From an optimization exercise on the open Yosys and OpenROAD flow, aimed at small area and a short achievable clock period; shortcuts taken in it are not production practice. Where RTL was checked, it was by simulation tests only, not by an equivalence proof against the original. The series may have gaps, and a smaller design here may also do less where the tests do not look. Only the layout flow was run in runs 2 to 6 and 9; the RTL was not checked for function there.

File: flow/run.sh
#!/bin/bash
# synth_recipe.tcl (not shown) runs the flow's synth.tcl, then flattens the netlist and writes it again
# the make line also repeats each setting of config.mk as NAME=value (left out here)
make -C /OpenROAD-flow-scripts/flow DESIGN_CONFIG=/design/flow/config.mk WORK_HOME=/design/flow/orfs CLKGATE_MAP_FILE= SYNTH_SCRIPT=/design/flow/synth_recipe.tcl finish
File: flow/config.mk
export PLATFORM = sky130hd
export DESIGN_NAME = BMD_64_RWDMA_FSM
export DESIGN_NICKNAME = BMD_64_RWDMA_FSM
export VERILOG_FILES = /design/flow/design.v
export SDC_FILE = /design/flow/constraint.sdc
export NUM_CORES = 4
export LEC_CHECK = 0
export CAP_MARGIN = 20
export CORE_MARGIN = 2
export CORE_UTILIZATION = 40
export PLACE_DENSITY = 0.6
export SLEW_MARGIN = 20
File: flow/constraint.sdc
create_clock -name core_clock -period 8.5 [get_ports {clk}]
set_input_delay 1.7000 -clock core_clock [delete_from_list [all_inputs] [get_ports {clk}]]
set_output_delay 1.7000 -clock core_clock [all_outputs]
set_load 0.01 [all_outputs]
File: flow/design.v
`timescale 1ns/1ns
module BMD_64_RWDMA_FSM (
    clk,
    rst_n,
    init_rst_i,
    wdma_rst_o,
    mwr_len_i,
    mwr_count_i,
    wdma_start_o,
    wdma_addr_o,
    wdma_done_i,
    wdma_irq_o,
    next_wdma_addr_i,
    next_wdma_up_addr_i,
    next_wdma_valid_i,
    wdma_start_i,
    wdma_stop_i,
    wdma_running_o,
    wdma_frame_len_i,
    timeframe_end_i,
    wdma_buf_ptr_o,
    wdma_status_o,
    cc_timeout_o
);
input           clk;
input           rst_n;
input           init_rst_i;
output          wdma_rst_o;
input  [9:0]    mwr_len_i;
input  [15:0]   mwr_count_i;
output          wdma_start_o;
output [39:0]   wdma_addr_o;
input           wdma_done_i;
output          wdma_irq_o;
input  [31:0]   next_wdma_addr_i;
input  [7:0]    next_wdma_up_addr_i;
input           next_wdma_valid_i;
input           wdma_start_i;
input           wdma_stop_i;
output          wdma_running_o;
input  [15:0]   wdma_frame_len_i;
input           timeframe_end_i;
output [15:0]   wdma_buf_ptr_o;
output [3:0]    wdma_status_o;
output          cc_timeout_o;
reg    [39:0]   wdma_addr_o;
reg             wdma_irq_o;
reg             wdma_start_o;
reg             wdma_running_o;
reg    [3:0]    wdma_status_o;
reg             timeframe_end_prev;
reg [15:0]      wdma_buf_cnt;
reg [5:0]       wdma_state;
reg [5:0]       wdma_state_prev;
wire [31:0]     wdma_frame_size  = 4 * mwr_len_i * mwr_count_i;
wire [15:0]     wdma_buf_size = wdma_frame_len_i[15:0];
wire            wdma_rst_o = timeframe_end_i && (wdma_state == 6'h04);
wire [15:0]     wdma_buf_ptr_o = wdma_buf_cnt;
reg         next_wdma_valid;
reg         wdma_stop;
reg [15:0]  cnt_16bit;
wire        cc_timeout_o = cnt_16bit[15];
always @ (posedge clk)
begin
    if (!rst_n) begin
        cnt_16bit <= 0;
    end
    else begin
        if (init_rst_i || timeframe_end_i)
            cnt_16bit <= 0;
        else if (!cnt_16bit[15] && wdma_state == 6'h04)
            cnt_16bit <= cnt_16bit + 1;
    end
end
always @ (posedge clk)
begin
    if (!rst_n) begin
        wdma_state <= 6'h01;
        timeframe_end_prev <= 1'b0;
        wdma_addr_o <= 40'h0;
        wdma_irq_o <= 1'b0;
        wdma_start_o <= 1'b0;
        wdma_buf_cnt <=  16'h0;
        next_wdma_valid <= 1'b0;
        wdma_running_o <= 1'b0;
        wdma_status_o <= 4'b0000;
        wdma_stop <= 1'b0;
    end
    else begin
        if (init_rst_i) begin
            wdma_state <= 6'h01;
            wdma_state_prev <= 6'h01;
            wdma_addr_o <= 40'h0;
            wdma_irq_o <= 1'b0;
            wdma_start_o <= 1'b0;
            wdma_buf_cnt <=  16'h0;
            wdma_running_o <= 1'b0;
            wdma_status_o <= 4'b0000;
            wdma_stop <= 1'b0;
        end
        wdma_state_prev <= wdma_state;
        timeframe_end_prev <= timeframe_end_i;
        if (next_wdma_valid_i)
            next_wdma_valid <= 1'b1;
        else if ((wdma_state == 6'h02 && next_wdma_valid && !wdma_stop)
                        || wdma_state == 6'h20)
            next_wdma_valid <= 1'b0;
        if (wdma_stop_i)
            wdma_stop <= 1'b1;
        else if (wdma_state == 6'h20)
            wdma_stop <= 1'b0;
        case (wdma_state)
            6'h01 : begin
                if (wdma_start_i)
                    wdma_state <= 6'h02;
            end
            6'h02 : begin
                wdma_buf_cnt <= 16'h0;
                if (next_wdma_valid && !wdma_stop) begin
                    wdma_state <= 6'h04;
                    wdma_addr_o <= {next_wdma_up_addr_i, next_wdma_addr_i};
                    wdma_running_o <= 1'b1;
                end
                else begin
                    wdma_state <= 6'h20;
                end
                if ((!next_wdma_valid || wdma_stop) && wdma_state_prev != 6'h10)
                    wdma_irq_o <= 1'b1;
                else
                    wdma_irq_o <= 1'b0;
            end
            6'h04 : begin
                if (cc_timeout_o) begin
                    wdma_state <= 6'h20;
                    wdma_irq_o <= 1'b1;
                end
                else if (timeframe_end_prev) begin
                    wdma_start_o <= 1'b1;
                    wdma_state <= 6'h08;
                end
            end
            6'h08 : begin
                wdma_start_o <= 1'b0;
                if (wdma_done_i) begin
                    wdma_addr_o <= wdma_addr_o + wdma_frame_size;
                    wdma_buf_cnt <=  wdma_buf_cnt + 1;
                    wdma_state <= 6'h10;
                end
            end
            6'h10 : begin
                if (wdma_stop) begin
                    wdma_state <= 6'h20;
                    wdma_irq_o <= 1'b1;
                end
                else if (wdma_buf_cnt == wdma_buf_size) begin
                    wdma_irq_o <= 1'b1;
                    wdma_state <= 6'h02;
                end
                else
                    wdma_state <= 6'h04;
            end
            6'h20 : begin
                wdma_irq_o <= 1'b0;
                wdma_running_o <= 1'b0;
            end
        endcase
        if (wdma_state == 6'h02 && wdma_state_prev == 6'h10 && next_wdma_valid && !wdma_stop)
            wdma_status_o <= 4'b0001;
        else if (wdma_state == 6'h02 && wdma_state_prev == 6'h10 && !next_wdma_valid && !wdma_stop)
            wdma_status_o <= 4'b0011;
        else if (wdma_state == 6'h02 && wdma_state_prev != 6'h10 && !next_wdma_valid && !wdma_stop)
            wdma_status_o <= 4'b0010;
        else if ((wdma_state == 6'h10 || wdma_state == 6'h02) && wdma_stop)
            wdma_status_o <= 4'b0100;
        else if (wdma_state == 6'h04 && cc_timeout_o)
            wdma_status_o <= 4'b1000;
    end
end
endmodule
run_1/layer_met3.png
Bar = 50 um.
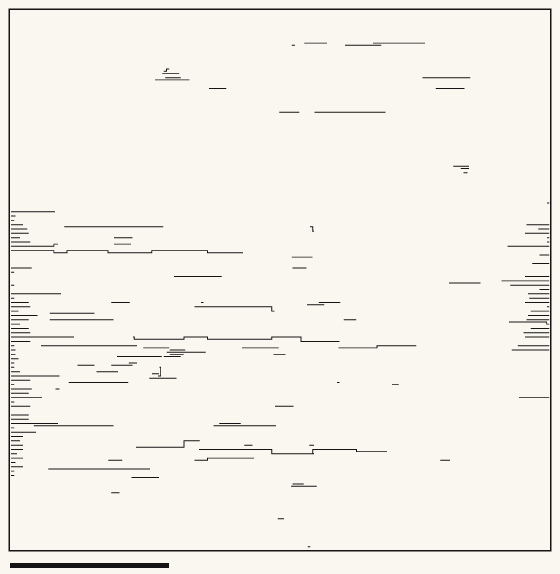
wire length on this layer: 1260 um
main direction: horizontal
nets with wire on the layer: 135
share of all routed wire: 3.9%
longest straight run: 31.7 um

run_1/chip.png
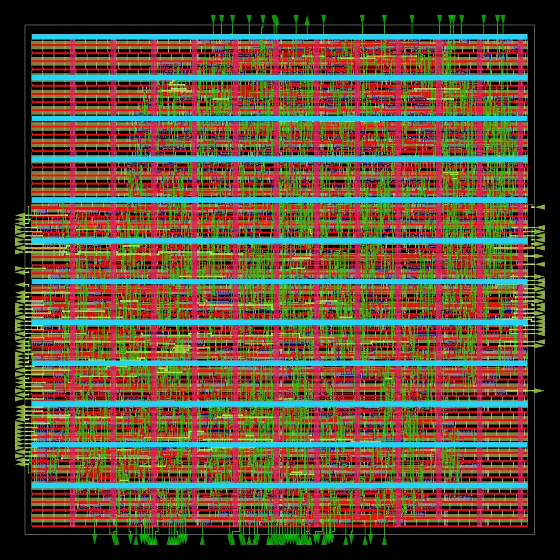
Row Count: 60
die width: 170 um
Die ar.: 28900 um^2
Non-Filler Instances: 1941

run_1/io_fan.png
Bar = 50 um.
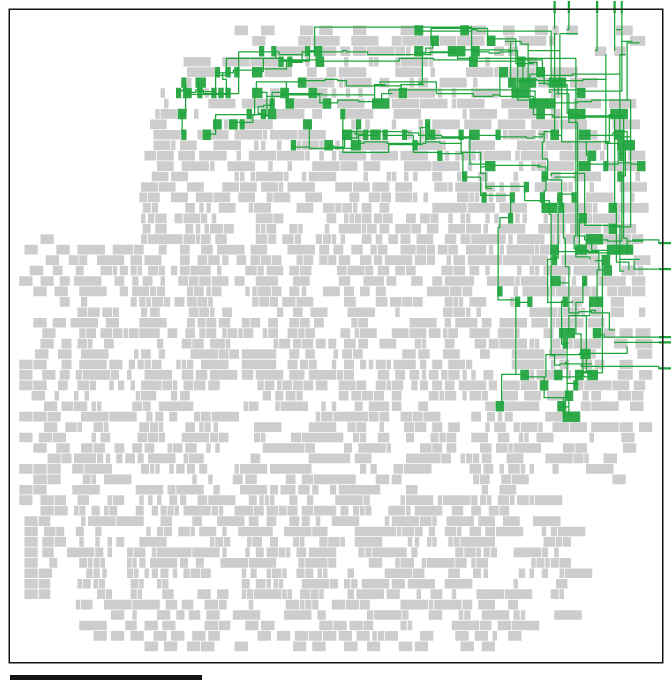
[green] mwr_len_i | direction: input | edge: 5 right, 5 top | end cells: 160 | buffers: 29 | wire: 2520 um

==> flow_summary_export.csv, run 1 <==
group,metric,value,unit
outcome,status,"timing/DRC/antenna clean",
clock_network,clock-root-buffer,"clkbuf_16",
clock_network,numClockSinks,94,
place,dp_cells,1912,
setup_path,cp_slowest_cell,"fa_1",
clock_network,cts_buffer_depth,2,
global_routing,overflow,0,
clock_network,ctsHoldBuffers,0,
synth,yosysMostFrequentCell,"nand2_1",
timing,worst_pin_slew,1000,ps
synth,synthArstFlopShare,0,%
synth,synth-seq-area-share,17.6,%
synth,synthFlopType,"dfxtp_1",
route,wl,32000,um
synth,netlist_instances,1338,
synth,ys_top_cells_by_area,"fa_1, dfxtp_1, ha_1, nand2_1, inv_1",
timing,fin_skew,8.19,ps
global_routing,grt-busiest-layer,"met2",
synth,synth_top_area_cell,"fa_1",
synth,synth-edff-count,6,
finish,insertedDiodeCount,0,
route,vias,10400,
global_routing,antenna_found_initial,0,
setup_path,cp.required,8800,ps
timing,fmax,121,MHz
global_routing,grt_pass1_vias,10300,
route,viasPerCell,5.35,
flow_run,drv_cap,0,
synth,netlist_area,11000,um^2
route,drc,0,
place,hpwl,24900,um
place,gp_congestion,0.861,
setup_path,worstSetupStartpoint,"mwr_count_i[3]",
setup_path,crit_path_end_kind,"flip-flop",
setup_path,slowest_delay,540,ps
synth,ys_seq_elements,94,
clock_network,clk_latency,350,ps
setup_path,crit_fanout,8,
finish,register_area,1940,um^2
clock_network,cts_made_buffers,9,
route,drt-initial-drc-count,607,
global_routing,met2_usage,37.5,%
global_routing,grt_max_degree,57,
global_routing,met1_usage,32.0,%
clock_network,cts_tree,"built",
min_path,hp-start,"wdma_running_o",
route,first_pass_iters,5,
min_path,hp-class,"flip-flop to flip-flop",
setup_path,worstSetupPathType,"input port to flip-flop",
finish,multi_input_area,8550,um^2
synth,ys_warn_count,1,
floorplan,start_util,40.8,%
timing,hold_viol_final,0,
global_routing,grt_pass1_wl,52200,um
clock_network,htreeDepth,3,
finish,nets,1887,
timing,setup_viol,0,
finish,syn2layout_area_growth,31.4,%
global_routing,met3_usage,3.14,%
finish,drive_above_1_share,15.1,%
timing,fin_ws,234,ps
setup_path,timing.rr.start,"wdma_state[1]",
floorplan,ios,155,
timing,final.min_clock_period,8270,ps
synth,avgSynthCellArea,8.23,um^2
place,dp_worst_setup_slack,-661,ps
route,wl_per_cell,16.5,um
place,io_buffers,154,
timing,maxSlewHeadroom,33.0,%
timing,timing.final.crit_share,97.2,%
clock_network,path_clk_slew,70,ps
timing,slew_viol_final,0,
finish,fin_util,53.7,%
synth,synthTopCellsByCount,"nand2_1, inv_1, fa_1",
synth,synth.distinct_cells,72,
setup_path,worstPathArrival,8560,ps
finish,nFillCells,2587,
timing,whs,470,ps
global_routing,grt.total_usage,22.4,%
route,drtAntennaViolNets,0,
floorplan,fp.coreArea,27000,um^2
synth,synth_top_area_share,20.2,%
setup_path,crit_path_start_kind,"input port",
==> run 1: placed cells by master, fill, tap and decap left out, types with 6 or more instances in the layout <==
cell	instances
xnor2_1	49
and3_1	11
xor2_1	22
nand3_1	23
edfxtp_1	6
clkbuf_16	10
fa_1	109
ha_1	82
dlymetal6s2s_1	6
nand2b_1	6
nor3_1	11
o211ai_1	14
nor4_1	9
a21oi_2	8
a22o_1	6
nor2_1	81
nor3b_1	6
o21bai_1	6
or3_1	6
dfxtp_1	88
a21oi_1	60
nand2_1	186
dlygate4sd2_1	9
o21a_1	11
a21o_1	20
buf_4	145
nor2b_1	9
a31oi_1	16
a221oi_1	6
nand4_1	15
a211oi_1	10
o21ai_0	34
clkdlybuf4s50_1	134
a22oi_1	25
and2_1	84
inv_1	144
==> run 1: per-layer routing <==
metal  vias up  wire, um
li1       5042         -
met5         -         0
met4         0       225
met2       229     15500
met1      5094     15000
met3        14      1260
==> run 1: critical path, delay by kind of cell <==
kind / cells / cell delay, ps
buffers and inverters: 8 / 1180
and+or+nand+nor: 4 / 1050
xor gates and xnor gates: 1 / 140
AOI/OAI and AO/OA: 9 / 1500
adders and majority gates: 7 / 2990
==> run 1: path summary, 6_finish.rpt <==
| kind | end | slack (ps) | depth (start not counted) |
|---|---|---|---|
| worst max-delay path | wdma_addr_o[33] | 230 | 29 |
| worst min-delay path | wdma_running_o | 470 | 2 |
| worst min register to register | wdma_running_o | 470 | 2 |
| worst max register to register | wdma_addr_o[16] | 5230 | 7 |
==> run 1: layout make-up <==
type	instances	share of cell area [%]
Sequential cell	94	13.4
Multi-Input combinational cell	1038	59.1
Timing Repair Buffer	306	18.5
Clock buffer	11	1.83
Clock inverter	4	0.346
Inverter	147	3.81
Tap cell	341	2.95
==> run 1: state kept, by name, summed over array words and instances, names as in the netlist, 4 cells and up <==
signal,cells
cnt_16bit,16
wdma_addr_o,40
wdma_buf_cnt,16
wdma_state,6
wdma_state_prev,6
wdma_status_o,4
==> run 1: cells by family after synthesis <==
group | count (synthesis) | share of synthesized area (%)
simple gates | 491 | 22.0
compound gates | 271 | 16.5
buf+inv | 206 | 7.37
fa+ha+maj | 201 | 30.4
flops | 94 | 17.6
xor+xnor | 71 | 5.65
mux | 4 | 0.375
==> run 1: through the flow <==
stage | cell area [um^2] | TNS (ps)
final | 14500 | 0
after global routing | 14500 | -71.9
after CTS | 14100 | 0
after detailed placement | 13800 | -8640
after global placement | 13800 | -7860
after floorplan | 11000 | 0
==> run 1: repair_timing <==
item	4_1_cts	5_1_grt
gates resized for setup	19	82
endpoints found under the setup margin	15	20
pin swaps	10	50
gates cloned	0	4
setup buffers	4	6
==> run 2: a larger rewrite; changed files in full <==
==> flow/design.v <==
`timescale 1ns/1ns
module BMD_64_RWDMA_FSM (
    clk,
    rst_n,
    init_rst_i,
    wdma_rst_o,
    mwr_len_i,
    mwr_count_i,
    wdma_start_o,
    wdma_addr_o,
    wdma_done_i,
    wdma_irq_o,
    next_wdma_addr_i,
    next_wdma_up_addr_i,
    next_wdma_valid_i,
    wdma_start_i,
    wdma_stop_i,
    wdma_running_o,
    wdma_frame_len_i,
    timeframe_end_i,
    wdma_buf_ptr_o,
    wdma_status_o,
    cc_timeout_o
);
input           clk;
input           rst_n;
input           init_rst_i;
output          wdma_rst_o;
input  [9:0]    mwr_len_i;
input  [15:0]   mwr_count_i;
output          wdma_start_o;
output [39:0]   wdma_addr_o;
input           wdma_done_i;
output          wdma_irq_o;
input  [31:0]   next_wdma_addr_i;
input  [7:0]    next_wdma_up_addr_i;
input           next_wdma_valid_i;
input           wdma_start_i;
input           wdma_stop_i;
output          wdma_running_o;
input  [15:0]   wdma_frame_len_i;
input           timeframe_end_i;
output [15:0]   wdma_buf_ptr_o;
output [3:0]    wdma_status_o;
output          cc_timeout_o;
reg             wdma_irq_o;
reg             wdma_start_o;
reg             wdma_running_o;
reg    [3:0]    wdma_status_o;
reg             st_idle, st_load, st_wait, st_dma, st_check, st_stop;
reg             prev_check;          
reg             timeframe_end_prev;
reg [15:0]      wdma_buf_cnt;
reg             next_wdma_valid;
reg             wdma_stop;
reg [15:0]      cnt_16bit;
reg [1:0]       a_lo;
reg [11:0]      a_hi;
reg [26:0]      s_q;
reg [26:0]      c_q;
wire            cc_timeout_o = cnt_16bit[15];
wire            wdma_rst_o = timeframe_end_i & st_wait;
wire [15:0]     wdma_buf_ptr_o = wdma_buf_cnt;
wire [26:0]     mid = s_q + c_q;
wire [11:0]     a_hi_inc = a_hi + 12'd1;
wire [11:0]     out_hi = mid[26] ? a_hi_inc : a_hi;
assign wdma_addr_o = {out_hi, mid[25:0], a_lo};
wire [25:0]     x = s_q[25:0];
wire [26:0]     ts;
wire [26:0]     tc;
    wire pp0_0 = mwr_len_i[0] & mwr_count_i[0];
    wire pp0_1 = mwr_len_i[0] & mwr_count_i[1];
    wire pp0_2 = mwr_len_i[0] & mwr_count_i[2];
    wire pp0_3 = mwr_len_i[0] & mwr_count_i[3];
    wire pp0_4 = mwr_len_i[0] & mwr_count_i[4];
    wire pp0_5 = mwr_len_i[0] & mwr_count_i[5];
    wire pp0_6 = mwr_len_i[0] & mwr_count_i[6];
    wire pp0_7 = mwr_len_i[0] & mwr_count_i[7];
    wire pp0_8 = mwr_len_i[0] & mwr_count_i[8];
    wire pp0_9 = mwr_len_i[0] & mwr_count_i[9];
    wire pp0_10 = mwr_len_i[0] & mwr_count_i[10];
    wire pp0_11 = mwr_len_i[0] & mwr_count_i[11];
    wire pp0_12 = mwr_len_i[0] & mwr_count_i[12];
    wire pp0_13 = mwr_len_i[0] & mwr_count_i[13];
    wire pp0_14 = mwr_len_i[0] & mwr_count_i[14];
    wire pp0_15 = mwr_len_i[0] & mwr_count_i[15];
    wire pp1_0 = mwr_len_i[1] & mwr_count_i[0];
    wire pp1_1 = mwr_len_i[1] & mwr_count_i[1];
    wire pp1_2 = mwr_len_i[1] & mwr_count_i[2];
    wire pp1_3 = mwr_len_i[1] & mwr_count_i[3];
    wire pp1_4 = mwr_len_i[1] & mwr_count_i[4];
    wire pp1_5 = mwr_len_i[1] & mwr_count_i[5];
    wire pp1_6 = mwr_len_i[1] & mwr_count_i[6];
    wire pp1_7 = mwr_len_i[1] & mwr_count_i[7];
    wire pp1_8 = mwr_len_i[1] & mwr_count_i[8];
    wire pp1_9 = mwr_len_i[1] & mwr_count_i[9];
    wire pp1_10 = mwr_len_i[1] & mwr_count_i[10];
    wire pp1_11 = mwr_len_i[1] & mwr_count_i[11];
    wire pp1_12 = mwr_len_i[1] & mwr_count_i[12];
    wire pp1_13 = mwr_len_i[1] & mwr_count_i[13];
    wire pp1_14 = mwr_len_i[1] & mwr_count_i[14];
    wire pp1_15 = mwr_len_i[1] & mwr_count_i[15];
    wire pp2_0 = mwr_len_i[2] & mwr_count_i[0];
    wire pp2_1 = mwr_len_i[2] & mwr_count_i[1];
    wire pp2_2 = mwr_len_i[2] & mwr_count_i[2];
    wire pp2_3 = mwr_len_i[2] & mwr_count_i[3];
    wire pp2_4 = mwr_len_i[2] & mwr_count_i[4];
    wire pp2_5 = mwr_len_i[2] & mwr_count_i[5];
    wire pp2_6 = mwr_len_i[2] & mwr_count_i[6];
    wire pp2_7 = mwr_len_i[2] & mwr_count_i[7];
    wire pp2_8 = mwr_len_i[2] & mwr_count_i[8];
    wire pp2_9 = mwr_len_i[2] & mwr_count_i[9];
    wire pp2_10 = mwr_len_i[2] & mwr_count_i[10];
    wire pp2_11 = mwr_len_i[2] & mwr_count_i[11];
    wire pp2_12 = mwr_len_i[2] & mwr_count_i[12];
    wire pp2_13 = mwr_len_i[2] & mwr_count_i[13];
    wire pp2_14 = mwr_len_i[2] & mwr_count_i[14];
    wire pp2_15 = mwr_len_i[2] & mwr_count_i[15];
    wire pp3_0 = mwr_len_i[3] & mwr_count_i[0];
    wire pp3_1 = mwr_len_i[3] & mwr_count_i[1];
    wire pp3_2 = mwr_len_i[3] & mwr_count_i[2];
    wire pp3_3 = mwr_len_i[3] & mwr_count_i[3];
    wire pp3_4 = mwr_len_i[3] & mwr_count_i[4];
    wire pp3_5 = mwr_len_i[3] & mwr_count_i[5];
    wire pp3_6 = mwr_len_i[3] & mwr_count_i[6];
    wire pp3_7 = mwr_len_i[3] & mwr_count_i[7];
    wire pp3_8 = mwr_len_i[3] & mwr_count_i[8];
    wire pp3_9 = mwr_len_i[3] & mwr_count_i[9];
    wire pp3_10 = mwr_len_i[3] & mwr_count_i[10];
    wire pp3_11 = mwr_len_i[3] & mwr_count_i[11];
    wire pp3_12 = mwr_len_i[3] & mwr_count_i[12];
    wire pp3_13 = mwr_len_i[3] & mwr_count_i[13];
    wire pp3_14 = mwr_len_i[3] & mwr_count_i[14];
    wire pp3_15 = mwr_len_i[3] & mwr_count_i[15];
    wire pp4_0 = mwr_len_i[4] & mwr_count_i[0];
    wire pp4_1 = mwr_len_i[4] & mwr_count_i[1];
    wire pp4_2 = mwr_len_i[4] & mwr_count_i[2];
    wire pp4_3 = mwr_len_i[4] & mwr_count_i[3];
    wire pp4_4 = mwr_len_i[4] & mwr_count_i[4];
    wire pp4_5 = mwr_len_i[4] & mwr_count_i[5];
    wire pp4_6 = mwr_len_i[4] & mwr_count_i[6];
    wire pp4_7 = mwr_len_i[4] & mwr_count_i[7];
    wire pp4_8 = mwr_len_i[4] & mwr_count_i[8];
    wire pp4_9 = mwr_len_i[4] & mwr_count_i[9];
    wire pp4_10 = mwr_len_i[4] & mwr_count_i[10];
    wire pp4_11 = mwr_len_i[4] & mwr_count_i[11];
    wire pp4_12 = mwr_len_i[4] & mwr_count_i[12];
    wire pp4_13 = mwr_len_i[4] & mwr_count_i[13];
    wire pp4_14 = mwr_len_i[4] & mwr_count_i[14];
    wire pp4_15 = mwr_len_i[4] & mwr_count_i[15];
    wire pp5_0 = mwr_len_i[5] & mwr_count_i[0];
    wire pp5_1 = mwr_len_i[5] & mwr_count_i[1];
    wire pp5_2 = mwr_len_i[5] & mwr_count_i[2];
    wire pp5_3 = mwr_len_i[5] & mwr_count_i[3];
    wire pp5_4 = mwr_len_i[5] & mwr_count_i[4];
    wire pp5_5 = mwr_len_i[5] & mwr_count_i[5];
    wire pp5_6 = mwr_len_i[5] & mwr_count_i[6];
    wire pp5_7 = mwr_len_i[5] & mwr_count_i[7];
    wire pp5_8 = mwr_len_i[5] & mwr_count_i[8];
    wire pp5_9 = mwr_len_i[5] & mwr_count_i[9];
    wire pp5_10 = mwr_len_i[5] & mwr_count_i[10];
    wire pp5_11 = mwr_len_i[5] & mwr_count_i[11];
    wire pp5_12 = mwr_len_i[5] & mwr_count_i[12];
    wire pp5_13 = mwr_len_i[5] & mwr_count_i[13];
    wire pp5_14 = mwr_len_i[5] & mwr_count_i[14];
    wire pp5_15 = mwr_len_i[5] & mwr_count_i[15];
    wire pp6_0 = mwr_len_i[6] & mwr_count_i[0];
    wire pp6_1 = mwr_len_i[6] & mwr_count_i[1];
    wire pp6_2 = mwr_len_i[6] & mwr_count_i[2];
    wire pp6_3 = mwr_len_i[6] & mwr_count_i[3];
    wire pp6_4 = mwr_len_i[6] & mwr_count_i[4];
    wire pp6_5 = mwr_len_i[6] & mwr_count_i[5];
    wire pp6_6 = mwr_len_i[6] & mwr_count_i[6];
    wire pp6_7 = mwr_len_i[6] & mwr_count_i[7];
    wire pp6_8 = mwr_len_i[6] & mwr_count_i[8];
    wire pp6_9 = mwr_len_i[6] & mwr_count_i[9];
    wire pp6_10 = mwr_len_i[6] & mwr_count_i[10];
    wire pp6_11 = mwr_len_i[6] & mwr_count_i[11];
    wire pp6_12 = mwr_len_i[6] & mwr_count_i[12];
    wire pp6_13 = mwr_len_i[6] & mwr_count_i[13];
    wire pp6_14 = mwr_len_i[6] & mwr_count_i[14];
    wire pp6_15 = mwr_len_i[6] & mwr_count_i[15];
    wire pp7_0 = mwr_len_i[7] & mwr_count_i[0];
    wire pp7_1 = mwr_len_i[7] & mwr_count_i[1];
    wire pp7_2 = mwr_len_i[7] & mwr_count_i[2];
    wire pp7_3 = mwr_len_i[7] & mwr_count_i[3];
    wire pp7_4 = mwr_len_i[7] & mwr_count_i[4];
    wire pp7_5 = mwr_len_i[7] & mwr_count_i[5];
    wire pp7_6 = mwr_len_i[7] & mwr_count_i[6];
    wire pp7_7 = mwr_len_i[7] & mwr_count_i[7];
    wire pp7_8 = mwr_len_i[7] & mwr_count_i[8];
    wire pp7_9 = mwr_len_i[7] & mwr_count_i[9];
    wire pp7_10 = mwr_len_i[7] & mwr_count_i[10];
    wire pp7_11 = mwr_len_i[7] & mwr_count_i[11];
    wire pp7_12 = mwr_len_i[7] & mwr_count_i[12];
    wire pp7_13 = mwr_len_i[7] & mwr_count_i[13];
    wire pp7_14 = mwr_len_i[7] & mwr_count_i[14];
    wire pp7_15 = mwr_len_i[7] & mwr_count_i[15];
    wire pp8_0 = mwr_len_i[8] & mwr_count_i[0];
    wire pp8_1 = mwr_len_i[8] & mwr_count_i[1];
    wire pp8_2 = mwr_len_i[8] & mwr_count_i[2];
    wire pp8_3 = mwr_len_i[8] & mwr_count_i[3];
    wire pp8_4 = mwr_len_i[8] & mwr_count_i[4];
    wire pp8_5 = mwr_len_i[8] & mwr_count_i[5];
    wire pp8_6 = mwr_len_i[8] & mwr_count_i[6];
    wire pp8_7 = mwr_len_i[8] & mwr_count_i[7];
    wire pp8_8 = mwr_len_i[8] & mwr_count_i[8];
    wire pp8_9 = mwr_len_i[8] & mwr_count_i[9];
    wire pp8_10 = mwr_len_i[8] & mwr_count_i[10];
    wire pp8_11 = mwr_len_i[8] & mwr_count_i[11];
    wire pp8_12 = mwr_len_i[8] & mwr_count_i[12];
    wire pp8_13 = mwr_len_i[8] & mwr_count_i[13];
    wire pp8_14 = mwr_len_i[8] & mwr_count_i[14];
    wire pp8_15 = mwr_len_i[8] & mwr_count_i[15];
    wire pp9_0 = mwr_len_i[9] & mwr_count_i[0];
    wire pp9_1 = mwr_len_i[9] & mwr_count_i[1];
    wire pp9_2 = mwr_len_i[9] & mwr_count_i[2];
    wire pp9_3 = mwr_len_i[9] & mwr_count_i[3];
    wire pp9_4 = mwr_len_i[9] & mwr_count_i[4];
    wire pp9_5 = mwr_len_i[9] & mwr_count_i[5];
    wire pp9_6 = mwr_len_i[9] & mwr_count_i[6];
    wire pp9_7 = mwr_len_i[9] & mwr_count_i[7];
    wire pp9_8 = mwr_len_i[9] & mwr_count_i[8];
    wire pp9_9 = mwr_len_i[9] & mwr_count_i[9];
    wire pp9_10 = mwr_len_i[9] & mwr_count_i[10];
    wire pp9_11 = mwr_len_i[9] & mwr_count_i[11];
    wire pp9_12 = mwr_len_i[9] & mwr_count_i[12];
    wire pp9_13 = mwr_len_i[9] & mwr_count_i[13];
    wire pp9_14 = mwr_len_i[9] & mwr_count_i[14];
    wire pp9_15 = mwr_len_i[9] & mwr_count_i[15];
    wire hs0 = x[8] ^ pp0_8;
    wire hc0 = x[8] & pp0_8;
    wire fs0 = x[9] ^ pp0_9 ^ pp1_8;
    wire fc0 = (x[9] & pp0_9) | (x[9] & pp1_8) | (pp0_9 & pp1_8);
    wire hs1 = pp2_7 ^ pp3_6;
    wire hc1 = pp2_7 & pp3_6;
    wire fs1 = x[10] ^ pp0_10 ^ pp1_9;
    wire fc1 = (x[10] & pp0_10) | (x[10] & pp1_9) | (pp0_10 & pp1_9);
    wire fs2 = pp2_8 ^ pp3_7 ^ pp4_6;
    wire fc2 = (pp2_8 & pp3_7) | (pp2_8 & pp4_6) | (pp3_7 & pp4_6);
    wire fs3 = x[11] ^ pp0_11 ^ pp1_10;
    wire fc3 = (x[11] & pp0_11) | (x[11] & pp1_10) | (pp0_11 & pp1_10);
    wire fs4 = pp2_9 ^ pp3_8 ^ pp4_7;
    wire fc4 = (pp2_9 & pp3_8) | (pp2_9 & pp4_7) | (pp3_8 & pp4_7);
    wire fs5 = x[12] ^ pp0_12 ^ pp1_11;
    wire fc5 = (x[12] & pp0_12) | (x[12] & pp1_11) | (pp0_12 & pp1_11);
    wire fs6 = pp2_10 ^ pp3_9 ^ pp4_8;
    wire fc6 = (pp2_10 & pp3_9) | (pp2_10 & pp4_8) | (pp3_9 & pp4_8);
    wire fs7 = x[13] ^ pp0_13 ^ pp1_12;
    wire fc7 = (x[13] & pp0_13) | (x[13] & pp1_12) | (pp0_13 & pp1_12);
    wire fs8 = pp2_11 ^ pp3_10 ^ pp4_9;
    wire fc8 = (pp2_11 & pp3_10) | (pp2_11 & pp4_9) | (pp3_10 & pp4_9);
    wire fs9 = x[14] ^ pp0_14 ^ pp1_13;
    wire fc9 = (x[14] & pp0_14) | (x[14] & pp1_13) | (pp0_14 & pp1_13);
    wire fs10 = pp2_12 ^ pp3_11 ^ pp4_10;
    wire fc10 = (pp2_12 & pp3_11) | (pp2_12 & pp4_10) | (pp3_11 & pp4_10);
    wire fs11 = x[15] ^ pp0_15 ^ pp1_14;
    wire fc11 = (x[15] & pp0_15) | (x[15] & pp1_14) | (pp0_15 & pp1_14);
    wire fs12 = pp2_13 ^ pp3_12 ^ pp4_11;
    wire fc12 = (pp2_13 & pp3_12) | (pp2_13 & pp4_11) | (pp3_12 & pp4_11);
    wire fs13 = x[16] ^ pp1_15 ^ pp2_14;
    wire fc13 = (x[16] & pp1_15) | (x[16] & pp2_14) | (pp1_15 & pp2_14);
    wire hs2 = pp3_13 ^ pp4_12;
    wire hc2 = pp3_13 & pp4_12;
    wire fs14 = x[17] ^ pp2_15 ^ pp3_14;
    wire fc14 = (x[17] & pp2_15) | (x[17] & pp3_14) | (pp2_15 & pp3_14);
    wire hs3 = x[5] ^ pp0_5;
    wire hc3 = x[5] & pp0_5;
    wire fs15 = x[6] ^ pp0_6 ^ pp1_5;
    wire fc15 = (x[6] & pp0_6) | (x[6] & pp1_5) | (pp0_6 & pp1_5);
    wire hs4 = pp2_4 ^ pp3_3;
    wire hc4 = pp2_4 & pp3_3;
    wire fs16 = x[7] ^ pp0_7 ^ pp1_6;
    wire fc16 = (x[7] & pp0_7) | (x[7] & pp1_6) | (pp0_7 & pp1_6);
    wire fs17 = pp2_5 ^ pp3_4 ^ pp4_3;
    wire fc17 = (pp2_5 & pp3_4) | (pp2_5 & pp4_3) | (pp3_4 & pp4_3);
    wire hs5 = pp5_2 ^ pp6_1;
    wire hc5 = pp5_2 & pp6_1;
    wire fs18 = pp1_7 ^ pp2_6 ^ pp3_5;
    wire fc18 = (pp1_7 & pp2_6) | (pp1_7 & pp3_5) | (pp2_6 & pp3_5);
    wire fs19 = pp4_4 ^ pp5_3 ^ pp6_2;
    wire fc19 = (pp4_4 & pp5_3) | (pp4_4 & pp6_2) | (pp5_3 & pp6_2);
    wire fs20 = pp7_1 ^ pp8_0 ^ hs0;
    wire fc20 = (pp7_1 & pp8_0) | (pp7_1 & hs0) | (pp8_0 & hs0);
    wire fs21 = pp4_5 ^ pp5_4 ^ pp6_3;
    wire fc21 = (pp4_5 & pp5_4) | (pp4_5 & pp6_3) | (pp5_4 & pp6_3);
    wire fs22 = pp7_2 ^ pp8_1 ^ pp9_0;
    wire fc22 = (pp7_2 & pp8_1) | (pp7_2 & pp9_0) | (pp8_1 & pp9_0);
    wire fs23 = hc0 ^ hs1 ^ fs0;
    wire fc23 = (hc0 & hs1) | (hc0 & fs0) | (hs1 & fs0);
    wire fs24 = pp5_5 ^ pp6_4 ^ pp7_3;
    wire fc24 = (pp5_5 & pp6_4) | (pp5_5 & pp7_3) | (pp6_4 & pp7_3);
    wire fs25 = pp8_2 ^ pp9_1 ^ hc1;
    wire fc25 = (pp8_2 & pp9_1) | (pp8_2 & hc1) | (pp9_1 & hc1);
    wire fs26 = fc0 ^ fs1 ^ fs2;
    wire fc26 = (fc0 & fs1) | (fc0 & fs2) | (fs1 & fs2);
    wire fs27 = pp5_6 ^ pp6_5 ^ pp7_4;
    wire fc27 = (pp5_6 & pp6_5) | (pp5_6 & pp7_4) | (pp6_5 & pp7_4);
    wire fs28 = pp8_3 ^ pp9_2 ^ fc1;
    wire fc28 = (pp8_3 & pp9_2) | (pp8_3 & fc1) | (pp9_2 & fc1);
    wire fs29 = fc2 ^ fs3 ^ fs4;
    wire fc29 = (fc2 & fs3) | (fc2 & fs4) | (fs3 & fs4);
    wire fs30 = pp5_7 ^ pp6_6 ^ pp7_5;
    wire fc30 = (pp5_7 & pp6_6) | (pp5_7 & pp7_5) | (pp6_6 & pp7_5);
    wire fs31 = pp8_4 ^ pp9_3 ^ fc3;
    wire fc31 = (pp8_4 & pp9_3) | (pp8_4 & fc3) | (pp9_3 & fc3);
    wire fs32 = fc4 ^ fs5 ^ fs6;
    wire fc32 = (fc4 & fs5) | (fc4 & fs6) | (fs5 & fs6);
    wire fs33 = pp5_8 ^ pp6_7 ^ pp7_6;
    wire fc33 = (pp5_8 & pp6_7) | (pp5_8 & pp7_6) | (pp6_7 & pp7_6);
    wire fs34 = pp8_5 ^ pp9_4 ^ fc5;
    wire fc34 = (pp8_5 & pp9_4) | (pp8_5 & fc5) | (pp9_4 & fc5);
    wire fs35 = fc6 ^ fs7 ^ fs8;
    wire fc35 = (fc6 & fs7) | (fc6 & fs8) | (fs7 & fs8);
    wire fs36 = pp5_9 ^ pp6_8 ^ pp7_7;
    wire fc36 = (pp5_9 & pp6_8) | (pp5_9 & pp7_7) | (pp6_8 & pp7_7);
    wire fs37 = pp8_6 ^ pp9_5 ^ fc7;
    wire fc37 = (pp8_6 & pp9_5) | (pp8_6 & fc7) | (pp9_5 & fc7);
    wire fs38 = fc8 ^ fs9 ^ fs10;
    wire fc38 = (fc8 & fs9) | (fc8 & fs10) | (fs9 & fs10);
    wire fs39 = pp5_10 ^ pp6_9 ^ pp7_8;
    wire fc39 = (pp5_10 & pp6_9) | (pp5_10 & pp7_8) | (pp6_9 & pp7_8);
    wire fs40 = pp8_7 ^ pp9_6 ^ fc9;
    wire fc40 = (pp8_7 & pp9_6) | (pp8_7 & fc9) | (pp9_6 & fc9);
    wire fs41 = fc10 ^ fs11 ^ fs12;
    wire fc41 = (fc10 & fs11) | (fc10 & fs12) | (fs11 & fs12);
    wire fs42 = pp5_11 ^ pp6_10 ^ pp7_9;
    wire fc42 = (pp5_11 & pp6_10) | (pp5_11 & pp7_9) | (pp6_10 & pp7_9);
    wire fs43 = pp8_8 ^ pp9_7 ^ hs2;
    wire fc43 = (pp8_8 & pp9_7) | (pp8_8 & hs2) | (pp9_7 & hs2);
    wire fs44 = fc11 ^ fc12 ^ fs13;
    wire fc44 = (fc11 & fc12) | (fc11 & fs13) | (fc12 & fs13);
    wire fs45 = pp4_13 ^ pp5_12 ^ pp6_11;
    wire fc45 = (pp4_13 & pp5_12) | (pp4_13 & pp6_11) | (pp5_12 & pp6_11);
    wire fs46 = pp7_10 ^ pp8_9 ^ pp9_8;
    wire fc46 = (pp7_10 & pp8_9) | (pp7_10 & pp9_8) | (pp8_9 & pp9_8);
    wire fs47 = hc2 ^ fc13 ^ fs14;
    wire fc47 = (hc2 & fc13) | (hc2 & fs14) | (fc13 & fs14);
    wire fs48 = x[18] ^ pp3_15 ^ pp4_14;
    wire fc48 = (x[18] & pp3_15) | (x[18] & pp4_14) | (pp3_15 & pp4_14);
    wire fs49 = pp5_13 ^ pp6_12 ^ pp7_11;
    wire fc49 = (pp5_13 & pp6_12) | (pp5_13 & pp7_11) | (pp6_12 & pp7_11);
    wire fs50 = pp8_10 ^ pp9_9 ^ fc14;
    wire fc50 = (pp8_10 & pp9_9) | (pp8_10 & fc14) | (pp9_9 & fc14);
    wire fs51 = x[19] ^ pp4_15 ^ pp5_14;
    wire fc51 = (x[19] & pp4_15) | (x[19] & pp5_14) | (pp4_15 & pp5_14);
    wire fs52 = pp6_13 ^ pp7_12 ^ pp8_11;
    wire fc52 = (pp6_13 & pp7_12) | (pp6_13 & pp8_11) | (pp7_12 & pp8_11);
    wire fs53 = x[20] ^ pp5_15 ^ pp6_14;
    wire fc53 = (x[20] & pp5_15) | (x[20] & pp6_14) | (pp5_15 & pp6_14);
    wire hs6 = x[3] ^ pp0_3;
    wire hc6 = x[3] & pp0_3;
    wire fs54 = x[4] ^ pp0_4 ^ pp1_3;
    wire fc54 = (x[4] & pp0_4) | (x[4] & pp1_3) | (pp0_4 & pp1_3);
    wire hs7 = pp2_2 ^ pp3_1;
    wire hc7 = pp2_2 & pp3_1;
    wire fs55 = pp1_4 ^ pp2_3 ^ pp3_2;
    wire fc55 = (pp1_4 & pp2_3) | (pp1_4 & pp3_2) | (pp2_3 & pp3_2);
    wire fs56 = pp4_1 ^ pp5_0 ^ hs3;
    wire fc56 = (pp4_1 & pp5_0) | (pp4_1 & hs3) | (pp5_0 & hs3);
    wire fs57 = pp4_2 ^ pp5_1 ^ pp6_0;
    wire fc57 = (pp4_2 & pp5_1) | (pp4_2 & pp6_0) | (pp5_1 & pp6_0);
    wire fs58 = hc3 ^ hs4 ^ fs15;
    wire fc58 = (hc3 & hs4) | (hc3 & fs15) | (hs4 & fs15);
    wire fs59 = pp7_0 ^ hc4 ^ hs5;
    wire fc59 = (pp7_0 & hc4) | (pp7_0 & hs5) | (hc4 & hs5);
    wire fs60 = fc15 ^ fs16 ^ fs17;
    wire fc60 = (fc15 & fs16) | (fc15 & fs17) | (fs16 & fs17);
    wire fs61 = hc5 ^ fc16 ^ fc17;
    wire fc61 = (hc5 & fc16) | (hc5 & fc17) | (fc16 & fc17);
    wire fs62 = fs18 ^ fs19 ^ fs20;
    wire fc62 = (fs18 & fs19) | (fs18 & fs20) | (fs19 & fs20);
    wire fs63 = fc18 ^ fc19 ^ fs21;
    wire fc63 = (fc18 & fc19) | (fc18 & fs21) | (fc19 & fs21);
    wire fs64 = fs22 ^ fc20 ^ fs23;
    wire fc64 = (fs22 & fc20) | (fs22 & fs23) | (fc20 & fs23);
    wire fs65 = fc21 ^ fc22 ^ fs24;
    wire fc65 = (fc21 & fc22) | (fc21 & fs24) | (fc22 & fs24);
    wire fs66 = fs25 ^ fc23 ^ fs26;
    wire fc66 = (fs25 & fc23) | (fs25 & fs26) | (fc23 & fs26);
    wire fs67 = fc24 ^ fs27 ^ fc25;
    wire fc67 = (fc24 & fs27) | (fc24 & fc25) | (fs27 & fc25);
    wire fs68 = fc26 ^ fs28 ^ fs29;
    wire fc68 = (fc26 & fs28) | (fc26 & fs29) | (fs28 & fs29);
    wire fs69 = fc27 ^ fs30 ^ fc28;
    wire fc69 = (fc27 & fs30) | (fc27 & fc28) | (fs30 & fc28);
    wire fs70 = fc29 ^ fs31 ^ fs32;
    wire fc70 = (fc29 & fs31) | (fc29 & fs32) | (fs31 & fs32);
    wire fs71 = fc30 ^ fs33 ^ fc31;
    wire fc71 = (fc30 & fs33) | (fc30 & fc31) | (fs33 & fc31);
    wire fs72 = fc32 ^ fs34 ^ fs35;
    wire fc72 = (fc32 & fs34) | (fc32 & fs35) | (fs34 & fs35);
    wire fs73 = fc33 ^ fs36 ^ fc34;
    wire fc73 = (fc33 & fs36) | (fc33 & fc34) | (fs36 & fc34);
    wire fs74 = fc35 ^ fs37 ^ fs38;
    wire fc74 = (fc35 & fs37) | (fc35 & fs38) | (fs37 & fs38);
    wire fs75 = fc36 ^ fs39 ^ fc37;
    wire fc75 = (fc36 & fs39) | (fc36 & fc37) | (fs39 & fc37);
    wire fs76 = fc38 ^ fs40 ^ fs41;
    wire fc76 = (fc38 & fs40) | (fc38 & fs41) | (fs40 & fs41);
    wire fs77 = fc39 ^ fs42 ^ fs43;
    wire fc77 = (fc39 & fs42) | (fc39 & fs43) | (fs42 & fs43);
    wire fs78 = fc40 ^ fc41 ^ fs44;
    wire fc78 = (fc40 & fc41) | (fc40 & fs44) | (fc41 & fs44);
    wire fs79 = fc42 ^ fs45 ^ fs46;
    wire fc79 = (fc42 & fs45) | (fc42 & fs46) | (fs45 & fs46);
    wire fs80 = fc43 ^ fc44 ^ fs47;
    wire fc80 = (fc43 & fc44) | (fc43 & fs47) | (fc44 & fs47);
    wire fs81 = fc45 ^ fc46 ^ fs48;
    wire fc81 = (fc45 & fc46) | (fc45 & fs48) | (fc46 & fs48);
    wire fs82 = fs49 ^ fc47 ^ fs50;
    wire fc82 = (fs49 & fc47) | (fs49 & fs50) | (fc47 & fs50);
    wire fs83 = pp9_10 ^ fc48 ^ fc49;
    wire fc83 = (pp9_10 & fc48) | (pp9_10 & fc49) | (fc48 & fc49);
    wire fs84 = fs51 ^ fs52 ^ fc50;
    wire fc84 = (fs51 & fs52) | (fs51 & fc50) | (fs52 & fc50);
    wire fs85 = pp7_13 ^ pp8_12 ^ pp9_11;
    wire fc85 = (pp7_13 & pp8_12) | (pp7_13 & pp9_11) | (pp8_12 & pp9_11);
    wire fs86 = fc51 ^ fc52 ^ fs53;
    wire fc86 = (fc51 & fc52) | (fc51 & fs53) | (fc52 & fs53);
    wire fs87 = x[21] ^ pp6_15 ^ pp7_14;
    wire fc87 = (x[21] & pp6_15) | (x[21] & pp7_14) | (pp6_15 & pp7_14);
    wire fs88 = pp8_13 ^ pp9_12 ^ fc53;
    wire fc88 = (pp8_13 & pp9_12) | (pp8_13 & fc53) | (pp9_12 & fc53);
    wire fs89 = x[22] ^ pp7_15 ^ pp8_14;
    wire fc89 = (x[22] & pp7_15) | (x[22] & pp8_14) | (pp7_15 & pp8_14);
    wire hs8 = x[2] ^ pp0_2;
    wire hc8 = x[2] & pp0_2;
    wire fs90 = pp1_2 ^ pp2_1 ^ pp3_0;
    wire fc90 = (pp1_2 & pp2_1) | (pp1_2 & pp3_0) | (pp2_1 & pp3_0);
    wire fs91 = pp4_0 ^ hc6 ^ hs7;
    wire fc91 = (pp4_0 & hc6) | (pp4_0 & hs7) | (hc6 & hs7);
    wire fs92 = hc7 ^ fc54 ^ fs55;
    wire fc92 = (hc7 & fc54) | (hc7 & fs55) | (fc54 & fs55);
    wire fs93 = fc55 ^ fs57 ^ fc56;
    wire fc93 = (fc55 & fs57) | (fc55 & fc56) | (fs57 & fc56);
    wire fs94 = fc57 ^ fs59 ^ fc58;
    wire fc94 = (fc57 & fs59) | (fc57 & fc58) | (fs59 & fc58);
    wire fs95 = fc59 ^ fc60 ^ fs61;
    wire fc95 = (fc59 & fc60) | (fc59 & fs61) | (fc60 & fs61);
    wire fs96 = fc61 ^ fs63 ^ fc62;
    wire fc96 = (fc61 & fs63) | (fc61 & fc62) | (fs63 & fc62);
    wire fs97 = fc63 ^ fs65 ^ fc64;
    wire fc97 = (fc63 & fs65) | (fc63 & fc64) | (fs65 & fc64);
    wire fs98 = fc65 ^ fs67 ^ fc66;
    wire fc98 = (fc65 & fs67) | (fc65 & fc66) | (fs67 & fc66);
    wire fs99 = fc67 ^ fc68 ^ fs69;
    wire fc99 = (fc67 & fc68) | (fc67 & fs69) | (fc68 & fs69);
    wire fs100 = fc69 ^ fc70 ^ fs71;
    wire fc100 = (fc69 & fc70) | (fc69 & fs71) | (fc70 & fs71);
    wire fs101 = fc71 ^ fc72 ^ fs73;
    wire fc101 = (fc71 & fc72) | (fc71 & fs73) | (fc72 & fs73);
    wire fs102 = fc73 ^ fc74 ^ fs75;
    wire fc102 = (fc73 & fc74) | (fc73 & fs75) | (fc74 & fs75);
    wire fs103 = fs77 ^ fc75 ^ fc76;
    wire fc103 = (fs77 & fc75) | (fs77 & fc76) | (fc75 & fc76);
    wire fs104 = fs79 ^ fc77 ^ fc78;
    wire fc104 = (fs79 & fc77) | (fs79 & fc78) | (fc77 & fc78);
    wire fs105 = fc79 ^ fs81 ^ fc80;
    wire fc105 = (fc79 & fs81) | (fc79 & fc80) | (fs81 & fc80);
    wire fs106 = fc81 ^ fs83 ^ fc82;
    wire fc106 = (fc81 & fs83) | (fc81 & fc82) | (fs83 & fc82);
    wire fs107 = fs85 ^ fc83 ^ fs86;
    wire fc107 = (fs85 & fc83) | (fs85 & fs86) | (fc83 & fs86);
    wire fs108 = fc85 ^ fs87 ^ fc86;
    wire fc108 = (fc85 & fs87) | (fc85 & fc86) | (fs87 & fc86);
    wire fs109 = pp9_13 ^ fc87 ^ fs89;
    wire fc109 = (pp9_13 & fc87) | (pp9_13 & fs89) | (fc87 & fs89);
    wire fs110 = x[23] ^ pp8_15 ^ pp9_14;
    wire fc110 = (x[23] & pp8_15) | (x[23] & pp9_14) | (pp8_15 & pp9_14);
    wire hs9 = x[1] ^ pp0_1;
    wire hc9 = x[1] & pp0_1;
    wire fs111 = pp1_1 ^ pp2_0 ^ hs8;
    wire fc111 = (pp1_1 & pp2_0) | (pp1_1 & hs8) | (pp2_0 & hs8);
    wire fs112 = hc8 ^ hs6 ^ fs90;
    wire fc112 = (hc8 & hs6) | (hc8 & fs90) | (hs6 & fs90);
    wire fs113 = fc90 ^ fs54 ^ fs91;
    wire fc113 = (fc90 & fs54) | (fc90 & fs91) | (fs54 & fs91);
    wire fs114 = fc91 ^ fs56 ^ fs92;
    wire fc114 = (fc91 & fs56) | (fc91 & fs92) | (fs56 & fs92);
    wire fs115 = fc92 ^ fs58 ^ fs93;
    wire fc115 = (fc92 & fs58) | (fc92 & fs93) | (fs58 & fs93);
    wire fs116 = fs60 ^ fc93 ^ fs94;
    wire fc116 = (fs60 & fc93) | (fs60 & fs94) | (fc93 & fs94);
    wire fs117 = fs62 ^ fc94 ^ fs95;
    wire fc117 = (fs62 & fc94) | (fs62 & fs95) | (fc94 & fs95);
    wire fs118 = fc95 ^ fs64 ^ fs96;
    wire fc118 = (fc95 & fs64) | (fc95 & fs96) | (fs64 & fs96);
    wire fs119 = fs66 ^ fc96 ^ fs97;
    wire fc119 = (fs66 & fc96) | (fs66 & fs97) | (fc96 & fs97);
    wire fs120 = fs68 ^ fc97 ^ fs98;
    wire fc120 = (fs68 & fc97) | (fs68 & fs98) | (fc97 & fs98);
    wire fs121 = fs70 ^ fc98 ^ fs99;
    wire fc121 = (fs70 & fc98) | (fs70 & fs99) | (fc98 & fs99);
    wire fs122 = fs72 ^ fc99 ^ fs100;
    wire fc122 = (fs72 & fc99) | (fs72 & fs100) | (fc99 & fs100);
    wire fs123 = fs74 ^ fc100 ^ fs101;
    wire fc123 = (fs74 & fc100) | (fs74 & fs101) | (fc100 & fs101);
    wire fs124 = fs76 ^ fc101 ^ fs102;
    wire fc124 = (fs76 & fc101) | (fs76 & fs102) | (fc101 & fs102);
    wire fs125 = fs78 ^ fc102 ^ fs103;
    wire fc125 = (fs78 & fc102) | (fs78 & fs103) | (fc102 & fs103);
    wire fs126 = fs80 ^ fc103 ^ fs104;
    wire fc126 = (fs80 & fc103) | (fs80 & fs104) | (fc103 & fs104);
    wire fs127 = fs82 ^ fc104 ^ fs105;
    wire fc127 = (fs82 & fc104) | (fs82 & fs105) | (fc104 & fs105);
    wire fs128 = fs84 ^ fc105 ^ fs106;
    wire fc128 = (fs84 & fc105) | (fs84 & fs106) | (fc105 & fs106);
    wire fs129 = fs107 ^ fc84 ^ fc106;
    wire fc129 = (fs107 & fc84) | (fs107 & fc106) | (fc84 & fc106);
    wire fs130 = fs88 ^ fc107 ^ fs108;
    wire fc130 = (fs88 & fc107) | (fs88 & fs108) | (fc107 & fs108);
    wire fs131 = fs109 ^ fc88 ^ fc108;
    wire fc131 = (fs109 & fc88) | (fs109 & fc108) | (fc88 & fc108);
    wire fs132 = fs110 ^ fc89 ^ fc109;
    wire fc132 = (fs110 & fc89) | (fs110 & fc109) | (fc89 & fc109);
    wire fs133 = x[24] ^ pp9_15 ^ fc110;
    wire fc133 = (x[24] & pp9_15) | (x[24] & fc110) | (pp9_15 & fc110);
    assign ts[0] = x[0];
    assign tc[0] = pp0_0;
    assign ts[1] = pp1_0;
    assign tc[1] = hs9;
    assign ts[2] = hc9;
    assign tc[2] = fs111;
    assign ts[3] = fc111;
    assign tc[3] = fs112;
    assign ts[4] = fc112;
    assign tc[4] = fs113;
    assign ts[5] = fc113;
    assign tc[5] = fs114;
    assign ts[6] = fc114;
    assign tc[6] = fs115;
    assign ts[7] = fc115;
    assign tc[7] = fs116;
    assign ts[8] = fc116;
    assign tc[8] = fs117;
    assign ts[9] = fc117;
    assign tc[9] = fs118;
    assign ts[10] = fc118;
    assign tc[10] = fs119;
    assign ts[11] = fc119;
    assign tc[11] = fs120;
    assign ts[12] = fc120;
    assign tc[12] = fs121;
    assign ts[13] = fc121;
    assign tc[13] = fs122;
    assign ts[14] = fc122;
    assign tc[14] = fs123;
    assign ts[15] = fc123;
    assign tc[15] = fs124;
    assign ts[16] = fc124;
    assign tc[16] = fs125;
    assign ts[17] = fc125;
    assign tc[17] = fs126;
    assign ts[18] = fc126;
    assign tc[18] = fs127;
    assign ts[19] = fc127;
    assign tc[19] = fs128;
    assign ts[20] = fc128;
    assign tc[20] = fs129;
    assign ts[21] = fs130;
    assign tc[21] = fc129;
    assign ts[22] = fc130;
    assign tc[22] = fs131;
    assign ts[23] = fs132;
    assign tc[23] = fc131;
    assign ts[24] = fs133;
    assign tc[24] = fc132;
    assign ts[25] = x[25];
    assign tc[25] = fc133;
    assign ts[26] = 1'b0;
    assign tc[26] = 1'b0;
wire            load_go  = st_load & next_wdma_valid & ~wdma_stop;
wire            dma_done = st_dma & wdma_done_i;
wire            buf_full = (wdma_buf_cnt == wdma_frame_len_i);
always @(posedge clk) begin
    if (!rst_n) begin
        a_lo <= 2'b0;
        a_hi <= 12'b0;
        s_q  <= 27'b0;
        c_q  <= 27'b0;
    end
    else if (load_go) begin
        a_lo <= next_wdma_addr_i[1:0];
        a_hi <= {next_wdma_up_addr_i, next_wdma_addr_i[31:28]};
        s_q  <= {1'b0, next_wdma_addr_i[27:2]};
        c_q  <= 27'b0;
    end
    else if (dma_done) begin
        a_hi <= out_hi;
        s_q  <= ts;
        c_q  <= tc;
    end
    else if (init_rst_i) begin
        a_lo <= 2'b0;
        a_hi <= 12'b0;
        s_q  <= 27'b0;
        c_q  <= 27'b0;
    end
    else begin
        a_hi <= out_hi;
        s_q  <= {1'b0, mid[25:0]};
        c_q  <= 27'b0;
    end
end
always @(posedge clk) begin
    if (!rst_n) begin
        cnt_16bit <= 16'b0;
    end
    else if (init_rst_i || timeframe_end_i) begin
        cnt_16bit <= 16'b0;
    end
    else if (!cnt_16bit[15] && st_wait) begin
        cnt_16bit <= cnt_16bit + 16'd1;
    end
end
always @(posedge clk) begin
    prev_check <= st_check;
end
always @(posedge clk) begin
    if (!rst_n) begin
        st_idle  <= 1'b1;
        st_load  <= 1'b0;
        st_wait  <= 1'b0;
        st_dma   <= 1'b0;
        st_check <= 1'b0;
        st_stop  <= 1'b0;
        timeframe_end_prev <= 1'b0;
        wdma_irq_o <= 1'b0;
        wdma_start_o <= 1'b0;
        wdma_buf_cnt <= 16'h0;
        next_wdma_valid <= 1'b0;
        wdma_running_o <= 1'b0;
        wdma_status_o <= 4'b0000;
        wdma_stop <= 1'b0;
    end
    else begin
        timeframe_end_prev <= timeframe_end_i;
        st_idle  <= (st_idle & ~wdma_start_i)
                  | (init_rst_i & ((st_wait & ~cc_timeout_o & ~timeframe_end_prev)
                                   | (st_dma & ~wdma_done_i) | st_stop));
        st_load  <= (st_idle & wdma_start_i) | (st_check & ~wdma_stop & buf_full);
        st_wait  <= load_go
                  | (st_wait & ~cc_timeout_o & ~timeframe_end_prev & ~init_rst_i)
                  | (st_check & ~wdma_stop & ~buf_full);
        st_dma   <= (st_wait & ~cc_timeout_o & timeframe_end_prev)
                  | (st_dma & ~wdma_done_i & ~init_rst_i);
        st_check <= dma_done;
        st_stop  <= (st_load & ~(next_wdma_valid & ~wdma_stop))
                  | (st_wait & cc_timeout_o)
                  | (st_check & wdma_stop)
                  | (st_stop & ~init_rst_i);
        if (next_wdma_valid_i)
            next_wdma_valid <= 1'b1;
        else if (load_go || st_stop)
            next_wdma_valid <= 1'b0;
        if (wdma_stop_i)
            wdma_stop <= 1'b1;
        else if (st_stop || init_rst_i)
            wdma_stop <= 1'b0;
        if (st_load)
            wdma_irq_o <= (~next_wdma_valid | wdma_stop) & ~prev_check;
        else if ((st_wait & cc_timeout_o) | (st_check & (wdma_stop | buf_full)))
            wdma_irq_o <= 1'b1;
        else if (st_stop || init_rst_i)
            wdma_irq_o <= 1'b0;
        if (st_wait & ~cc_timeout_o & timeframe_end_prev)
            wdma_start_o <= 1'b1;
        else if (st_dma || init_rst_i)
            wdma_start_o <= 1'b0;
        if (st_load || (init_rst_i && !dma_done))
            wdma_buf_cnt <= 16'h0;
        else if (dma_done)
            wdma_buf_cnt <= wdma_buf_cnt + 16'd1;
        if (load_go)
            wdma_running_o <= 1'b1;
        else if (st_stop || init_rst_i)
            wdma_running_o <= 1'b0;
        if (st_load & ~wdma_stop & (prev_check | ~next_wdma_valid))
            wdma_status_o <= {2'b00, ~next_wdma_valid, prev_check};
        else if ((st_check | st_load) & wdma_stop)
            wdma_status_o <= 4'b0100;
        else if (st_wait & cc_timeout_o)
            wdma_status_o <= 4'b1000;
        else if (init_rst_i)
            wdma_status_o <= 4'b0000;
    end
end
endmodule
run_2/io_placement.png
Bar = 50 um. Pins as bars across the die edge, other pins in gray.
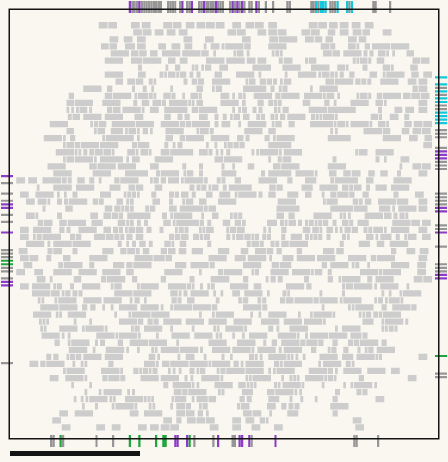
[purple] next_wdma_addr_i | pins: 32 | direction: input | edge: 10 top, 8 right, 8 bottom, 6 left
[cyan] wdma_frame_len_i | pins: 16 | direction: input | edge: 9 right, 7 top
[green] mwr_len_i | pins: 10 | direction: input | edge: 7 bottom, 2 left, 1 right
all pins by edge: 66 top, 41 right, 28 bottom, 20 left

run_2/layer_met3.png
Bar = 50 um.
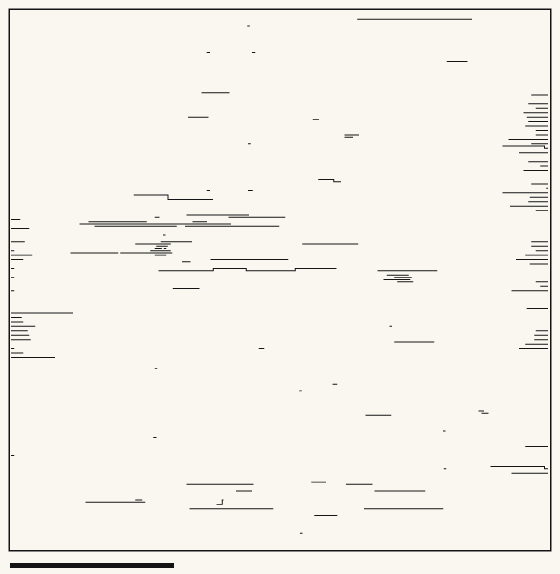
drt total wl: 29400 um
GR Util met3: 2.94%
DR vias: 8609

run_2/io_fan.png
Bar = 50 um.
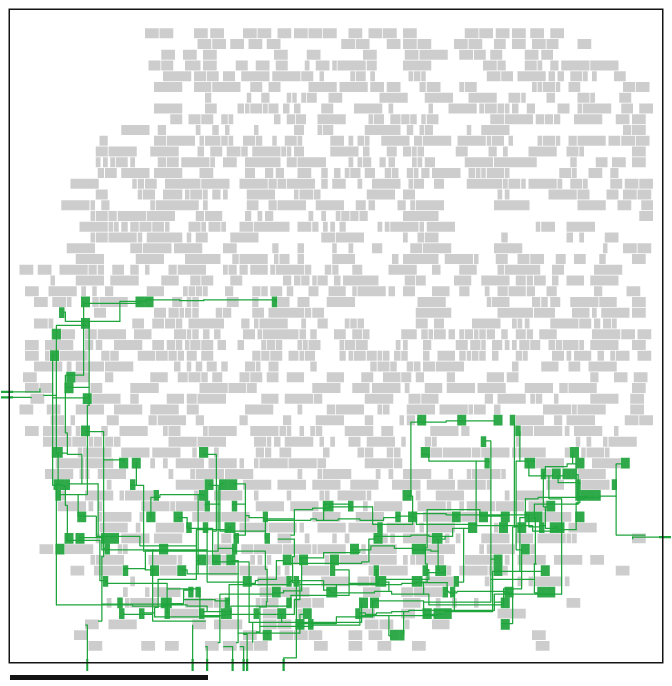
[green] mwr_len_i | direction: input | edge: 7 bottom, 2 left, 1 right | end cells: 160 | buffers: 10 | wire: 2610 um

==> run 2 against run 1 <==
Fmax rose by 51%; register-to-register slack improved by 80 ps; non-clock buffer count fell by 147; area after synthesis fell by 5.8%; worst setup slack improved by 2800 ps; design area fell by 12%; global-route usage rose by 0.27 points; hold slack got worse by 55 ps; highest routed layer unchanged.
==> flow_summary_export.csv, run 2 <==
group,metric,value,unit
outcome,status,"timing/DRC/antenna clean",
setup_path,crit_fanout,8,
global_routing,antenna_found_initial,0,
setup_path,crit_path_end_kind,"output pin",
timing,maxSlewHeadroom,24.6,%
floorplan,fp.coreArea,25300,um^2
synth,ys_warn_count,1,
clock_network,clock-root-buffer,"clkbuf_16",
timing,setup_tns,0,ps
setup_path,worstPathArrival,3760,ps
floorplan,die_h,165,um
floorplan,die_w,165,um
synth,synthFlopType,"dfxtp_1",
setup_path,reg2reg_to,"s_q[15]",
clock_network,cts_buffer_depth,2,
finish,nets,1584,
clock_network,htreeDepth,4,
floorplan,ios,155,
flow_run,drv_cap,0,
synth,synth-seq-area-share,22.2,%
global_routing,grt.total_usage,22.7,%
synth,ys_top_cells_by_area,"fa_1, dfxtp_1, and2_1, ha_1, nand2_1",
finish,final_cell_area,12800,um^2
finish,fin_util,50.4,%
setup_path,worstSetupPathType,"flip-flop to output pin",
timing,worst_pin_slew,1130,ps
route,drc,0,
timing,setup_viol,0,
floorplan,rows,58,
clock_network,path_clk_slew,60,ps
setup_path,timing.rr.start,"s_q[12]",
clock_network,cts_tree,"built",
timing,hold_viol_final,0,
timing,slew_viol_final,0,
min_path,hold_depth,0,
timing,timing.final.crit_share,64.2,%
finish,drive_above_1_share,3.60,%
setup_path,regToRegSetupSlack,5310,ps
synth,netlist_area,10400,um^2
setup_path,crit_path_start_kind,"flip-flop",
min_path,hp-class,"flip-flop to flip-flop",
route,wl_per_cell,17.7,um
route,drtAntennaViolNets,0,
synth,synthTopCellsByCount,"nand2_1, inv_1, fa_1",
synth,avgSynthCellArea,8.66,um^2
floorplan,start_util,40.9,%
synth,synth.distinct_cells,57,
place,dp_worst_setup_slack,2950,ps
synth,synth_top_area_cell,"fa_1",
global_routing,grt_pass1_wl,47400,um
global_routing,grt_max_degree,38,
place,placed_cell_area,12200,um^2
synth,synth_top_area_share,25.1,%
setup_path,cp.required,6800,ps
global_routing,overflow,0,
synth,synth-edff-count,0,
synth,ys_seq_elements,115,
route,first_pass_iters,5,
finish,final_common_cell,"clkdlybuf4s50_1",
finish,reg.largest.list,"c_q: 26 flops, s_q: 26 flops",
finish,insertedDiodeCount,0,
place,io_buffers,154,
global_routing,grt_pass1_vias,8878,
clock_network,numClockSinks,115,
min_path,hp-start,"st_check",
clock_network,ctsHoldBuffers,0,
timing,fin_skew,10.3,ps
floorplan,dieArea,27200,um^2
clock_network,post_cts_buffers,0,
clock_network,clk_latency,410,ps
route,viasPerCell,5.18,
timing,final.min_clock_period,5460,ps
setup_path,worstRegToRegCells,9,
synth,synthArstFlopShare,0,%
synth,netlist_instances,1198,
timing,rsz0062_at_grt,"false",
place,gp_congestion,0.873,
timing,fin_ws,3040,ps
clock_network,cts_made_buffers,17,
route,drt-initial-drc-count,578,
min_path,whs_endpoint,"prev_check",
finish,final_cell_mix,"clkdlybuf4s50_1, nand2_1, inv_1",
finish,syn2layout_area_growth,23.0,%
synth,yosysMostFrequentCell,"nand2_1",
place,hpwl,22700,um
timing,fmax,183,MHz
clock_network,cts.repair.resized,0,
-- run 2: changes by cell type after synthesis, moves of 11 or more --
cell and delta:
nand2_1 -49, and3_1 +13, xor2_1 +18, a21oi_1 -14
a22oi_1 -21, inv_1 -11, fa_1 +19, ha_1 -46
and2_1 +20, a31oi_1 -13, dfxtp_1 +27
-- run 2: logic make-up after synthesis --
kind of cell | share of synthesized area [%]
mux | 0.109
compound gates | 12.2
xor+xnor | 7.01
flops | 22.2
simple gates | 21.1
buf+inv | 6.99
fa+ha+maj | 30.4
-- run 2: worst max-delay path by stage --
stage	slack (ps)	startpoint	cells after the start	end
2_1_floorplan	3770	mwr_len_i[1]	12	s_q[18]
3_3_place_gp	3010	mwr_len_i[1]	12	s_q[18]
3_5_place_dp	2950	mwr_len_i[4]	11	s_q[17]
4_1_cts	3050	s_q[0]	10	wdma_addr_o[36]
5_1_grt	2890	s_q[3]	8	wdma_addr_o[25]
6_report	3040	s_q[0]	10	wdma_addr_o[36]
-- run 2: per-stage QoR --
| stage | cells | hold WS [ps] |
|---|---|---|
| 2_1_floorplan | 1198 | 383 |
| 3_3_place_gp | 1631 | 410 |
| 3_5_place_dp | 1631 | 414 |
| 4_1_cts | 1663 | 406 |
| 5_1_grt | 1663 | 438 |
| 6_report | 1663 | 415 |
-- run 2: routing by layer --
layer / GRT usage, % / vias to the layer above / routed length, um
li1: - / 4137 / -
met1: 31.0 / 4269 / 13600
met2: 38.6 / 179 / 14500
met3: 2.94 / 24 / 982
met4: 4.90 / 0 / 371
met5: 0 / - / 0
-- run 2: cell type report --
type,instances,area (um^2)
timing repair buffer,159,1580
fill,2388,12600
clock inverter,14,153
multi-input combinational,890,7350
inverter,137,514
tap,330,413
clock buffer,18,439
sequential,115,2300
-- run 2: critical path: stages (launching register included) --
cell and delay, ps:
dfxtp_1 340, ha_1 200, fa_1 240, a21o_1 170
a221oi_2 110, or4_4 560, a211oi_4 460, nor2_1 180
nor3_1 350, xor2_1 170, clkdlybuf4s50_1 560
==> run 3: changes to the inputs <==
==> flow/flow/run.sh (new file) <==
#!/bin/bash
# Standard layout, but with sky130_fd_sc_hd__buf_1 as the port buffer cell
# (instead of the default clkdlybuf4s50_1, which is larger and slower).
set -euo pipefail
export BUFFER_PORTS_ARGS="-buffer_cell sky130_fd_sc_hd__buf_1"
bash standard.sh finish > flow_make.log 2>&1
==> flow/standard.sh (new file) <==
#!/bin/bash
# synth_recipe.tcl (not shown) runs the flow's synth.tcl, then flattens the netlist and writes it again
# the make line also repeats each setting of config.mk as NAME=value (left out here)
make -C /OpenROAD-flow-scripts/flow DESIGN_CONFIG=/design/flow/config.mk WORK_HOME=/design/flow/orfs CLKGATE_MAP_FILE= SYNTH_SCRIPT=/design/flow/synth_recipe.tcl "${@:-finish}"
--- a/flow/config.mk
+++ b/flow/config.mk
@@ -9,4 +9,5 @@
 export CORE_MARGIN = 2
 export CORE_UTILIZATION = 40
 export PLACE_DENSITY = 0.6
+export SETUP_SLACK_MARGIN = 4.0
 export SLEW_MARGIN = 20
removed: flow/run.sh
run_3/io_fan.png
Bar = 50 um.
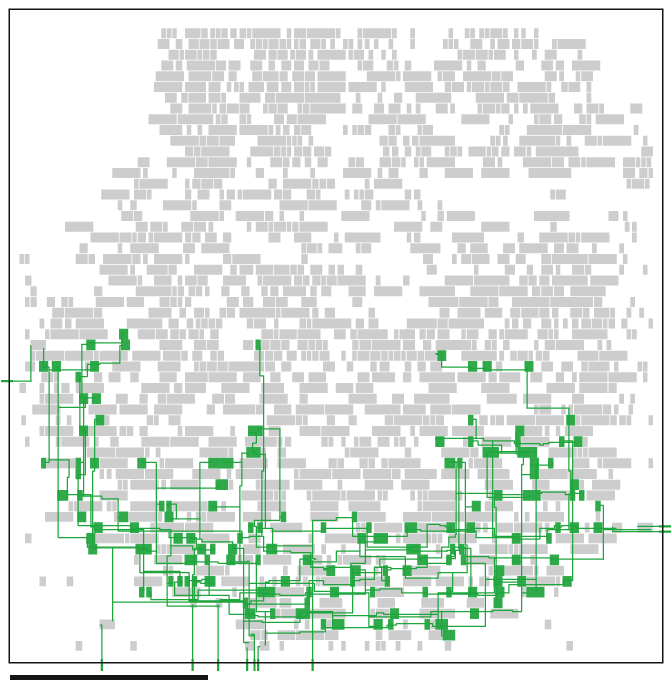
Port Buffers: 154
Ports: 155

run_3/detail.png
Window x 29 to 54, y 29 to 54 um. Cells in gray, sequential cells in the stronger gray; small squares are vias.
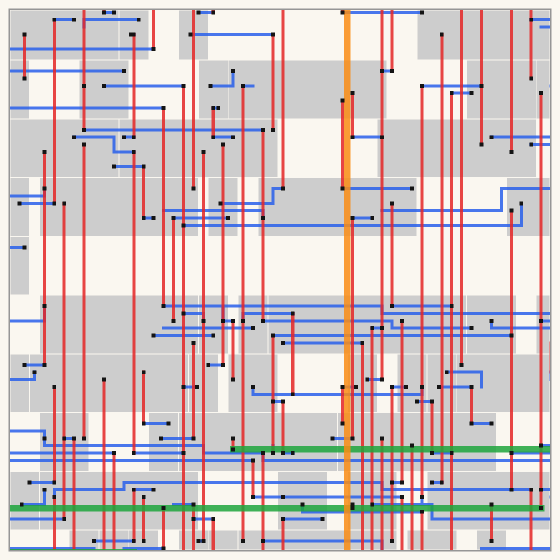
[green] metal 3
[blue] metal 1
[red] metal 2
[orange] metal 4
most frequent: fa_1 (15), inv_1 (11), and2_1 (6)
cells with their middle in the window: 37
sequential cells in the window: 0

run_3/chip.png
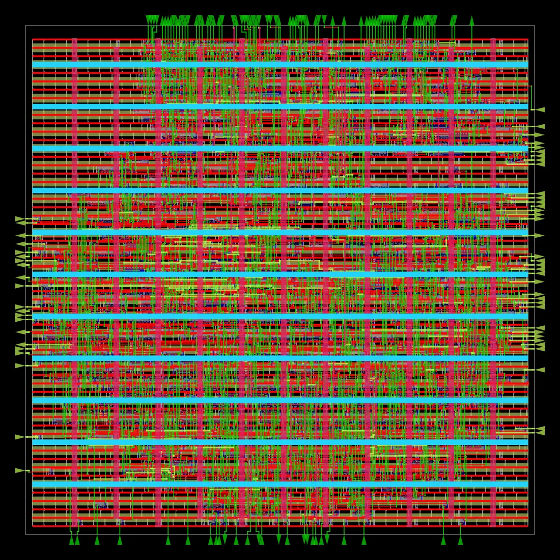
final core occ: 50.0%
die width: 165 um
Row Count: 58

==> run 3 against run 2 <==
Design area is 0.73% lower; first-iteration DRC count is 21% higher; clock skew fell by 2.6 ps; wire length up 3.7%; sequential share of layout area rose by 0.16 points; die area unchanged; synthesized cell count unchanged.
==> flow_summary_export.csv, run 3 <==
group,metric,value,unit
synth,synth_top_area_cell,"fa_1",
place,gp_congestion,0.850,
floorplan,fp.coreArea,25300,um^2
global_routing,overflow,0,
clock_network,cts_tree,"built",
synth,synth.distinct_cells,57,
synth,ys_seq_elements,115,
global_routing,antenna_found_initial,0,
outcome,status,"timing/DRC/antenna clean",
synth,ys_warn_count,1,
timing,final.min_clock_period,4670,ps
timing,hold_viol_final,0,
setup_path,slowest_delay,540,ps
route,wl_per_cell,18.0,um
finish,final_common_cell,"nand2_1",
timing,rsz0062_at_grt,"true",
setup_path,cp.depth,11,
place,hpwl,22800,um
finish,syn2layout_area_growth,22.1,%
timing,fin_skew,7.71,ps
timing,worst_pin_slew,1030,ps
synth,netlist_area,10400,um^2
clock_network,cts_made_buffers,17,
finish,multi_input_area,7890,um^2
setup_path,crit_family,"simple AND/OR/NAND/NOR gates",
clock_network,clock-root-buffer,"clkbuf_16",
finish,reg.largest.list,"c_q: 26 flops, s_q: 26 flops",
synth,synthTopCellsByCount,"nand2_1, inv_1, fa_1",
setup_path,crit_fanout,5,
synth,ys_top_cells_by_area,"fa_1, dfxtp_1, and2_1, ha_1, nand2_1",
synth,avgSynthCellArea,8.66,um^2
min_path,hp-class,"flip-flop to flip-flop",
global_routing,grt_pass1_vias,9238,
synth,synth-seq-area-share,22.2,%
setup_path,regToRegSetupSlack,5310,ps
route,first_pass_iters,6,
flow_run,drv_cap,0,
route,drtAntennaViolNets,0,
finish,register_area,2310,um^2
setup_path,endpoint,"wdma_addr_o[36]",
clock_network,clk_latency,420,ps
synth,yosysMostFrequentCell,"nand2_1",
finish,nFillCells,2403,
finish,nets,1617,
finish,drive_above_1_share,15.3,%
timing,maxSlewHeadroom,31.3,%
setup_path,cp_slowest_cell,"or4_4",
floorplan,start_util,40.9,%
route,wl,30500,um
setup_path,worstRegToRegCells,11,
synth,synth-edff-count,0,
global_routing,grt_pass1_wl,48400,um
finish,insertedDiodeCount,0,
setup_path,crit_path_start_kind,"flip-flop",
setup_path,worstSetupPathType,"flip-flop to output pin",
synth,synth_top_area_share,25.1,%
global_routing,grt.total_usage,23.1,%
synth,netlist_instances,1198,
setup_path,path_cells,"ha_4 -> fa_2 -> a21o_1 -> a221oi_4 -> or4_4 -> a211oi_4 -> buf_6 -> nor2_4 -> nor3_4 -> xor2_1 -> buf_2",
floorplan,dieArea,27200,um^2
clock_network,path_clk_slew,50,ps
timing,timing.final.crit_share,54.9,%
clock_network,htreeDepth,4,
timing,fmax,214,MHz
finish,final_cell_mix,"nand2_1, inv_1, buf_1",
setup_path,critPathBufInv,2,
timing,slew_viol_final,0,
route,vias,8881,
route,drt-initial-drc-count,699,
setup_path,reg2reg_to,"s_q[18]",
setup_path,cp.required,6800,ps
synth,synthArstFlopShare,0,%
setup_path,worstPathArrival,2970,ps
setup_path,crit_path_end_kind,"output pin",
place,placed_cell_area,11300,um^2
setup_path,worstSetupStartpoint,"s_q[0]",
clock_network,numClockSinks,115,
finish,final_cell_area,12700,um^2
clock_network,ctsHoldBuffers,0,
timing,setup_viol,0,
route,viasPerCell,5.24,
global_routing,grt_max_degree,38,
setup_path,timing.rr.start,"s_q[16]",
clock_network,cts_buffer_depth,2,
route,drc,0,
timing,whs,431,ps
synth,synthFlopType,"dfxtp_1",
timing,setup_tns,0,ps
## run 3: cell counts after synthesis
No cell type changed its count.
## run 3: worst reg2reg max path: cells and delay by family, from the launching register on
kind	cells	cell delay, ps
flip-flops	1	340
AND/OR/NAND/NOR	1	70
AO/OA/AOI/OAI	1	270
buffers and inverters	4	250
adder cells (fa/ha/maj)	5	2160
## run 3: timing repair
action,4_1_cts,5_1_grt
buffers inserted,17,12
setup endpoints to repair,47,36
pin swaps,19,18
resized for setup,80,67
## run 3: worst min-delay path by stage
stage                  start          to  slack, ps  cells after the start
finish              st_check  prev_check        430                      0
global route        st_check  prev_check        440                      0
CTS                 st_check  prev_check        420                      0
detailed placement  st_check  prev_check        420                      0
global placement    st_check  prev_check        420                      0
floorplan           st_check  prev_check        380                      0
## run 3: layer usage
metal | part of all wire (%) | vias up | GRT usage (%)
met4 | 3.0 | 0 | 8.30
met1 | 44 | 4380 | 30.9
met5 | 0 | - | 0
met2 | 48 | 253 | 38.2
met3 | 4.6 | 58 | 3.44
li1 | - | 4190 | -
## run 3: per-stage QoR
stage / setup slack, ps / cells / util (%)
final: 3830 / 1695 / 50.0
after global routing: 3730 / 1695 / 50.0
after CTS: 3820 / 1683 / 48.7
after detailed placement: 3230 / 1635 / 44.8
after global placement: 3290 / 1634 / 44.8
after floorplan: 3900 / 1198 / -
## run 3: final cells by class
class,count,area share [%]
inverters,137,4.06
clock buffers,19,3.42
clock inverters,12,1.11
flip-flops and latches,115,18.2
multi-input cells,890,62.3
well taps,330,3.26
repair buffers,192,7.60
## run 3: cells by family after synthesis
kind of cell | after synthesis | share of synthesized area [%]
compound gates | 187 | 12.2
xor+xnor | 83 | 7.01
fa+ha+maj | 174 | 30.4
buf+inv | 193 | 6.99
flops | 115 | 22.2
mux | 1 | 0.109
simple gates | 445 | 21.1
==> run 4: changes to the inputs <==
--- a/flow/config.mk
+++ b/flow/config.mk
@@ -9,5 +9,4 @@
 export CORE_MARGIN = 2
 export CORE_UTILIZATION = 40
 export PLACE_DENSITY = 0.6
-export SETUP_SLACK_MARGIN = 4.0
 export SLEW_MARGIN = 20
run_4/io_placement.png
Bar = 50 um. Pins as bars across the die edge, other pins in gray.
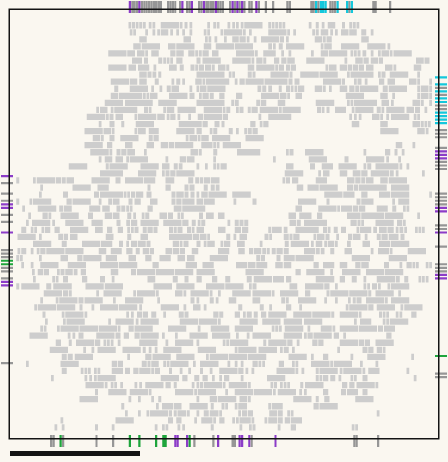
DIE HEIGHT: 165 um

run_4/detail.png
Window x 29 to 54, y 29 to 54 um. Cells in gray, sequential cells in the stronger gray; small squares are vias.
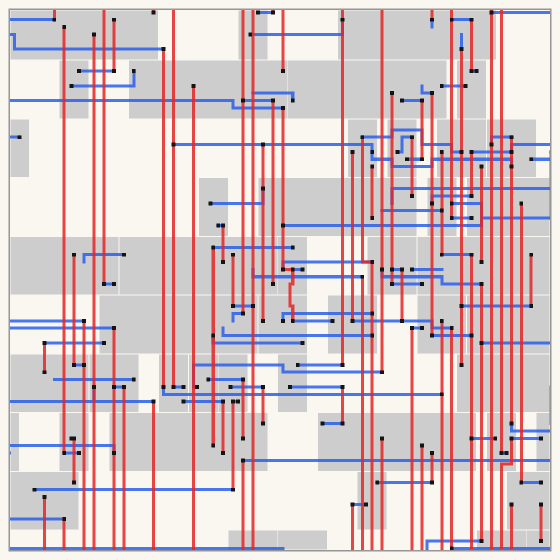
[red] metal 2
[blue] metal 1
[green] metal 3
sequential cells in the window: 0
cells with their middle in the window: 38
most frequent: fa_1 (14), inv_1 (12), and2_1 (7)

run_4/chip.png
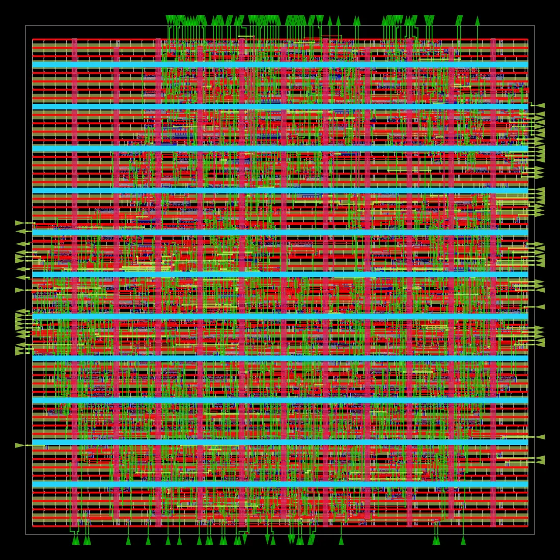
Die ar.: 27200 um^2
Non-Filler Instances: 1666

==> run 4 against run 3 <==
Critical path type unchanged; first-iteration DRC count is 21% lower; critical endpoint unchanged; area after synthesis stayed put; hold slack hardly changed; non-clock buffer count is 30 lower; still clean on timing, DRC and antenna; fmax is 8.0% lower.
==> flow_summary_export.csv, run 4 <==
group,metric,value,unit
clock_network,numClockSinks,115,
timing,rsz0062_at_grt,"false",
timing,whs,431,ps
synth,synthArstFlopShare,0,%
finish,final_common_cell,"buf_1",
outcome,status,"timing/DRC/antenna clean",
route,drc,0,
timing,worst_pin_slew,1090,ps
route,wl_per_cell,17.4,um
place,gp_congestion,0.890,
synth,synth-seq-area-share,22.2,%
synth,ys_top_cells_by_area,"fa_1, dfxtp_1, and2_1, ha_1, nand2_1",
finish,reg.largest.list,"c_q: 26 flops, s_q: 26 flops",
finish,syn2layout_area_growth,14.3,%
synth,synthTopCellsByCount,"nand2_1, inv_1, fa_1",
global_routing,grt_max_degree,38,
min_path,hp-start,"st_check",
timing,hold_viol_final,0,
route,first_pass_iters,6,
clock_network,post_cts_buffers,0,
route,vias,8725,
clock_network,ctsHoldBuffers,0,
min_path,hold_depth,0,
setup_path,timing.rr.start,"s_q[16]",
setup_path,reg2reg_to,"s_q[18]",
timing,setup_viol,0,
synth,synth.distinct_cells,57,
clock_network,path_clk_slew,50,ps
synth,avgSynthCellArea,8.66,um^2
synth,ys_seq_elements,115,
clock_network,htreeDepth,4,
timing,fin_skew,10.8,ps
setup_path,regToRegSetupSlack,5320,ps
min_path,hp-class,"flip-flop to flip-flop",
timing,slew_viol_final,0,
clock_network,cts_buffer_depth,2,
setup_path,cp.required,6800,ps
place,hpwl,22700,um
synth,netlist_instances,1198,
clock_network,cts.repair.resized,0,
synth,netlist_area,10400,um^2
floorplan,rows,58,
min_path,whs_endpoint,"prev_check",
timing,final.min_clock_period,5070,ps
route,drtAntennaViolNets,0,
clock_network,cts_made_buffers,17,
floorplan,fp.coreArea,25300,um^2
global_routing,antenna_found_initial,0,
timing,fmax,197,MHz
finish,drive_above_1_share,3.67,%
timing,maxSlewHeadroom,27.0,%
flow_run,drv_cap,0,
synth,ys_warn_count,1,
place,io_buffers,154,
synth,synth-edff-count,0,
floorplan,start_util,40.9,%
route,drt-initial-drc-count,549,
synth,synth_top_area_cell,"fa_1",
setup_path,worstPathArrival,3370,ps
timing,setup_tns,0,ps
clock_network,clock-root-buffer,"clkbuf_16",
finish,fin_util,46.8,%
finish,final_cell_mix,"buf_1, nand2_1, inv_1",
global_routing,grt.total_usage,22.3,%
global_routing,grt_pass1_vias,8876,
clock_network,cts_tree,"built",
floorplan,ios,155,
finish,nets,1587,
setup_path,crit_path_end_kind,"output pin",
global_routing,overflow,0,
timing,timing.final.crit_share,59.7,%
setup_path,worstSetupPathType,"flip-flop to output pin",
setup_path,crit_path_start_kind,"flip-flop",
synth,yosysMostFrequentCell,"nand2_1",
setup_path,worstRegToRegCells,11,
route,viasPerCell,5.24,
floorplan,die_w,165,um
synth,synthFlopType,"dfxtp_1",
global_routing,grt_pass1_wl,46600,um
clock_network,clk_latency,420,ps
finish,insertedDiodeCount,0,
setup_path,crit_fanout,8,
synth,synth_top_area_share,25.1,%
route,wl,29000,um
-- run 4: area by class of cell --
type	count	area (um^2)
flip-flops and latches	115	2300
multi-input cells	890	7350
fillers	2503	13500
clock inverters	9	150
repair buffers	162	638
well taps	330	413
clock buffers	23	488
inverters	137	514
-- run 4: worst max path at each step --
stage / startpoint / end / slack, ps / cells past startpoint
floorplan: mwr_len_i[1] / s_q[18] / 3770 / 12
global placement: mwr_len_i[1] / s_q[18] / 3320 / 12
detailed placement: mwr_len_i[1] / s_q[18] / 3270 / 12
CTS: s_q[4] / wdma_addr_o[36] / 3420 / 9
global route: s_q[0] / wdma_addr_o[36] / 3210 / 10
finish: s_q[4] / wdma_addr_o[36] / 3430 / 9
-- run 4: cell families (layout without fill, tap and decap cells) --
family                   after synthesis  after routing  synth area share (%)
multiplexers                           1              1                 0.109
buffers and inverters                193            331                  6.99
flip-flops                           115            115                  22.2
AO/OA/AOI/OAI                        187            187                  12.2
adder cells (fa/ha/maj)              174            174                  30.4
XOR/XNOR                              83             83                  7.01
AND/OR/NAND/NOR                      445            445                  21.1
-- run 4: through the flow --
stage,std cells,cell area [um^2],setup WS [ps]
2_1_floorplan,1198,10400,3770
3_3_place_gp,1633,11200,3320
3_5_place_dp,1633,11200,3270
4_1_cts,1665,11800,3420
5_1_grt,1666,11900,3210
6_report,1666,11900,3430
-- run 4: metal layers --
metal | routed length [um] | GRT usage (%) | vias up
met5 | 0 | 0 | -
met4 | 890 | 8.66 | 0
met3 | 1150 | 2.74 | 59
met2 | 13900 | 37.3 | 226
met1 | 13100 | 29.6 | 4303
li1 | - | - | 4137
-- run 4: critical path, cell delays in order, from the launching register on --
cell	delay, ps
dfxtp_1	340
ha_1	390
and3_1	200
a221oi_2	100
or4_4	560
a211oi_4	460
nor2_1	170
nor3_1	380
xor2_1	190
buf_1	170
## Run 5: large edit since run 4, in outline
flow/design.v: 689 -> 969 lines; modules unchanged: 0
  BMD_64_RWDMA_FSM: edited, 688 -> 951 lines
  rw_fa: new, 4 lines
  rw_ha: new, 4 lines
  rw_ao21: new, 3 lines
  rw_a2: new, 3 lines
  rw_x2: new, 3 lines
==> module rw_x2 as of run 5 <==
module rw_x2 (input a, input b, output y);
assign y = a ^ b;
endmodule
==> module rw_ha as of run 5 <==
module rw_ha (input a, input b, output s, output co);
assign s = a ^ b;
assign co = a & b;
endmodule
==> module rw_a2 as of run 5 <==
module rw_a2 (input a, input b, output y);
assign y = a & b;
endmodule
==> module rw_fa as of run 5 <==
module rw_fa (input a, input b, input c, output s, output co);
assign s = a ^ b ^ c;
assign co = (a & b) | (a & c) | (b & c);
endmodule
==> module rw_ao21 as of run 5 <==
module rw_ao21 (input a, input b, input c, output y);
assign y = a | (b & c);
endmodule
--- a/flow/config.mk
+++ b/flow/config.mk
@@ -11,2 +11,4 @@
 export PLACE_DENSITY = 0.6
 export SLEW_MARGIN = 20
+export SYNTH_HIERARCHICAL = 1
+export SYNTH_MINIMUM_KEEP_SIZE = 0
run_5/io_placement.png
Bar = 50 um. Pins as bars across the die edge, other pins in gray.
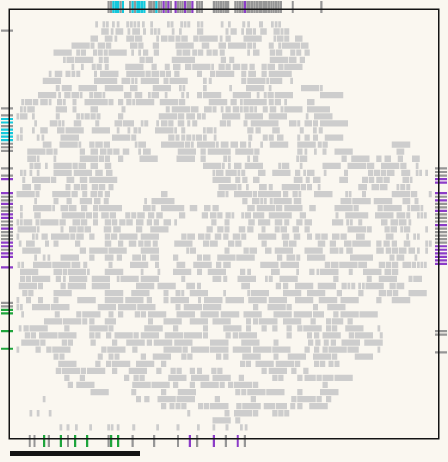
[purple] next_wdma_addr_i | pins: 32 | direction: input | edge: 12 right, 11 left, 6 top, 3 bottom
[cyan] wdma_frame_len_i | pins: 16 | direction: input | edge: 10 top, 6 left
[green] mwr_len_i | pins: 10 | direction: input | edge: 6 bottom, 4 left

run_5/detail.png
Window x 29 to 54, y 29 to 54 um. Cells in gray, sequential cells in the stronger gray; small squares are vias.
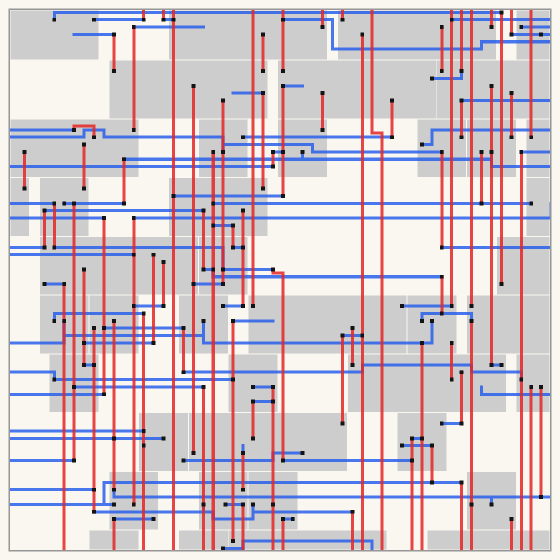
[blue] metal 1
[red] metal 2
cells with their middle in the window: 33
most frequent: and2_1 (20), fa_1 (12), ha_1 (1)
sequential cells in the window: 0

run_5/layer_met3.png
Bar = 50 um.
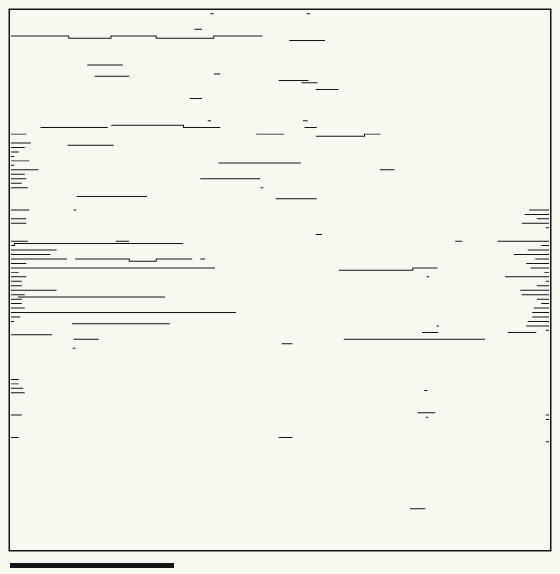
longest straight run: 68.3 um
nets with wire on the layer: 99
main direction: horizontal
share of all routed wire: 4.1%
wire length on this layer: 1060 um

==> run 5 against run 4 <==
Area after synthesis shrank 0.41%; die area down 0.40%; synthesized cell count is 11% lower; critical path depth rose by 1; wire length down 11%; still clean on timing, DRC and antenna; core utilization shrank 0.82 points; clock skew grew 2.1 ps; count of clock-buffer cells in the layout unchanged; worst setup slack lost 350 ps.
==> flow_summary_export.csv, run 5 <==
group,metric,value,unit
finish,syn2layout_area_growth,12.4,%
clock_network,numClockSinks,115,
clock_network,cts_tree,"built",
timing,maxSlewHeadroom,25.9,%
floorplan,ios,155,
route,first_pass_iters,5,
setup_path,cp.required,6800,ps
route,drtAntennaViolNets,0,
global_routing,overflow,0,
clock_network,cts.repair.resized,0,
timing,timing.final.crit_share,63.8,%
place,io_buffers,154,
synth,synth_top_area_share,26.0,%
outcome,status,"timing/DRC/antenna clean",
setup_path,worstSetupPathType,"flip-flop to output pin",
floorplan,start_util,40.9,%
finish,fin_util,46.0,%
timing,worst_pin_slew,1110,ps
synth,synth.distinct_cells,47,
timing,setup_viol,0,
finish,nFillCells,2505,
finish,nets,1410,
route,wl,25900,um
place,gp_congestion,0.794,
synth,synth-edff-count,0,
timing,fin_ws,3070,ps
synth,yosysMostFrequentCell,"and2_1",
route,drc,0,
clock_network,path_clk_slew,60,ps
timing,rsz0062_at_grt,"false",
finish,final_cell_mix,"and2_1, buf_1, fa_1",
global_routing,grt_pass1_vias,8023,
floorplan,rows,58,
synth,ys_warn_count,7,
synth,netlist_area,10300,um^2
setup_path,cp_slowest_cell,"xor2_1",
synth,ys_seq_elements,115,
flow_run,drv_cap,0,
clock_network,cts_buffer_depth,2,
global_routing,grt_max_degree,82,
setup_path,crit_fanout,12,
clock_network,clock-root-buffer,"clkbuf_16",
global_routing,grt_pass1_wl,42100,um
timing,fmax,184,MHz
synth,avgSynthCellArea,9.70,um^2
clock_network,post_cts_buffers,0,
floorplan,fp.coreArea,25300,um^2
route,wl_per_cell,17.1,um
clock_network,ctsHoldBuffers,0,
synth,netlist_instances,1065,
timing,final.min_clock_period,5430,ps
route,vias,7897,
setup_path,slowest_delay,630,ps
clock_network,cts_made_buffers,17,
floorplan,dieArea,27100,um^2
clock_network,clk_latency,420,ps
timing,hold_viol_final,0,
synth,synth_top_area_cell,"fa_1",
synth,synth-seq-area-share,22.3,%
finish,final_common_cell,"and2_1",
global_routing,antenna_found_initial,1,
route,viasPerCell,5.20,
setup_path,critPathMostFrequentCell,"a21o_1",
floorplan,die_h,165,um
setup_path,critPathBufInv,1,
-- run 5: changes by cell type in the layout (fill, tap and decap cells not counted), sizes merged, moves of 23 or more --
cell	previous run	this run
a21o	13	57
a21oi	53	15
and2	109	224
and3	25	48
ha	44	12
inv	137	10
nand2	139	50
nand3b	2	28
nor2	90	24
o211a	0	27
xnor2	43	10
xor2	40	89
-- run 5: cell type report --
| type | instances | area [um^2] | share of cell area (%) |
|---|---|---|---|
| diodes | 1 | 2.50 | 0.0216 |
| clock buffers | 23 | 478 | 4.12 |
| clock inverters | 9 | 126 | 1.09 |
| inverters | 9 | 33.8 | 0.291 |
| multi-input cells | 872 | 7640 | 65.8 |
| flip-flops and latches | 115 | 2300 | 19.8 |
| well taps | 330 | 413 | 3.56 |
| repair buffers | 159 | 617 | 5.31 |
-- run 5: worst paths after layout --
kind / endpoint / slack, ps / startpoint / cells past startpoint
setup / recovery: wdma_addr_o[34] / 3070 / s_q[2] / 10
hold / removal: prev_check / 440 / st_check / 0
setup reg to reg: a_hi[11] / 5060 / s_q[2] / 11
hold reg to reg: prev_check / 440 / st_check / 0
-- run 5: cell families after synthesis --
family                   share of synthesized area [%]
AO/OA/AOI/OAI                                     10.5
XOR/XNOR                                          8.40
adder cells (fa/ha/maj)                           27.4
buffers and inverters                             3.83
flip-flops                                        22.3
other                                           0.0727
AND/OR/NAND/NOR                                   27.4
-- run 5: worst register-to-register path: cells and delay by family, from the launching register on --
family / cells / cell delay [ps]
xor gates and xnor gates: 3 / 1110
DFF: 1 / 380
AOI/OAI and AO/OA: 5 / 1310
and+or+nand+nor: 3 / 570
-- run 5: stage by stage --
| stage | cell area (um^2) | instances |
|---|---|---|
| floorplan | 10300 | 1066 |
| finish | 11600 | 1518 |
| global placement | 11000 | 1485 |
| global route | 11600 | 1517 |
| detailed placement | 11000 | 1485 |
| CTS | 11600 | 1517 |
-- run 5: Yosys stat by module, one instance, submodules excluded --
module,area [um^2],times used,flops+latches,cells inside
rw_a2,6.26,12,0,1
rw_ha,12.5,10,0,1
rw_ao21,7.51,57,0,1
rw_fa,20.0,134,0,1
BMD_64_RWDMA_FSM,6450,1,115,787
rw_x2,8.76,65,0,1
-- run 5: metal layers --
metal  GRT usage [%]  vias up  routed length [um]
li1                -     3760                   -
met1            26.7     3963               11800
met2            33.8      145               12700
met3            3.97       29                1060
met4            4.98        0                 400
met5               0        -                   0
==> run 6: changes to the inputs <==
--- a/flow/config.mk
+++ b/flow/config.mk
@@ -7,8 +7,9 @@
 export LEC_CHECK = 0
 export CAP_MARGIN = 20
 export CORE_MARGIN = 2
-export CORE_UTILIZATION = 40
-export PLACE_DENSITY = 0.6
+export CORE_UTILIZATION = 60
+export PLACE_DENSITY = 0.75
+export SETUP_SLACK_MARGIN = 4.3
 export SLEW_MARGIN = 20
 export SYNTH_HIERARCHICAL = 1
 export SYNTH_MINIMUM_KEEP_SIZE = 0
run_6/detail.png
Window x 21 to 46, y 21 to 46 um. Cells in gray, sequential cells in the stronger gray; small squares are vias.
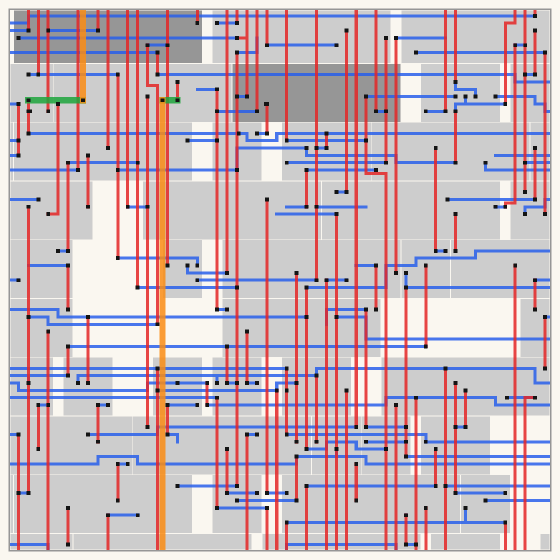
[blue] metal 1
[green] metal 3
[red] metal 2
[orange] metal 4
sequential cells in the window: 2
most frequent: fa_2 (11), and2_1 (9), fa_1 (4)
netlist names of flops here include: c_q (1), s_q (1)
cells with their middle in the window: 34

run_6/layer_met3.png
Bar = 50 um.
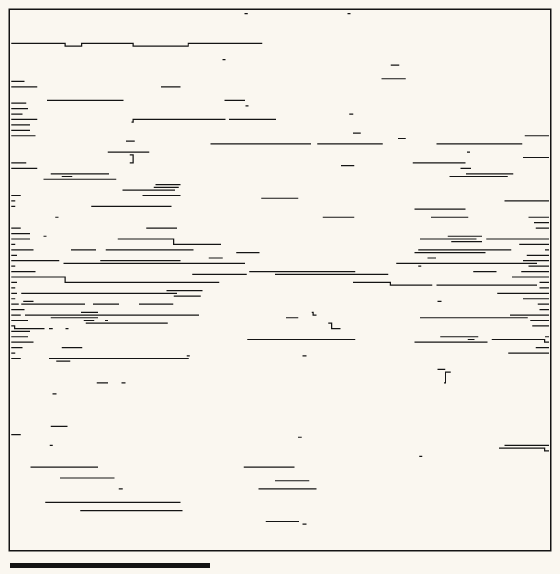
drt total wl: 27400 um
DR vias: 8261
GR Util met3: 5.01%

run_6/io_placement.png
Bar = 50 um. Pins as bars across the die edge, other pins in gray.
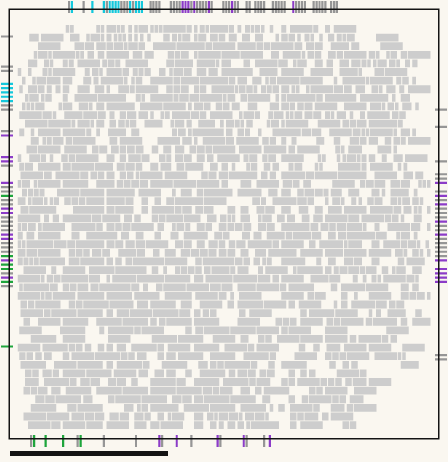
[purple] next_wdma_addr_i | pins: 32 | direction: input | edge: 10 right, 10 left, 7 top, 5 bottom
[cyan] wdma_frame_len_i | pins: 16 | direction: input | edge: 11 top, 5 left
[green] mwr_len_i | pins: 10 | direction: input | edge: 6 left, 4 bottom
all pins by edge: 67 top, 41 left, 29 right, 18 bottom

==> run 6 against run 5 <==
Count of clock-buffer cells in the layout decreased by 4; via count grew 4.6%; area after synthesis unchanged; non-clock buffer count up 44; fmax up 21%; register-to-register slack improved by 670 ps; sequential share of layout area down 1.6 points; design area grew 11%; hold slack improved by 12 ps; global-route usage grew 9.8 points.
==> flow_summary_export.csv, run 6 <==
group,metric,value,unit
synth,synthArstFlopShare,0,%
global_routing,grt_pass1_wl,42600,um
clock_network,ctsHoldBuffers,0,
synth,avgSynthCellArea,9.70,um^2
global_routing,grt.total_usage,29.9,%
synth,synth_top_area_cell,"fa_1",
synth,ys_top_cells_by_area,"fa_1, dfxtp_1, and2_1, xor2_1, a21o_1",
clock_network,cts_made_buffers,17,
synth,synth-seq-area-share,22.3,%
finish,insertedDiodeCount,0,
finish,nFillCells,1136,
synth,synthFlopType,"dfxtp_1",
global_routing,grt_max_degree,82,
clock_network,htreeDepth,4,
finish,drive_above_1_share,27.1,%
timing,setup_viol,0,
synth,netlist_area,10300,um^2
clock_network,cts_tree,"built",
clock_network,clk_latency,420,ps
synth,netlist_instances,1065,
timing,fin_skew,16.8,ps
floorplan,start_util,61.8,%
finish,final_common_cell,"and2_1",
synth,ys_warn_count,7,
setup_path,worstSetupPathType,"flip-flop to output pin",
floorplan,die_w,135,um
floorplan,rows,47,
global_routing,overflow,0,
route,first_pass_iters,5,
clock_network,clock-root-buffer,"clkbuf_16",
global_routing,grt_pass1_vias,8425,
floorplan,die_h,135,um
setup_path,crit_path_end_kind,"output pin",
timing,maxSlewHeadroom,29.6,%
timing,timing.final.crit_share,52.7,%
timing,setup_tns,0,ps
finish,syn2layout_area_growth,25.1,%
floorplan,ios,155,
setup_path,worstRegToRegCells,13,
floorplan,dieArea,18300,um^2
synth,synth.distinct_cells,47,
route,drc,0,
clock_network,cts_buffer_depth,2,
synth,ys_seq_elements,115,
timing,hold_viol_final,0,
route,drtAntennaViolNets,0,
finish,final_cell_mix,"and2_1, buf_1, dfxtp_1",
min_path,hold_depth,0,
synth,synth-edff-count,0,
finish,reg.largest.list,"c_q: 26 flops, s_q: 26 flops",
min_path,hp-class,"flip-flop to flip-flop",
place,gp_congestion,0.851,
setup_path,crit_path_start_kind,"flip-flop",
route,wl_per_cell,18.9,um
timing,slew_viol_final,0,
setup_path,worstPathArrival,2780,ps
finish,fin_util,77.3,%
synth,synthTopCellsByCount,"and2_1, fa_1, dfxtp_1",
route,drt-initial-drc-count,438,
setup_path,crit_fanout,6,
place,hpwl,18300,um
place,io_buffers,154,
global_routing,antenna_found_initial,0,
timing,rsz0062_at_grt,"true",
floorplan,fp.coreArea,16700,um^2
finish,nets,1455,
clock_network,path_clk_slew,60,ps
route,viasPerCell,5.69,
timing,worst_pin_slew,1060,ps
synth,synth_top_area_share,26.0,%
outcome,status,"timing/DRC/antenna clean",
setup_path,cp.required,6800,ps
timing,fmax,223,MHz
clock_network,numClockSinks,115,
flow_run,drv_cap,0,
synth,yosysMostFrequentCell,"and2_1",
timing,final.min_clock_period,4480,ps
-- run 6: final timing paths --
check | start | slack (ps) | to
setup / recovery | s_q[17] | 4020 | wdma_addr_o[39]
hold / removal | st_check | 450 | prev_check
setup reg to reg | s_q[17] | 5730 | a_hi[10]
hold reg to reg | st_check | 450 | prev_check
-- run 6: layout make-up --
cell class | count | area (um^2) | area share [%]
flip-flops and latches | 115 | 2350 | 18.2
multi-input cells | 873 | 8440 | 65.4
repair buffers | 203 | 1260 | 9.77
clock inverters | 13 | 98.8 | 0.765
inverters | 9 | 33.8 | 0.262
well taps | 220 | 275 | 2.13
clock buffers | 19 | 453 | 3.51
-- run 6: modules after synthesis (local to each module, per instance) --
module | cells | flops+latches | times used
rw_ao21 | 1 | 0 | 57
rw_fa | 1 | 0 | 134
rw_a2 | 1 | 0 | 12
rw_x2 | 1 | 0 | 65
BMD_64_RWDMA_FSM | 787 | 115 | 1
rw_ha | 1 | 0 | 10
-- run 6: through the flow --
step	cell area (um^2)	setup WS, ps	instances	hold WS, ps
4_1_cts	12300	4040	1422	439
6_report	12900	4020	1452	450
3_5_place_dp	11100	3310	1375	434
2_1_floorplan	10600	3970	1066	393
3_3_place_gp	11100	3410	1375	437
5_1_grt	12900	3940	1452	453
-- run 6: logic make-up after synthesis --
| logic type | count (synthesis) | synth area share, % |
|---|---|---|
| AOI/OAI and AO/OA | 145 | 10.5 |
| xor gates and xnor gates | 99 | 8.40 |
| adders and majority gates | 146 | 27.4 |
| buffers and inverters | 79 | 3.83 |
| DFF | 115 | 22.3 |
| other | 2 | 0.0727 |
| and+or+nand+nor | 479 | 27.4 |
-- run 6: what timing repair did --
| action | in CTS | in global routing |
|---|---|---|
| setup endpoints to repair | 55 | 48 |
| pin swaps | 59 | 71 |
| buffers inserted | 14 | 28 |
| gates cloned | 1 | 2 |
| gates resized for setup | 156 | 97 |
-- run 6: worst max-delay path, cell delays in order, from the launching register on --
cell	delay, ps
dfxtp_4	370
xor2_4	200
a21o_1	230
a21o_1	220
a21o_1	200
a21o_1	180
a21o_4	230
xor2_4	220
and2_4	190
xor2_2	160
buf_2	160
-- run 6: layer usage --
metal / wire (um) / GRT usage [%] / vias up
li1: - / - / 3822
met5: 0 / 0 / -
met1: 11500 / 40.5 / 4134
met3: 1570 / 5.01 / 43
met4: 522 / 7.99 / 0
met2: 13800 / 50.4 / 262
## Run 7: large edit since run 6, in outline
flow/design.v: 969 -> 995 lines; modules unchanged: 4
  BMD_64_RWDMA_FSM: edited, 951 -> 969 lines
  rw_xn2: new, 3 lines
  rw_or2: new, 3 lines
  rw_o21ai: new, 3 lines
  rw_nor2: new, 3 lines
  removed: rw_ha
==> module rw_xn2 as of run 7 <==
module rw_xn2 (input a, input b, output y);
assign y = ~(a ^ b);
endmodule
==> module rw_o21ai as of run 7 <==
module rw_o21ai (input a1, input a2, input b1, output y);
assign y = ~((a1 | a2) & b1);
endmodule
==> module rw_or2 as of run 7 <==
module rw_or2 (input a, input b, output y);
assign y = a | b;
endmodule
==> module rw_nor2 as of run 7 <==
module rw_nor2 (input a, input b, output y);
assign y = ~(a | b);
endmodule
--- a/flow/config.mk
+++ b/flow/config.mk
@@ -10,5 +10,4 @@
 export CORE_UTILIZATION = 60
 export PLACE_DENSITY = 0.75
-export SETUP_SLACK_MARGIN = 4.3
 export SLEW_MARGIN = 20
 export SYNTH_HIERARCHICAL = 1
run_7/detail.png
Window x 20 to 45, y 20 to 45 um. Cells in gray, sequential cells in the stronger gray; small squares are vias.
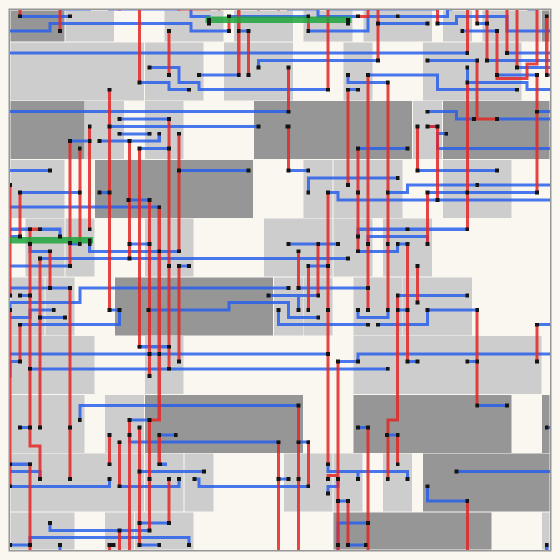

run_7/layer_met3.png
Bar = 50 um.
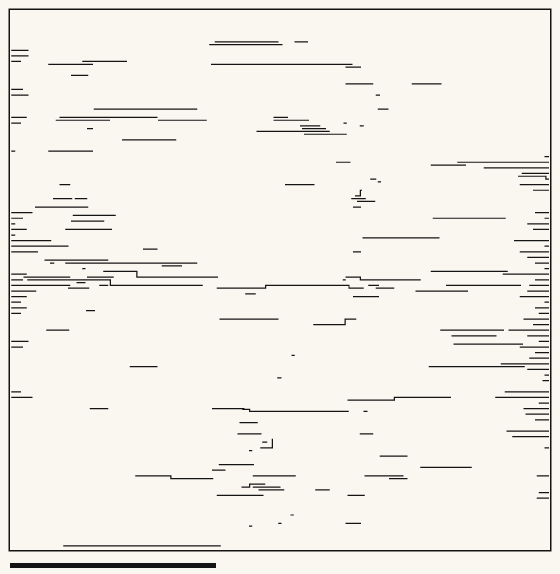
DR vias: 7718
drt total wl: 22900 um
GR Util met3: 5.36%

run_7/chip.png
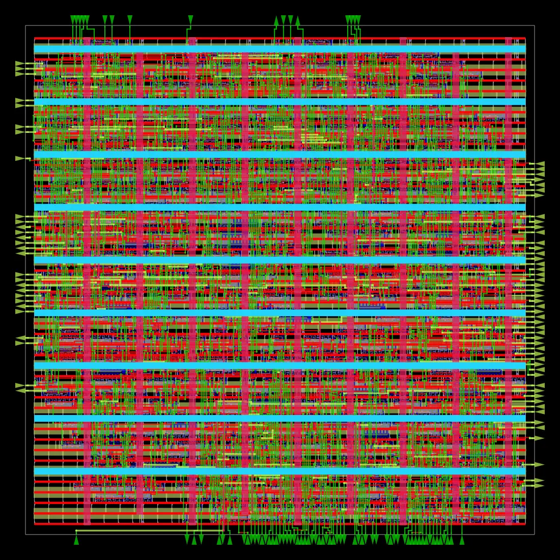
die width: 131 um
Row Count: 46
Die ar.: 17200 um^2
final core occ: 68.3%

==> run 7 against run 6 <==
Still clean on timing, DRC and antenna; worst setup slack got worse by 850 ps; via count fell by 6.6%.
==> flow_summary_export.csv, run 7 <==
group,metric,value,unit
setup_path,cp.required,6800,ps
timing,hold_viol_final,0,
flow_run,drv_cap,0,
synth,synth_compound_area_share,12.0,%
synth,synth-seq-area-share,24.1,%
synth,synth_simple_gate_area_share,20.1,%
finish,final_cell_area,10800,um^2
place,placed_cell_area,10200,um^2
clock_network,path_clk_slew,50,ps
setup_path,worstRegToRegCells,10,
route,wl_per_cell,16.5,um
global_routing,overflow,0,
finish,syn2layout_area_growth,11.4,%
place,dp_cells,1351,
synth,netlist_area,9700,um^2
synth,synthTopCellsByCount,"nand2_1, fa_1, dfxtp_1",
timing,fin_ws,3170,ps
timing,whs,445,ps
synth,synth_top_area_share,27.7,%
clock_network,ctsHoldBuffers,0,
setup_path,crit_path_end_kind,"output pin",
synth,synthAdderAreaFrac,27.9,%
min_path,hold_depth,2,
route,viasPerCell,5.58,
finish,insertedDiodeCount,0,
finish,nFillCells,1283,
synth,synth_top_area_cell,"fa_1",
timing,slew_viol_final,0,
setup_path,crit_fanout,12,
timing,final.min_clock_period,5330,ps
min_path,hp-class,"flip-flop to flip-flop",
synth,synthArstFlopShare,0,%
finish,drive_above_1_share,3.94,%
floorplan,fp.coreArea,15800,um^2
finish,multi_input_area,6810,um^2
finish,final_common_cell,"nand2_1",
finish,reg.largest.list,"c_q: 27 flops, s_q: 27 flops",
global_routing,grt_pass1_wl,37600,um
clock_network,cts_made_buffers,17,
synth,ys_seq_elements,117,
place,gp_congestion,0.853,
finish,final_cell_mix,"nand2_1, buf_1, fa_1",
synth,synth_xor_area_share,9.93,%
route,drt-initial-drc-count,419,
floorplan,start_util,61.3,%
place,dp_worst_setup_slack,3270,ps
global_routing,grt.total_usage,27.3,%
synth,synthFlopType,"dfxtp_1",
clock_network,cts_buffer_depth,2,
route,drc,0,
synth,yosysMostFrequentCell,"nand2_1",
finish,nets,1380,
timing,setup_tns,0,ps
synth,synth.distinct_cells,54,
place,io_buffers,154,
synth,ys_warn_count,7,
global_routing,antenna_found_initial,0,
floorplan,ios,155,
route,drtAntennaViolNets,0,
outcome,status,"timing/DRC/antenna clean",
setup_path,crit_path_start_kind,"flip-flop",
finish,stdcell_count,1383,
clock_network,post_cts_buffers,0,
timing,timing.final.crit_share,62.7,%
timing,fmax,188,MHz
global_routing,grt_pass1_vias,7762,
clock_network,cts_tree,"built",
setup_path,worstPathArrival,3630,ps
clock_network,clock-root-buffer,"clkbuf_16",
synth,synth_mux_area_share,0,%
synth,avgSynthCellArea,9.20,um^2
clock_network,clk_latency,420,ps
timing,fin_skew,7.53,ps
synth,netlist_instances,1055,
clock_network,numClockSinks,117,
timing,maxSlewHeadroom,22.3,%
setup_path,worstSetupPathType,"flip-flop to output pin",
place,hpwl,17300,um
timing,worst_pin_slew,1170,ps
clock_network,cts.repair.resized,0,
route,first_pass_iters,5,
global_routing,grt_max_degree,55,
synth,synth_top_family_by_area,"adder cells",
synth,ys_top_cells_by_area,"fa_1, dfxtp_1, xor2_1, nand2_1, a21o_1",
timing,setup_viol,0,
clock_network,htreeDepth,4,
synth,synth-edff-count,0,
finish,register_area,2340,um^2
timing,rsz0062_at_grt,"false",
## run 7: worst paths after layout
kind / from / end / slack (ps)
worst max-delay path: s_q[1] / wdma_addr_o[31] / 3170
worst min-delay path: s_q[1] / c_q[1] / 450
worst max register to register: s_q[1] / a_hi[3] / 5250
worst min register to register: s_q[1] / c_q[1] / 450
## run 7: cells by family (layout without fill, tap and decap cells)
logic type | Yosys count | after routing
AOI/OAI and AO/OA | 170 | 170
and+or+nand+nor | 402 | 402
xor gates and xnor gates | 110 | 110
DFF | 117 | 117
other | 1 | 4
buffers and inverters | 119 | 228
adders and majority gates | 136 | 136
## run 7: cell type report
cell class / count / area share [%]
inverters: 41 / 1.42
clock inverters: 14 / 1.92
multi-input cells: 822 / 63.0
flip-flops and latches: 117 / 21.7
clock buffers: 18 / 4.06
well taps: 216 / 2.50
repair buffers: 155 / 5.42
## run 7: worst max-delay path, cell delays in order, from the launching register on
cell and delay [ps]:
dfxtp_1 350, xor2_1 220, a21o_1 200, a21o_1 220, a21o_1 380, a21o_1 410
a21o_1 180, xor2_1 510, and2_1 230, xor2_1 300, buf_1 200
## run 7: routing by layer
layer  routed length [um]  vias up  GRT usage (%)
met5                    0        -              0
met4                  465        0           9.54
met3                 1370       41           5.36
met2                11400      274           45.5
met1                 9660     3795           35.9
li1                     -     3608              -
## run 7: Yosys stat by module, one instance, submodules excluded
module,area [um^2],cells
rw_x2,8.76,1
rw_ao21,7.51,1
rw_fa,20.0,1
rw_a2,6.26,1
rw_nor2,3.75,1
rw_xn2,8.76,1
rw_o21ai,5.00,1
BMD_64_RWDMA_FSM,5560,713
rw_or2,6.26,1
==> run 8: changes to the inputs <==
--- a/flow/config.mk
+++ b/flow/config.mk
@@ -9,6 +9,7 @@
 export CORE_MARGIN = 2
 export CORE_UTILIZATION = 60
 export PLACE_DENSITY = 0.75
+export SETUP_SLACK_MARGIN = 4.3
 export SLEW_MARGIN = 20
 export SYNTH_HIERARCHICAL = 1
 export SYNTH_MINIMUM_KEEP_SIZE = 0
run_8/layer_met3.png
Bar = 50 um.
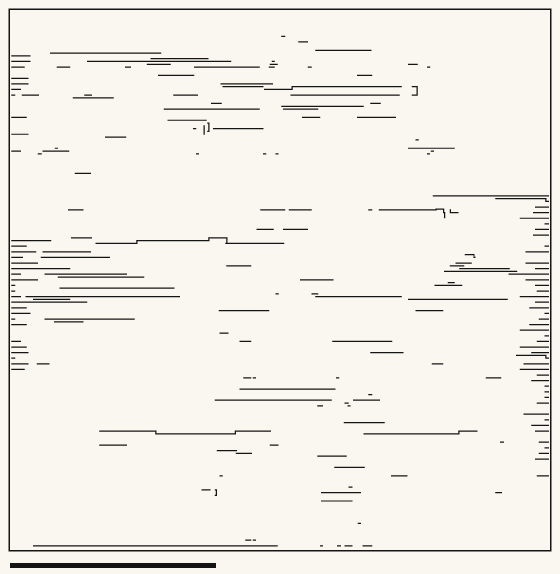
drt total wl: 23900 um
DR vias: 7827

run_8/io_fan.png
Bar = 50 um.
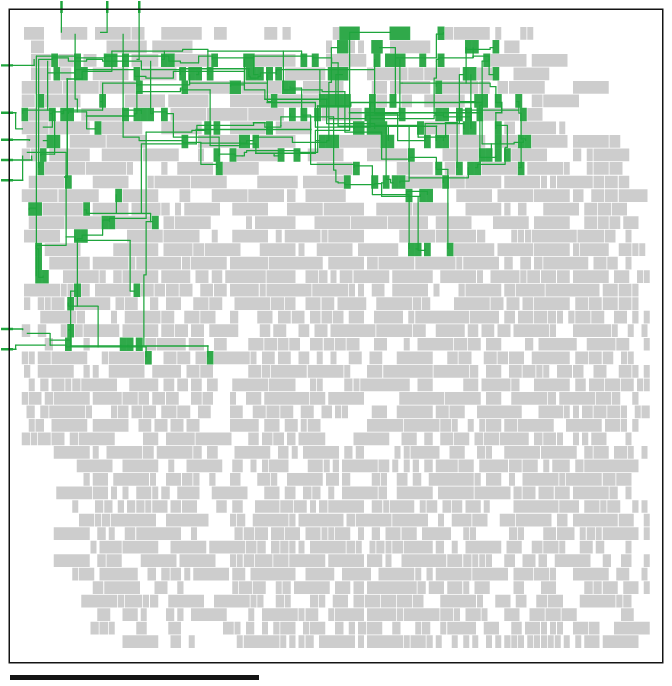
[green] mwr_len_i | direction: input | edge: 7 left, 3 top | end cells: 160 | buffers: 10 | wire: 1890 um

run_8/chip.png
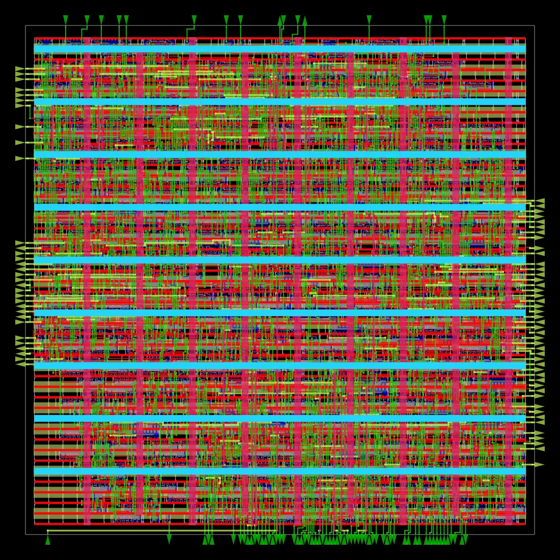
Non-Filler Instances: 1401
final core occ: 73.4%

==> run 8 against run 7 <==
Cell count increased by 1.3%; count of clock-buffer cells in the layout up 4; largest cell class unchanged; hold slack worse by 6.6 ps; design area increased by 7.5%; register-to-register slack improved by 550 ps; synthesized cell count unchanged.
==> flow_summary_export.csv, run 8 <==
group,metric,value,unit
route,first_pass_iters,5,
clock_network,cts_buffer_depth,2,
global_routing,met1_usage,36.0,%
global_routing,antenna_found_initial,0,
timing,timing.final.crit_share,53.0,%
floorplan,fp.coreArea,15800,um^2
global_routing,met3_usage,5.48,%
route,drc,0,
setup_path,reg2reg_to,"a_hi[6]",
route,viasPerCell,5.59,
synth,synth-edff-count,0,
global_routing,met2_usage,46.3,%
clock_network,path_clk_slew,50,ps
synth,ys_top_cells_by_area,"fa_1, dfxtp_1, xor2_1, nand2_1, a21o_1",
finish,insertedDiodeCount,0,
timing,setup_tns,0,ps
route,wl_per_cell,17.1,um
setup_path,worstPathArrival,2800,ps
synth,netlist_area,9700,um^2
setup_path,crit_fanout,6,
global_routing,grt-busiest-layer,"met2",
setup_path,cp_slowest_cell,"dfxtp_2",
finish,drive_above_1_share,18.7,%
finish,nFillCells,1142,
synth,synthTopCellsByCount,"nand2_1, fa_1, dfxtp_1",
finish,final_common_cell,"nand2_1",
flow_run,drv_cap,0,
synth,synth-seq-area-share,24.1,%
synth,synthArstFlopShare,0,%
global_routing,grt_max_degree,55,
timing,rsz0062_at_grt,"true",
clock_network,cts_made_buffers,17,
global_routing,overflow,0,
route,drtAntennaViolNets,0,
clock_network,ctsHoldBuffers,0,
global_routing,grt_pass1_vias,7902,
floorplan,die_h,131,um
synth,yosysMostFrequentCell,"nand2_1",
timing,fin_skew,8.76,ps
finish,nets,1399,
synth,synth.distinct_cells,54,
setup_path,crit_path_start_kind,"flip-flop",
min_path,hp-class,"flip-flop to flip-flop",
timing,maxSlewHeadroom,27.3,%
global_routing,grt.total_usage,28.1,%
timing,slew_viol_final,0,
setup_path,endpoint,"wdma_addr_o[35]",
clock_network,numClockSinks,117,
setup_path,worstRegToRegCells,12,
finish,syn2layout_area_growth,19.8,%
place,dp_worst_setup_slack,3270,ps
min_path,hp-start,"st_check",
clock_network,clk_latency,420,ps
floorplan,start_util,61.3,%
place,io_buffers,154,
setup_path,slowest_delay,330,ps
setup_path,path_cells,"xor2_2 -> and2_1 -> a21o_1 -> a21o_4 -> a21o_4 -> a21o_4 -> xor2_4 -> and2_4 -> xor2_4 -> buf_2",
outcome,status,"timing/DRC/antenna clean",
timing,fin_ws,4000,ps
synth,synth_top_area_share,27.7,%
finish,final_cell_mix,"nand2_1, buf_1, dfxtp_1",
timing,final.min_clock_period,4500,ps
setup_path,regToRegSetupSlack,5800,ps
synth,netlist_instances,1055,
timing,whs,439,ps
timing,hold_viol_final,0,
setup_path,crit_path_end_kind,"output pin",
timing,fmax,222,MHz
floorplan,die_w,131,um
clock_network,htreeDepth,4,
floorplan,rows,46,
place,hpwl,17500,um
synth,ys_warn_count,7,
setup_path,worstSetupPathType,"flip-flop to output pin",
setup_path,cp.required,6800,ps
finish,reg.largest.list,"c_q: 27 flops, s_q: 27 flops",
synth,avgSynthCellArea,9.20,um^2
clock_network,cts_tree,"built",
place,gp_congestion,0.838,
setup_path,worstSetupStartpoint,"c_q[3]",
global_routing,grt_pass1_wl,38500,um
route,drt-initial-drc-count,454,
synth,synthFlopType,"dfxtp_1",
floorplan,dieArea,17200,um^2
timing,worst_pin_slew,1090,ps
setup_path,critPathMostFrequentCell,"a21o_4",
clock_network,clock-root-buffer,"clkbuf_16",
synth,synth_top_area_cell,"fa_1",
synth,ys_seq_elements,117,
setup_path,timing.rr.start,"c_q[3]",
timing,setup_viol,0,
floorplan,ios,155,
run 8: cell types whose count changed in the layout (fill, tap and decap cells not counted), moves of 5 or more:
cell	delta
fa_1	-48
fa_2	+48
buf_1	-40
xor2_1	-34
xor2_2	+32
buf_2	+25
buf_4	+22
and2_1	-17
and2_4	+16
nand2_1	-14
nand2_2	+8
nand2_4	+6
buf_6	+5
run 8: routing by layer:
metal	vias to the layer above	share of wire (%)
met4	0	4.0
met1	3847	41
li1	3615	-
met5	-	0
met3	69	5.8
met2	296	49
run 8: Yosys stat by module, one instance, submodules excluded:
module	copies in the design	cells	flip-flops and latches
BMD_64_RWDMA_FSM	1	713	117
rw_a2	12	1	0
rw_ao21	57	1	0
rw_fa	134	1	0
rw_nor2	27	1	0
rw_o21ai	27	1	0
rw_or2	10	1	0
rw_x2	65	1	0
rw_xn2	10	1	0
run 8: cell type report:
class,instances,area [um^2],area share [%]
Tap cell,216,270,2.33
Clock buffer,22,474,4.08
Inverter,41,154,1.32
Multi-Input combinational cell,823,7360,63.4
Clock inverter,9,150,1.29
Timing Repair Buffer,173,862,7.42
Sequential cell,117,2350,20.2
run 8: worst min path at each step:
stage,slack (ps),depth (start not counted),endpoint
4_1_cts,430,0,prev_check
6_report,440,0,prev_check
5_1_grt,450,0,prev_check
2_1_floorplan,390,0,prev_check
3_3_place_gp,430,2,c_q[25]
3_5_place_dp,420,0,prev_check
run 8: what timing repair did:
item / in CTS / in global routing
gates resized for setup: 101 / 49
cloned: 1 / 0
endpoints found under the hold margin: 0 / 0
buffers inserted: 9 / 9
endpoints found under the setup margin: 58 / 36
pin swaps: 10 / 26
run 8: worst max-delay path, delay by kind of cell (launching register included):
kind | cells | cell delay [ps]
buffers and inverters | 1 | 160
flip-flops | 1 | 330
XOR/XNOR | 3 | 590
AND/OR/NAND/NOR | 2 | 380
AO/OA/AOI/OAI | 4 | 910
run 8: cell families after synthesis:
family | synth area share (%)
simple gates | 20.1
compound gates | 12.0
fa+ha+maj | 27.9
buf+inv | 5.87
flops | 24.1
xor+xnor | 9.93
other cells | 0.0387
run 8: metrics by stage:
step	cell area, um^2	cells
after global routing	11600	1401
final	11600	1401
after detailed placement	10300	1351
after global placement	10300	1351
after CTS	11400	1392
after floorplan	10100	1058
==> run 9: changes to the inputs <==
--- a/flow/design.v
+++ b/flow/design.v
@@ -315,6 +315,10 @@
     wire ap26;
     rw_x2 u_ap26 (.a(s_q[26]), .b(c_q[26]), .y(ap26));
     rw_x2 u_sum26 (.a(ap26), .b(g16_25), .y(mid[26]));
+    assign c26 = g16_25;
+    assign p26 = ap26;
+wire            c26;
+wire            p26;
 wire [11:0]     hi_ones;
 wire [11:0]     out_hi;
 assign hi_ones[0] = 1'b1;
@@ -322,10 +326,10 @@
 generate for (gi = 1; gi < 12; gi = gi + 1) begin : g_hi
     assign hi_ones[gi] = hi_ones[gi-1] & a_hi[gi-1];
 end endgenerate
+wire [11:0]     hi_c0 = a_hi ^ (hi_ones & {12{p26}});
+wire [11:0]     hi_c1 = a_hi ^ (hi_ones & {12{~p26}});
 generate for (gi = 0; gi < 12; gi = gi + 1) begin : g_hx
-    wire inc;
-    rw_a2 u_hc (.a(mid[26]), .b(hi_ones[gi]), .y(inc));
-    rw_x2 u_hx (.a(a_hi[gi]), .b(inc), .y(out_hi[gi]));
+    rw_mux2 u_hm (.a(hi_c0[gi]), .b(hi_c1[gi]), .s(c26), .y(out_hi[gi]));
 end endgenerate
 assign wdma_addr_o = {out_hi, mid[25:0], a_lo};
 wire [25:0]     x = s_q[25:0];
@@ -987,6 +991,9 @@
 module rw_nor2 (input a, input b, output y);
 assign y = ~(a | b);
 endmodule
+module rw_mux2 (input a, input b, input s, output y);
+assign y = s ? b : a;
+endmodule
 module rw_a2 (input a, input b, output y);
 assign y = a & b;
 endmodule
run_9/detail.png
Window x 20 to 45, y 20 to 45 um. Cells in gray, sequential cells in the stronger gray; small squares are vias.
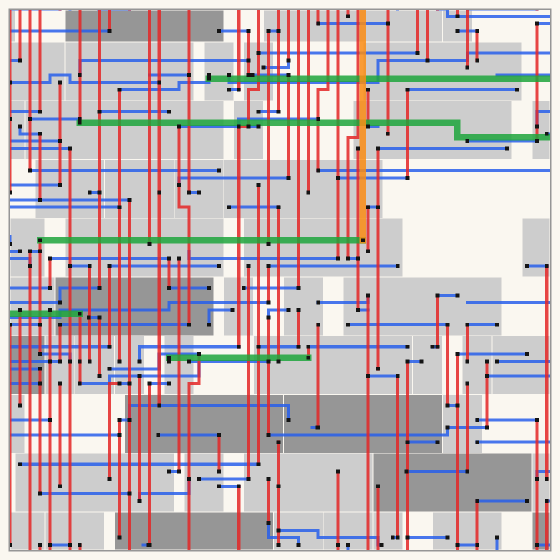
[red] metal 2
[blue] metal 1
[green] metal 3
[orange] metal 4
sequential cells in the window: 6
netlist names of flops here include: s_q (4), c_q (2)
most frequent: fa_1 (8), nand2_1 (6), dfxtp_1 (6)
cells with their middle in the window: 45

run_9/io_placement.png
Bar = 50 um. Pins as bars across the die edge, other pins in gray.
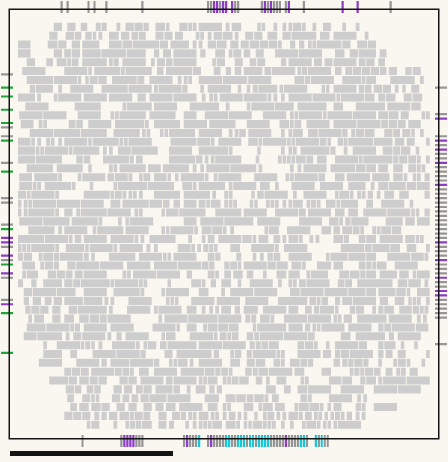
[purple] next_wdma_addr_i | pins: 32 | direction: input | edge: 10 right, 10 top, 7 bottom, 5 left
[green] mwr_len_i | pins: 10 | direction: input | edge: left
[cyan] wdma_frame_len_i | pins: 16 | direction: input | edge: bottom

run_9/chip.png
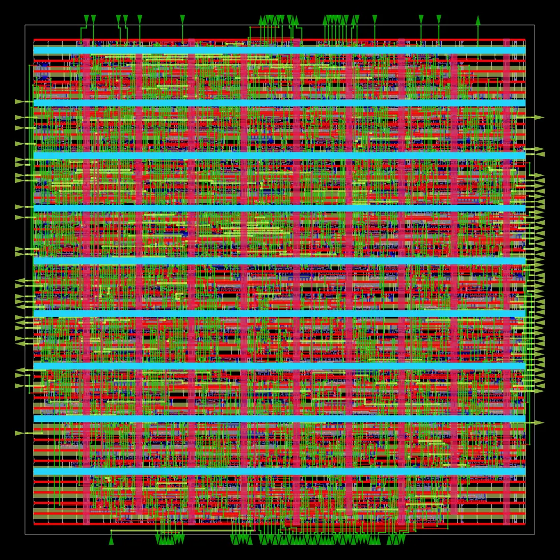
final core occ: 74.6%
Die ar.: 17300 um^2
Non-Filler Instances: 1439
die width: 132 um

==> run 9 against run 8 <==
Still clean on timing, DRC and antenna; clock skew down 0.64 ps; non-clock buffer count up 8; synthesized cell count up 0.85%; area after synthesis up 0.80%; global-route usage up 1.9 points; design area up 1.9%.
==> flow_summary_export.csv, run 9 <==
group,metric,value,unit
global_routing,grt_max_degree,55,
synth,netlist_area,9780,um^2
timing,whs,443,ps
setup_path,path_cells,"xor2_2 -> and2_4 -> a21o_1 -> a21o_1 -> a21o_4 -> a21o_4 -> mux2_4 -> buf_6",
setup_path,worstRegToRegCells,6,
global_routing,grt.total_usage,30.0,%
clock_network,cts_buffer_depth,2,
synth,synth.distinct_cells,54,
route,wl,25800,um
route,drtAntennaViolNets,0,
floorplan,fp.coreArea,15900,um^2
synth,synth_top_area_share,27.4,%
setup_path,crit_path_start_kind,"flip-flop",
setup_path,endpoint,"wdma_addr_o[28]",
floorplan,ios,155,
synth,ys_seq_elements,117,
timing,fmax,235,MHz
finish,drive_above_1_share,18.3,%
synth,synth-seq-area-share,24.0,%
timing,maxSlewHeadroom,30.7,%
synth,synthFlopType,"dfxtp_1",
setup_path,reg2reg_to,"c_q[19]",
floorplan,rows,46,
timing,timing.final.crit_share,50.0,%
finish,final_cell_area,11800,um^2
min_path,hp-start,"st_check",
min_path,whs_endpoint,"prev_check",
timing,hold_viol_final,0,
setup_path,crit_family,"compound AO/OA/AOI/OAI gates",
route,first_pass_iters,4,
setup_path,worstPathArrival,2550,ps
route,drc,0,
timing,setup_tns,0,ps
place,gp_congestion,0.895,
setup_path,worstSetupPathType,"flip-flop to output pin",
global_routing,grt_pass1_wl,41400,um
route,vias,8106,
setup_path,cp_slowest_cell,"dfxtp_1",
finish,nets,1438,
synth,ys_warn_count,7,
synth,synth_top_area_cell,"fa_1",
route,viasPerCell,5.63,
outcome,status,"timing/DRC/antenna clean",
synth,synthTopCellsByCount,"nand2_1, fa_1, dfxtp_1",
clock_network,cts_made_buffers,17,
finish,insertedDiodeCount,0,
route,drt-initial-drc-count,413,
clock_network,cts_tree,"built",
min_path,hold_depth,0,
global_routing,overflow,0,
setup_path,cp.depth,8,
synth,avgSynthCellArea,9.19,um^2
[run 9: cell count changes in the layout (fill, tap and decap cells not counted), moves of 9 or more]
cell	delta
xor2_1	+15
xor2_2	-15
and2_4	-13
buf_2	-13
xnor2_1	+13
mux2_4	+12
buf_6	+10
nor2_1	+9
[run 9: worst register-to-register path, delay by kind of cell (launching register included)]
family / cells / cell delay (ps)
and+or+nand+nor: 1 / 40
DFF: 1 / 410
adders and majority gates: 4 / 1940
buffers and inverters: 1 / 80
[run 9: cell type report]
| cell class | instances | area share [%] |
|---|---|---|
| clock buffer | 17 | 3.59 |
| clock inverter | 15 | 1.54 |
| inverter | 44 | 1.39 |
| multi-input combinational | 849 | 62.7 |
| sequential | 117 | 19.9 |
| tap | 216 | 2.28 |
| timing repair buffer | 181 | 8.54 |
[run 9: cell families after synthesis]
logic type | share of synthesized area (%)
simple gates | 19.6
flops | 24.0
xor+xnor | 10.8
buf+inv | 4.02
mux | 2.06
fa+ha+maj | 27.9
compound gates | 11.6
other cells | 0.0383
[run 9: timing repair]
action	in CTS	in global routing
pin swaps	9	26
gates cloned	1	0
setup buffers	12	12
gates resized for setup	93	63
endpoints found under the setup margin	57	37
[run 9: per-stage QoR]
step                util, %  setup slack [ps]  std cells
finish                 74.6              4250       1439
global route           74.6              4190       1439
CTS                    72.8              4210       1427
detailed placement     66.8              3230       1382
global placement       66.8              3350       1382
floorplan                 -              3990       1066
[run 9: per-layer routing]
metal,up-vias,share of wire (%),GRT usage [%]
met5,-,0,0
met4,0,2.3,9.96
met3,42,5.4,5.67
met2,282,50,50.9
met1,4010,42,38.9
li1,3772,-,-
[run 9: per-module statistics from Yosys (local to each module, per instance)]
module / area, um^2 / times used / cells / flops+latches
rw_fa: 20.0 / 134 / 1 / 0
rw_ao21: 7.51 / 57 / 1 / 0
rw_o21ai: 5.00 / 27 / 1 / 0
BMD_64_RWDMA_FSM: 5650 / 1 / 735 / 117
rw_nor2: 3.75 / 27 / 1 / 0
rw_mux2: 15.0 / 12 / 1 / 0
rw_x2: 8.76 / 52 / 1 / 0
rw_or2: 6.26 / 10 / 1 / 0
rw_xn2: 8.76 / 10 / 1 / 0

-- what the ideal ports hide --
How much do the figures lean on ideal ports? The routed layouts below were timed once more, with nothing changed but the port constraints.
Step 1 (the two cells are an assumption about what drives the block):
set clk [get_ports {clk}]
set_driving_cell -lib_cell sky130_fd_sc_hd__clkbuf_16 $clk
set_driving_cell -lib_cell sky130_fd_sc_hd__buf_2 [delete_from_list [all_inputs] $clk]
Step 2 adds t to the input delays and takes it off the output delays; t is the mean of the earliest and latest rising clock arrival at the registers after step 1. Input paths then give back, and output paths get back, about the clock's delay inside the block.
Slacks: ideal / step 1 / step 2; pairs: ideal / step 1.
| run | shift t [ns] | setup slack, ns | worst hold slack (ns) |
|---|---|---|---|
| run 1 | 0.395 | 0.234 / 0.253 / -0.142 | 0.470 / 0.470 / 0.470 |
| run 2 | 0.454 | 3.042 / 2.997 / 2.901 | 0.415 / 0.415 / 0.415 |
| run 3 | 0.454 | 3.834 / 3.794 / 3.685 | 0.431 / 0.431 / 0.431 |
| run 4 | 0.456 | 3.429 / 3.388 / 3.271 | 0.431 / 0.431 / 0.431 |
| run 5 | 0.457 | 3.074 / 3.031 / 3.264 | 0.438 / 0.438 / 0.438 |
| run 6 | 0.457 | 4.023 / 3.978 / 3.787 | 0.450 / 0.450 / 0.450 |
| run 7 | 0.452 | 3.171 / 3.133 / 3.242 | 0.445 / 0.445 / 0.445 |
| run 8 | 0.458 | 3.996 / 3.955 / 3.883 | 0.439 / 0.439 / 0.439 |
| run 9 | 0.459 | 4.246 / 4.205 / 3.870 | 0.443 / 0.443 / 0.443 |
Met with ideal ports but missed after step 2: setup timing in run 1.
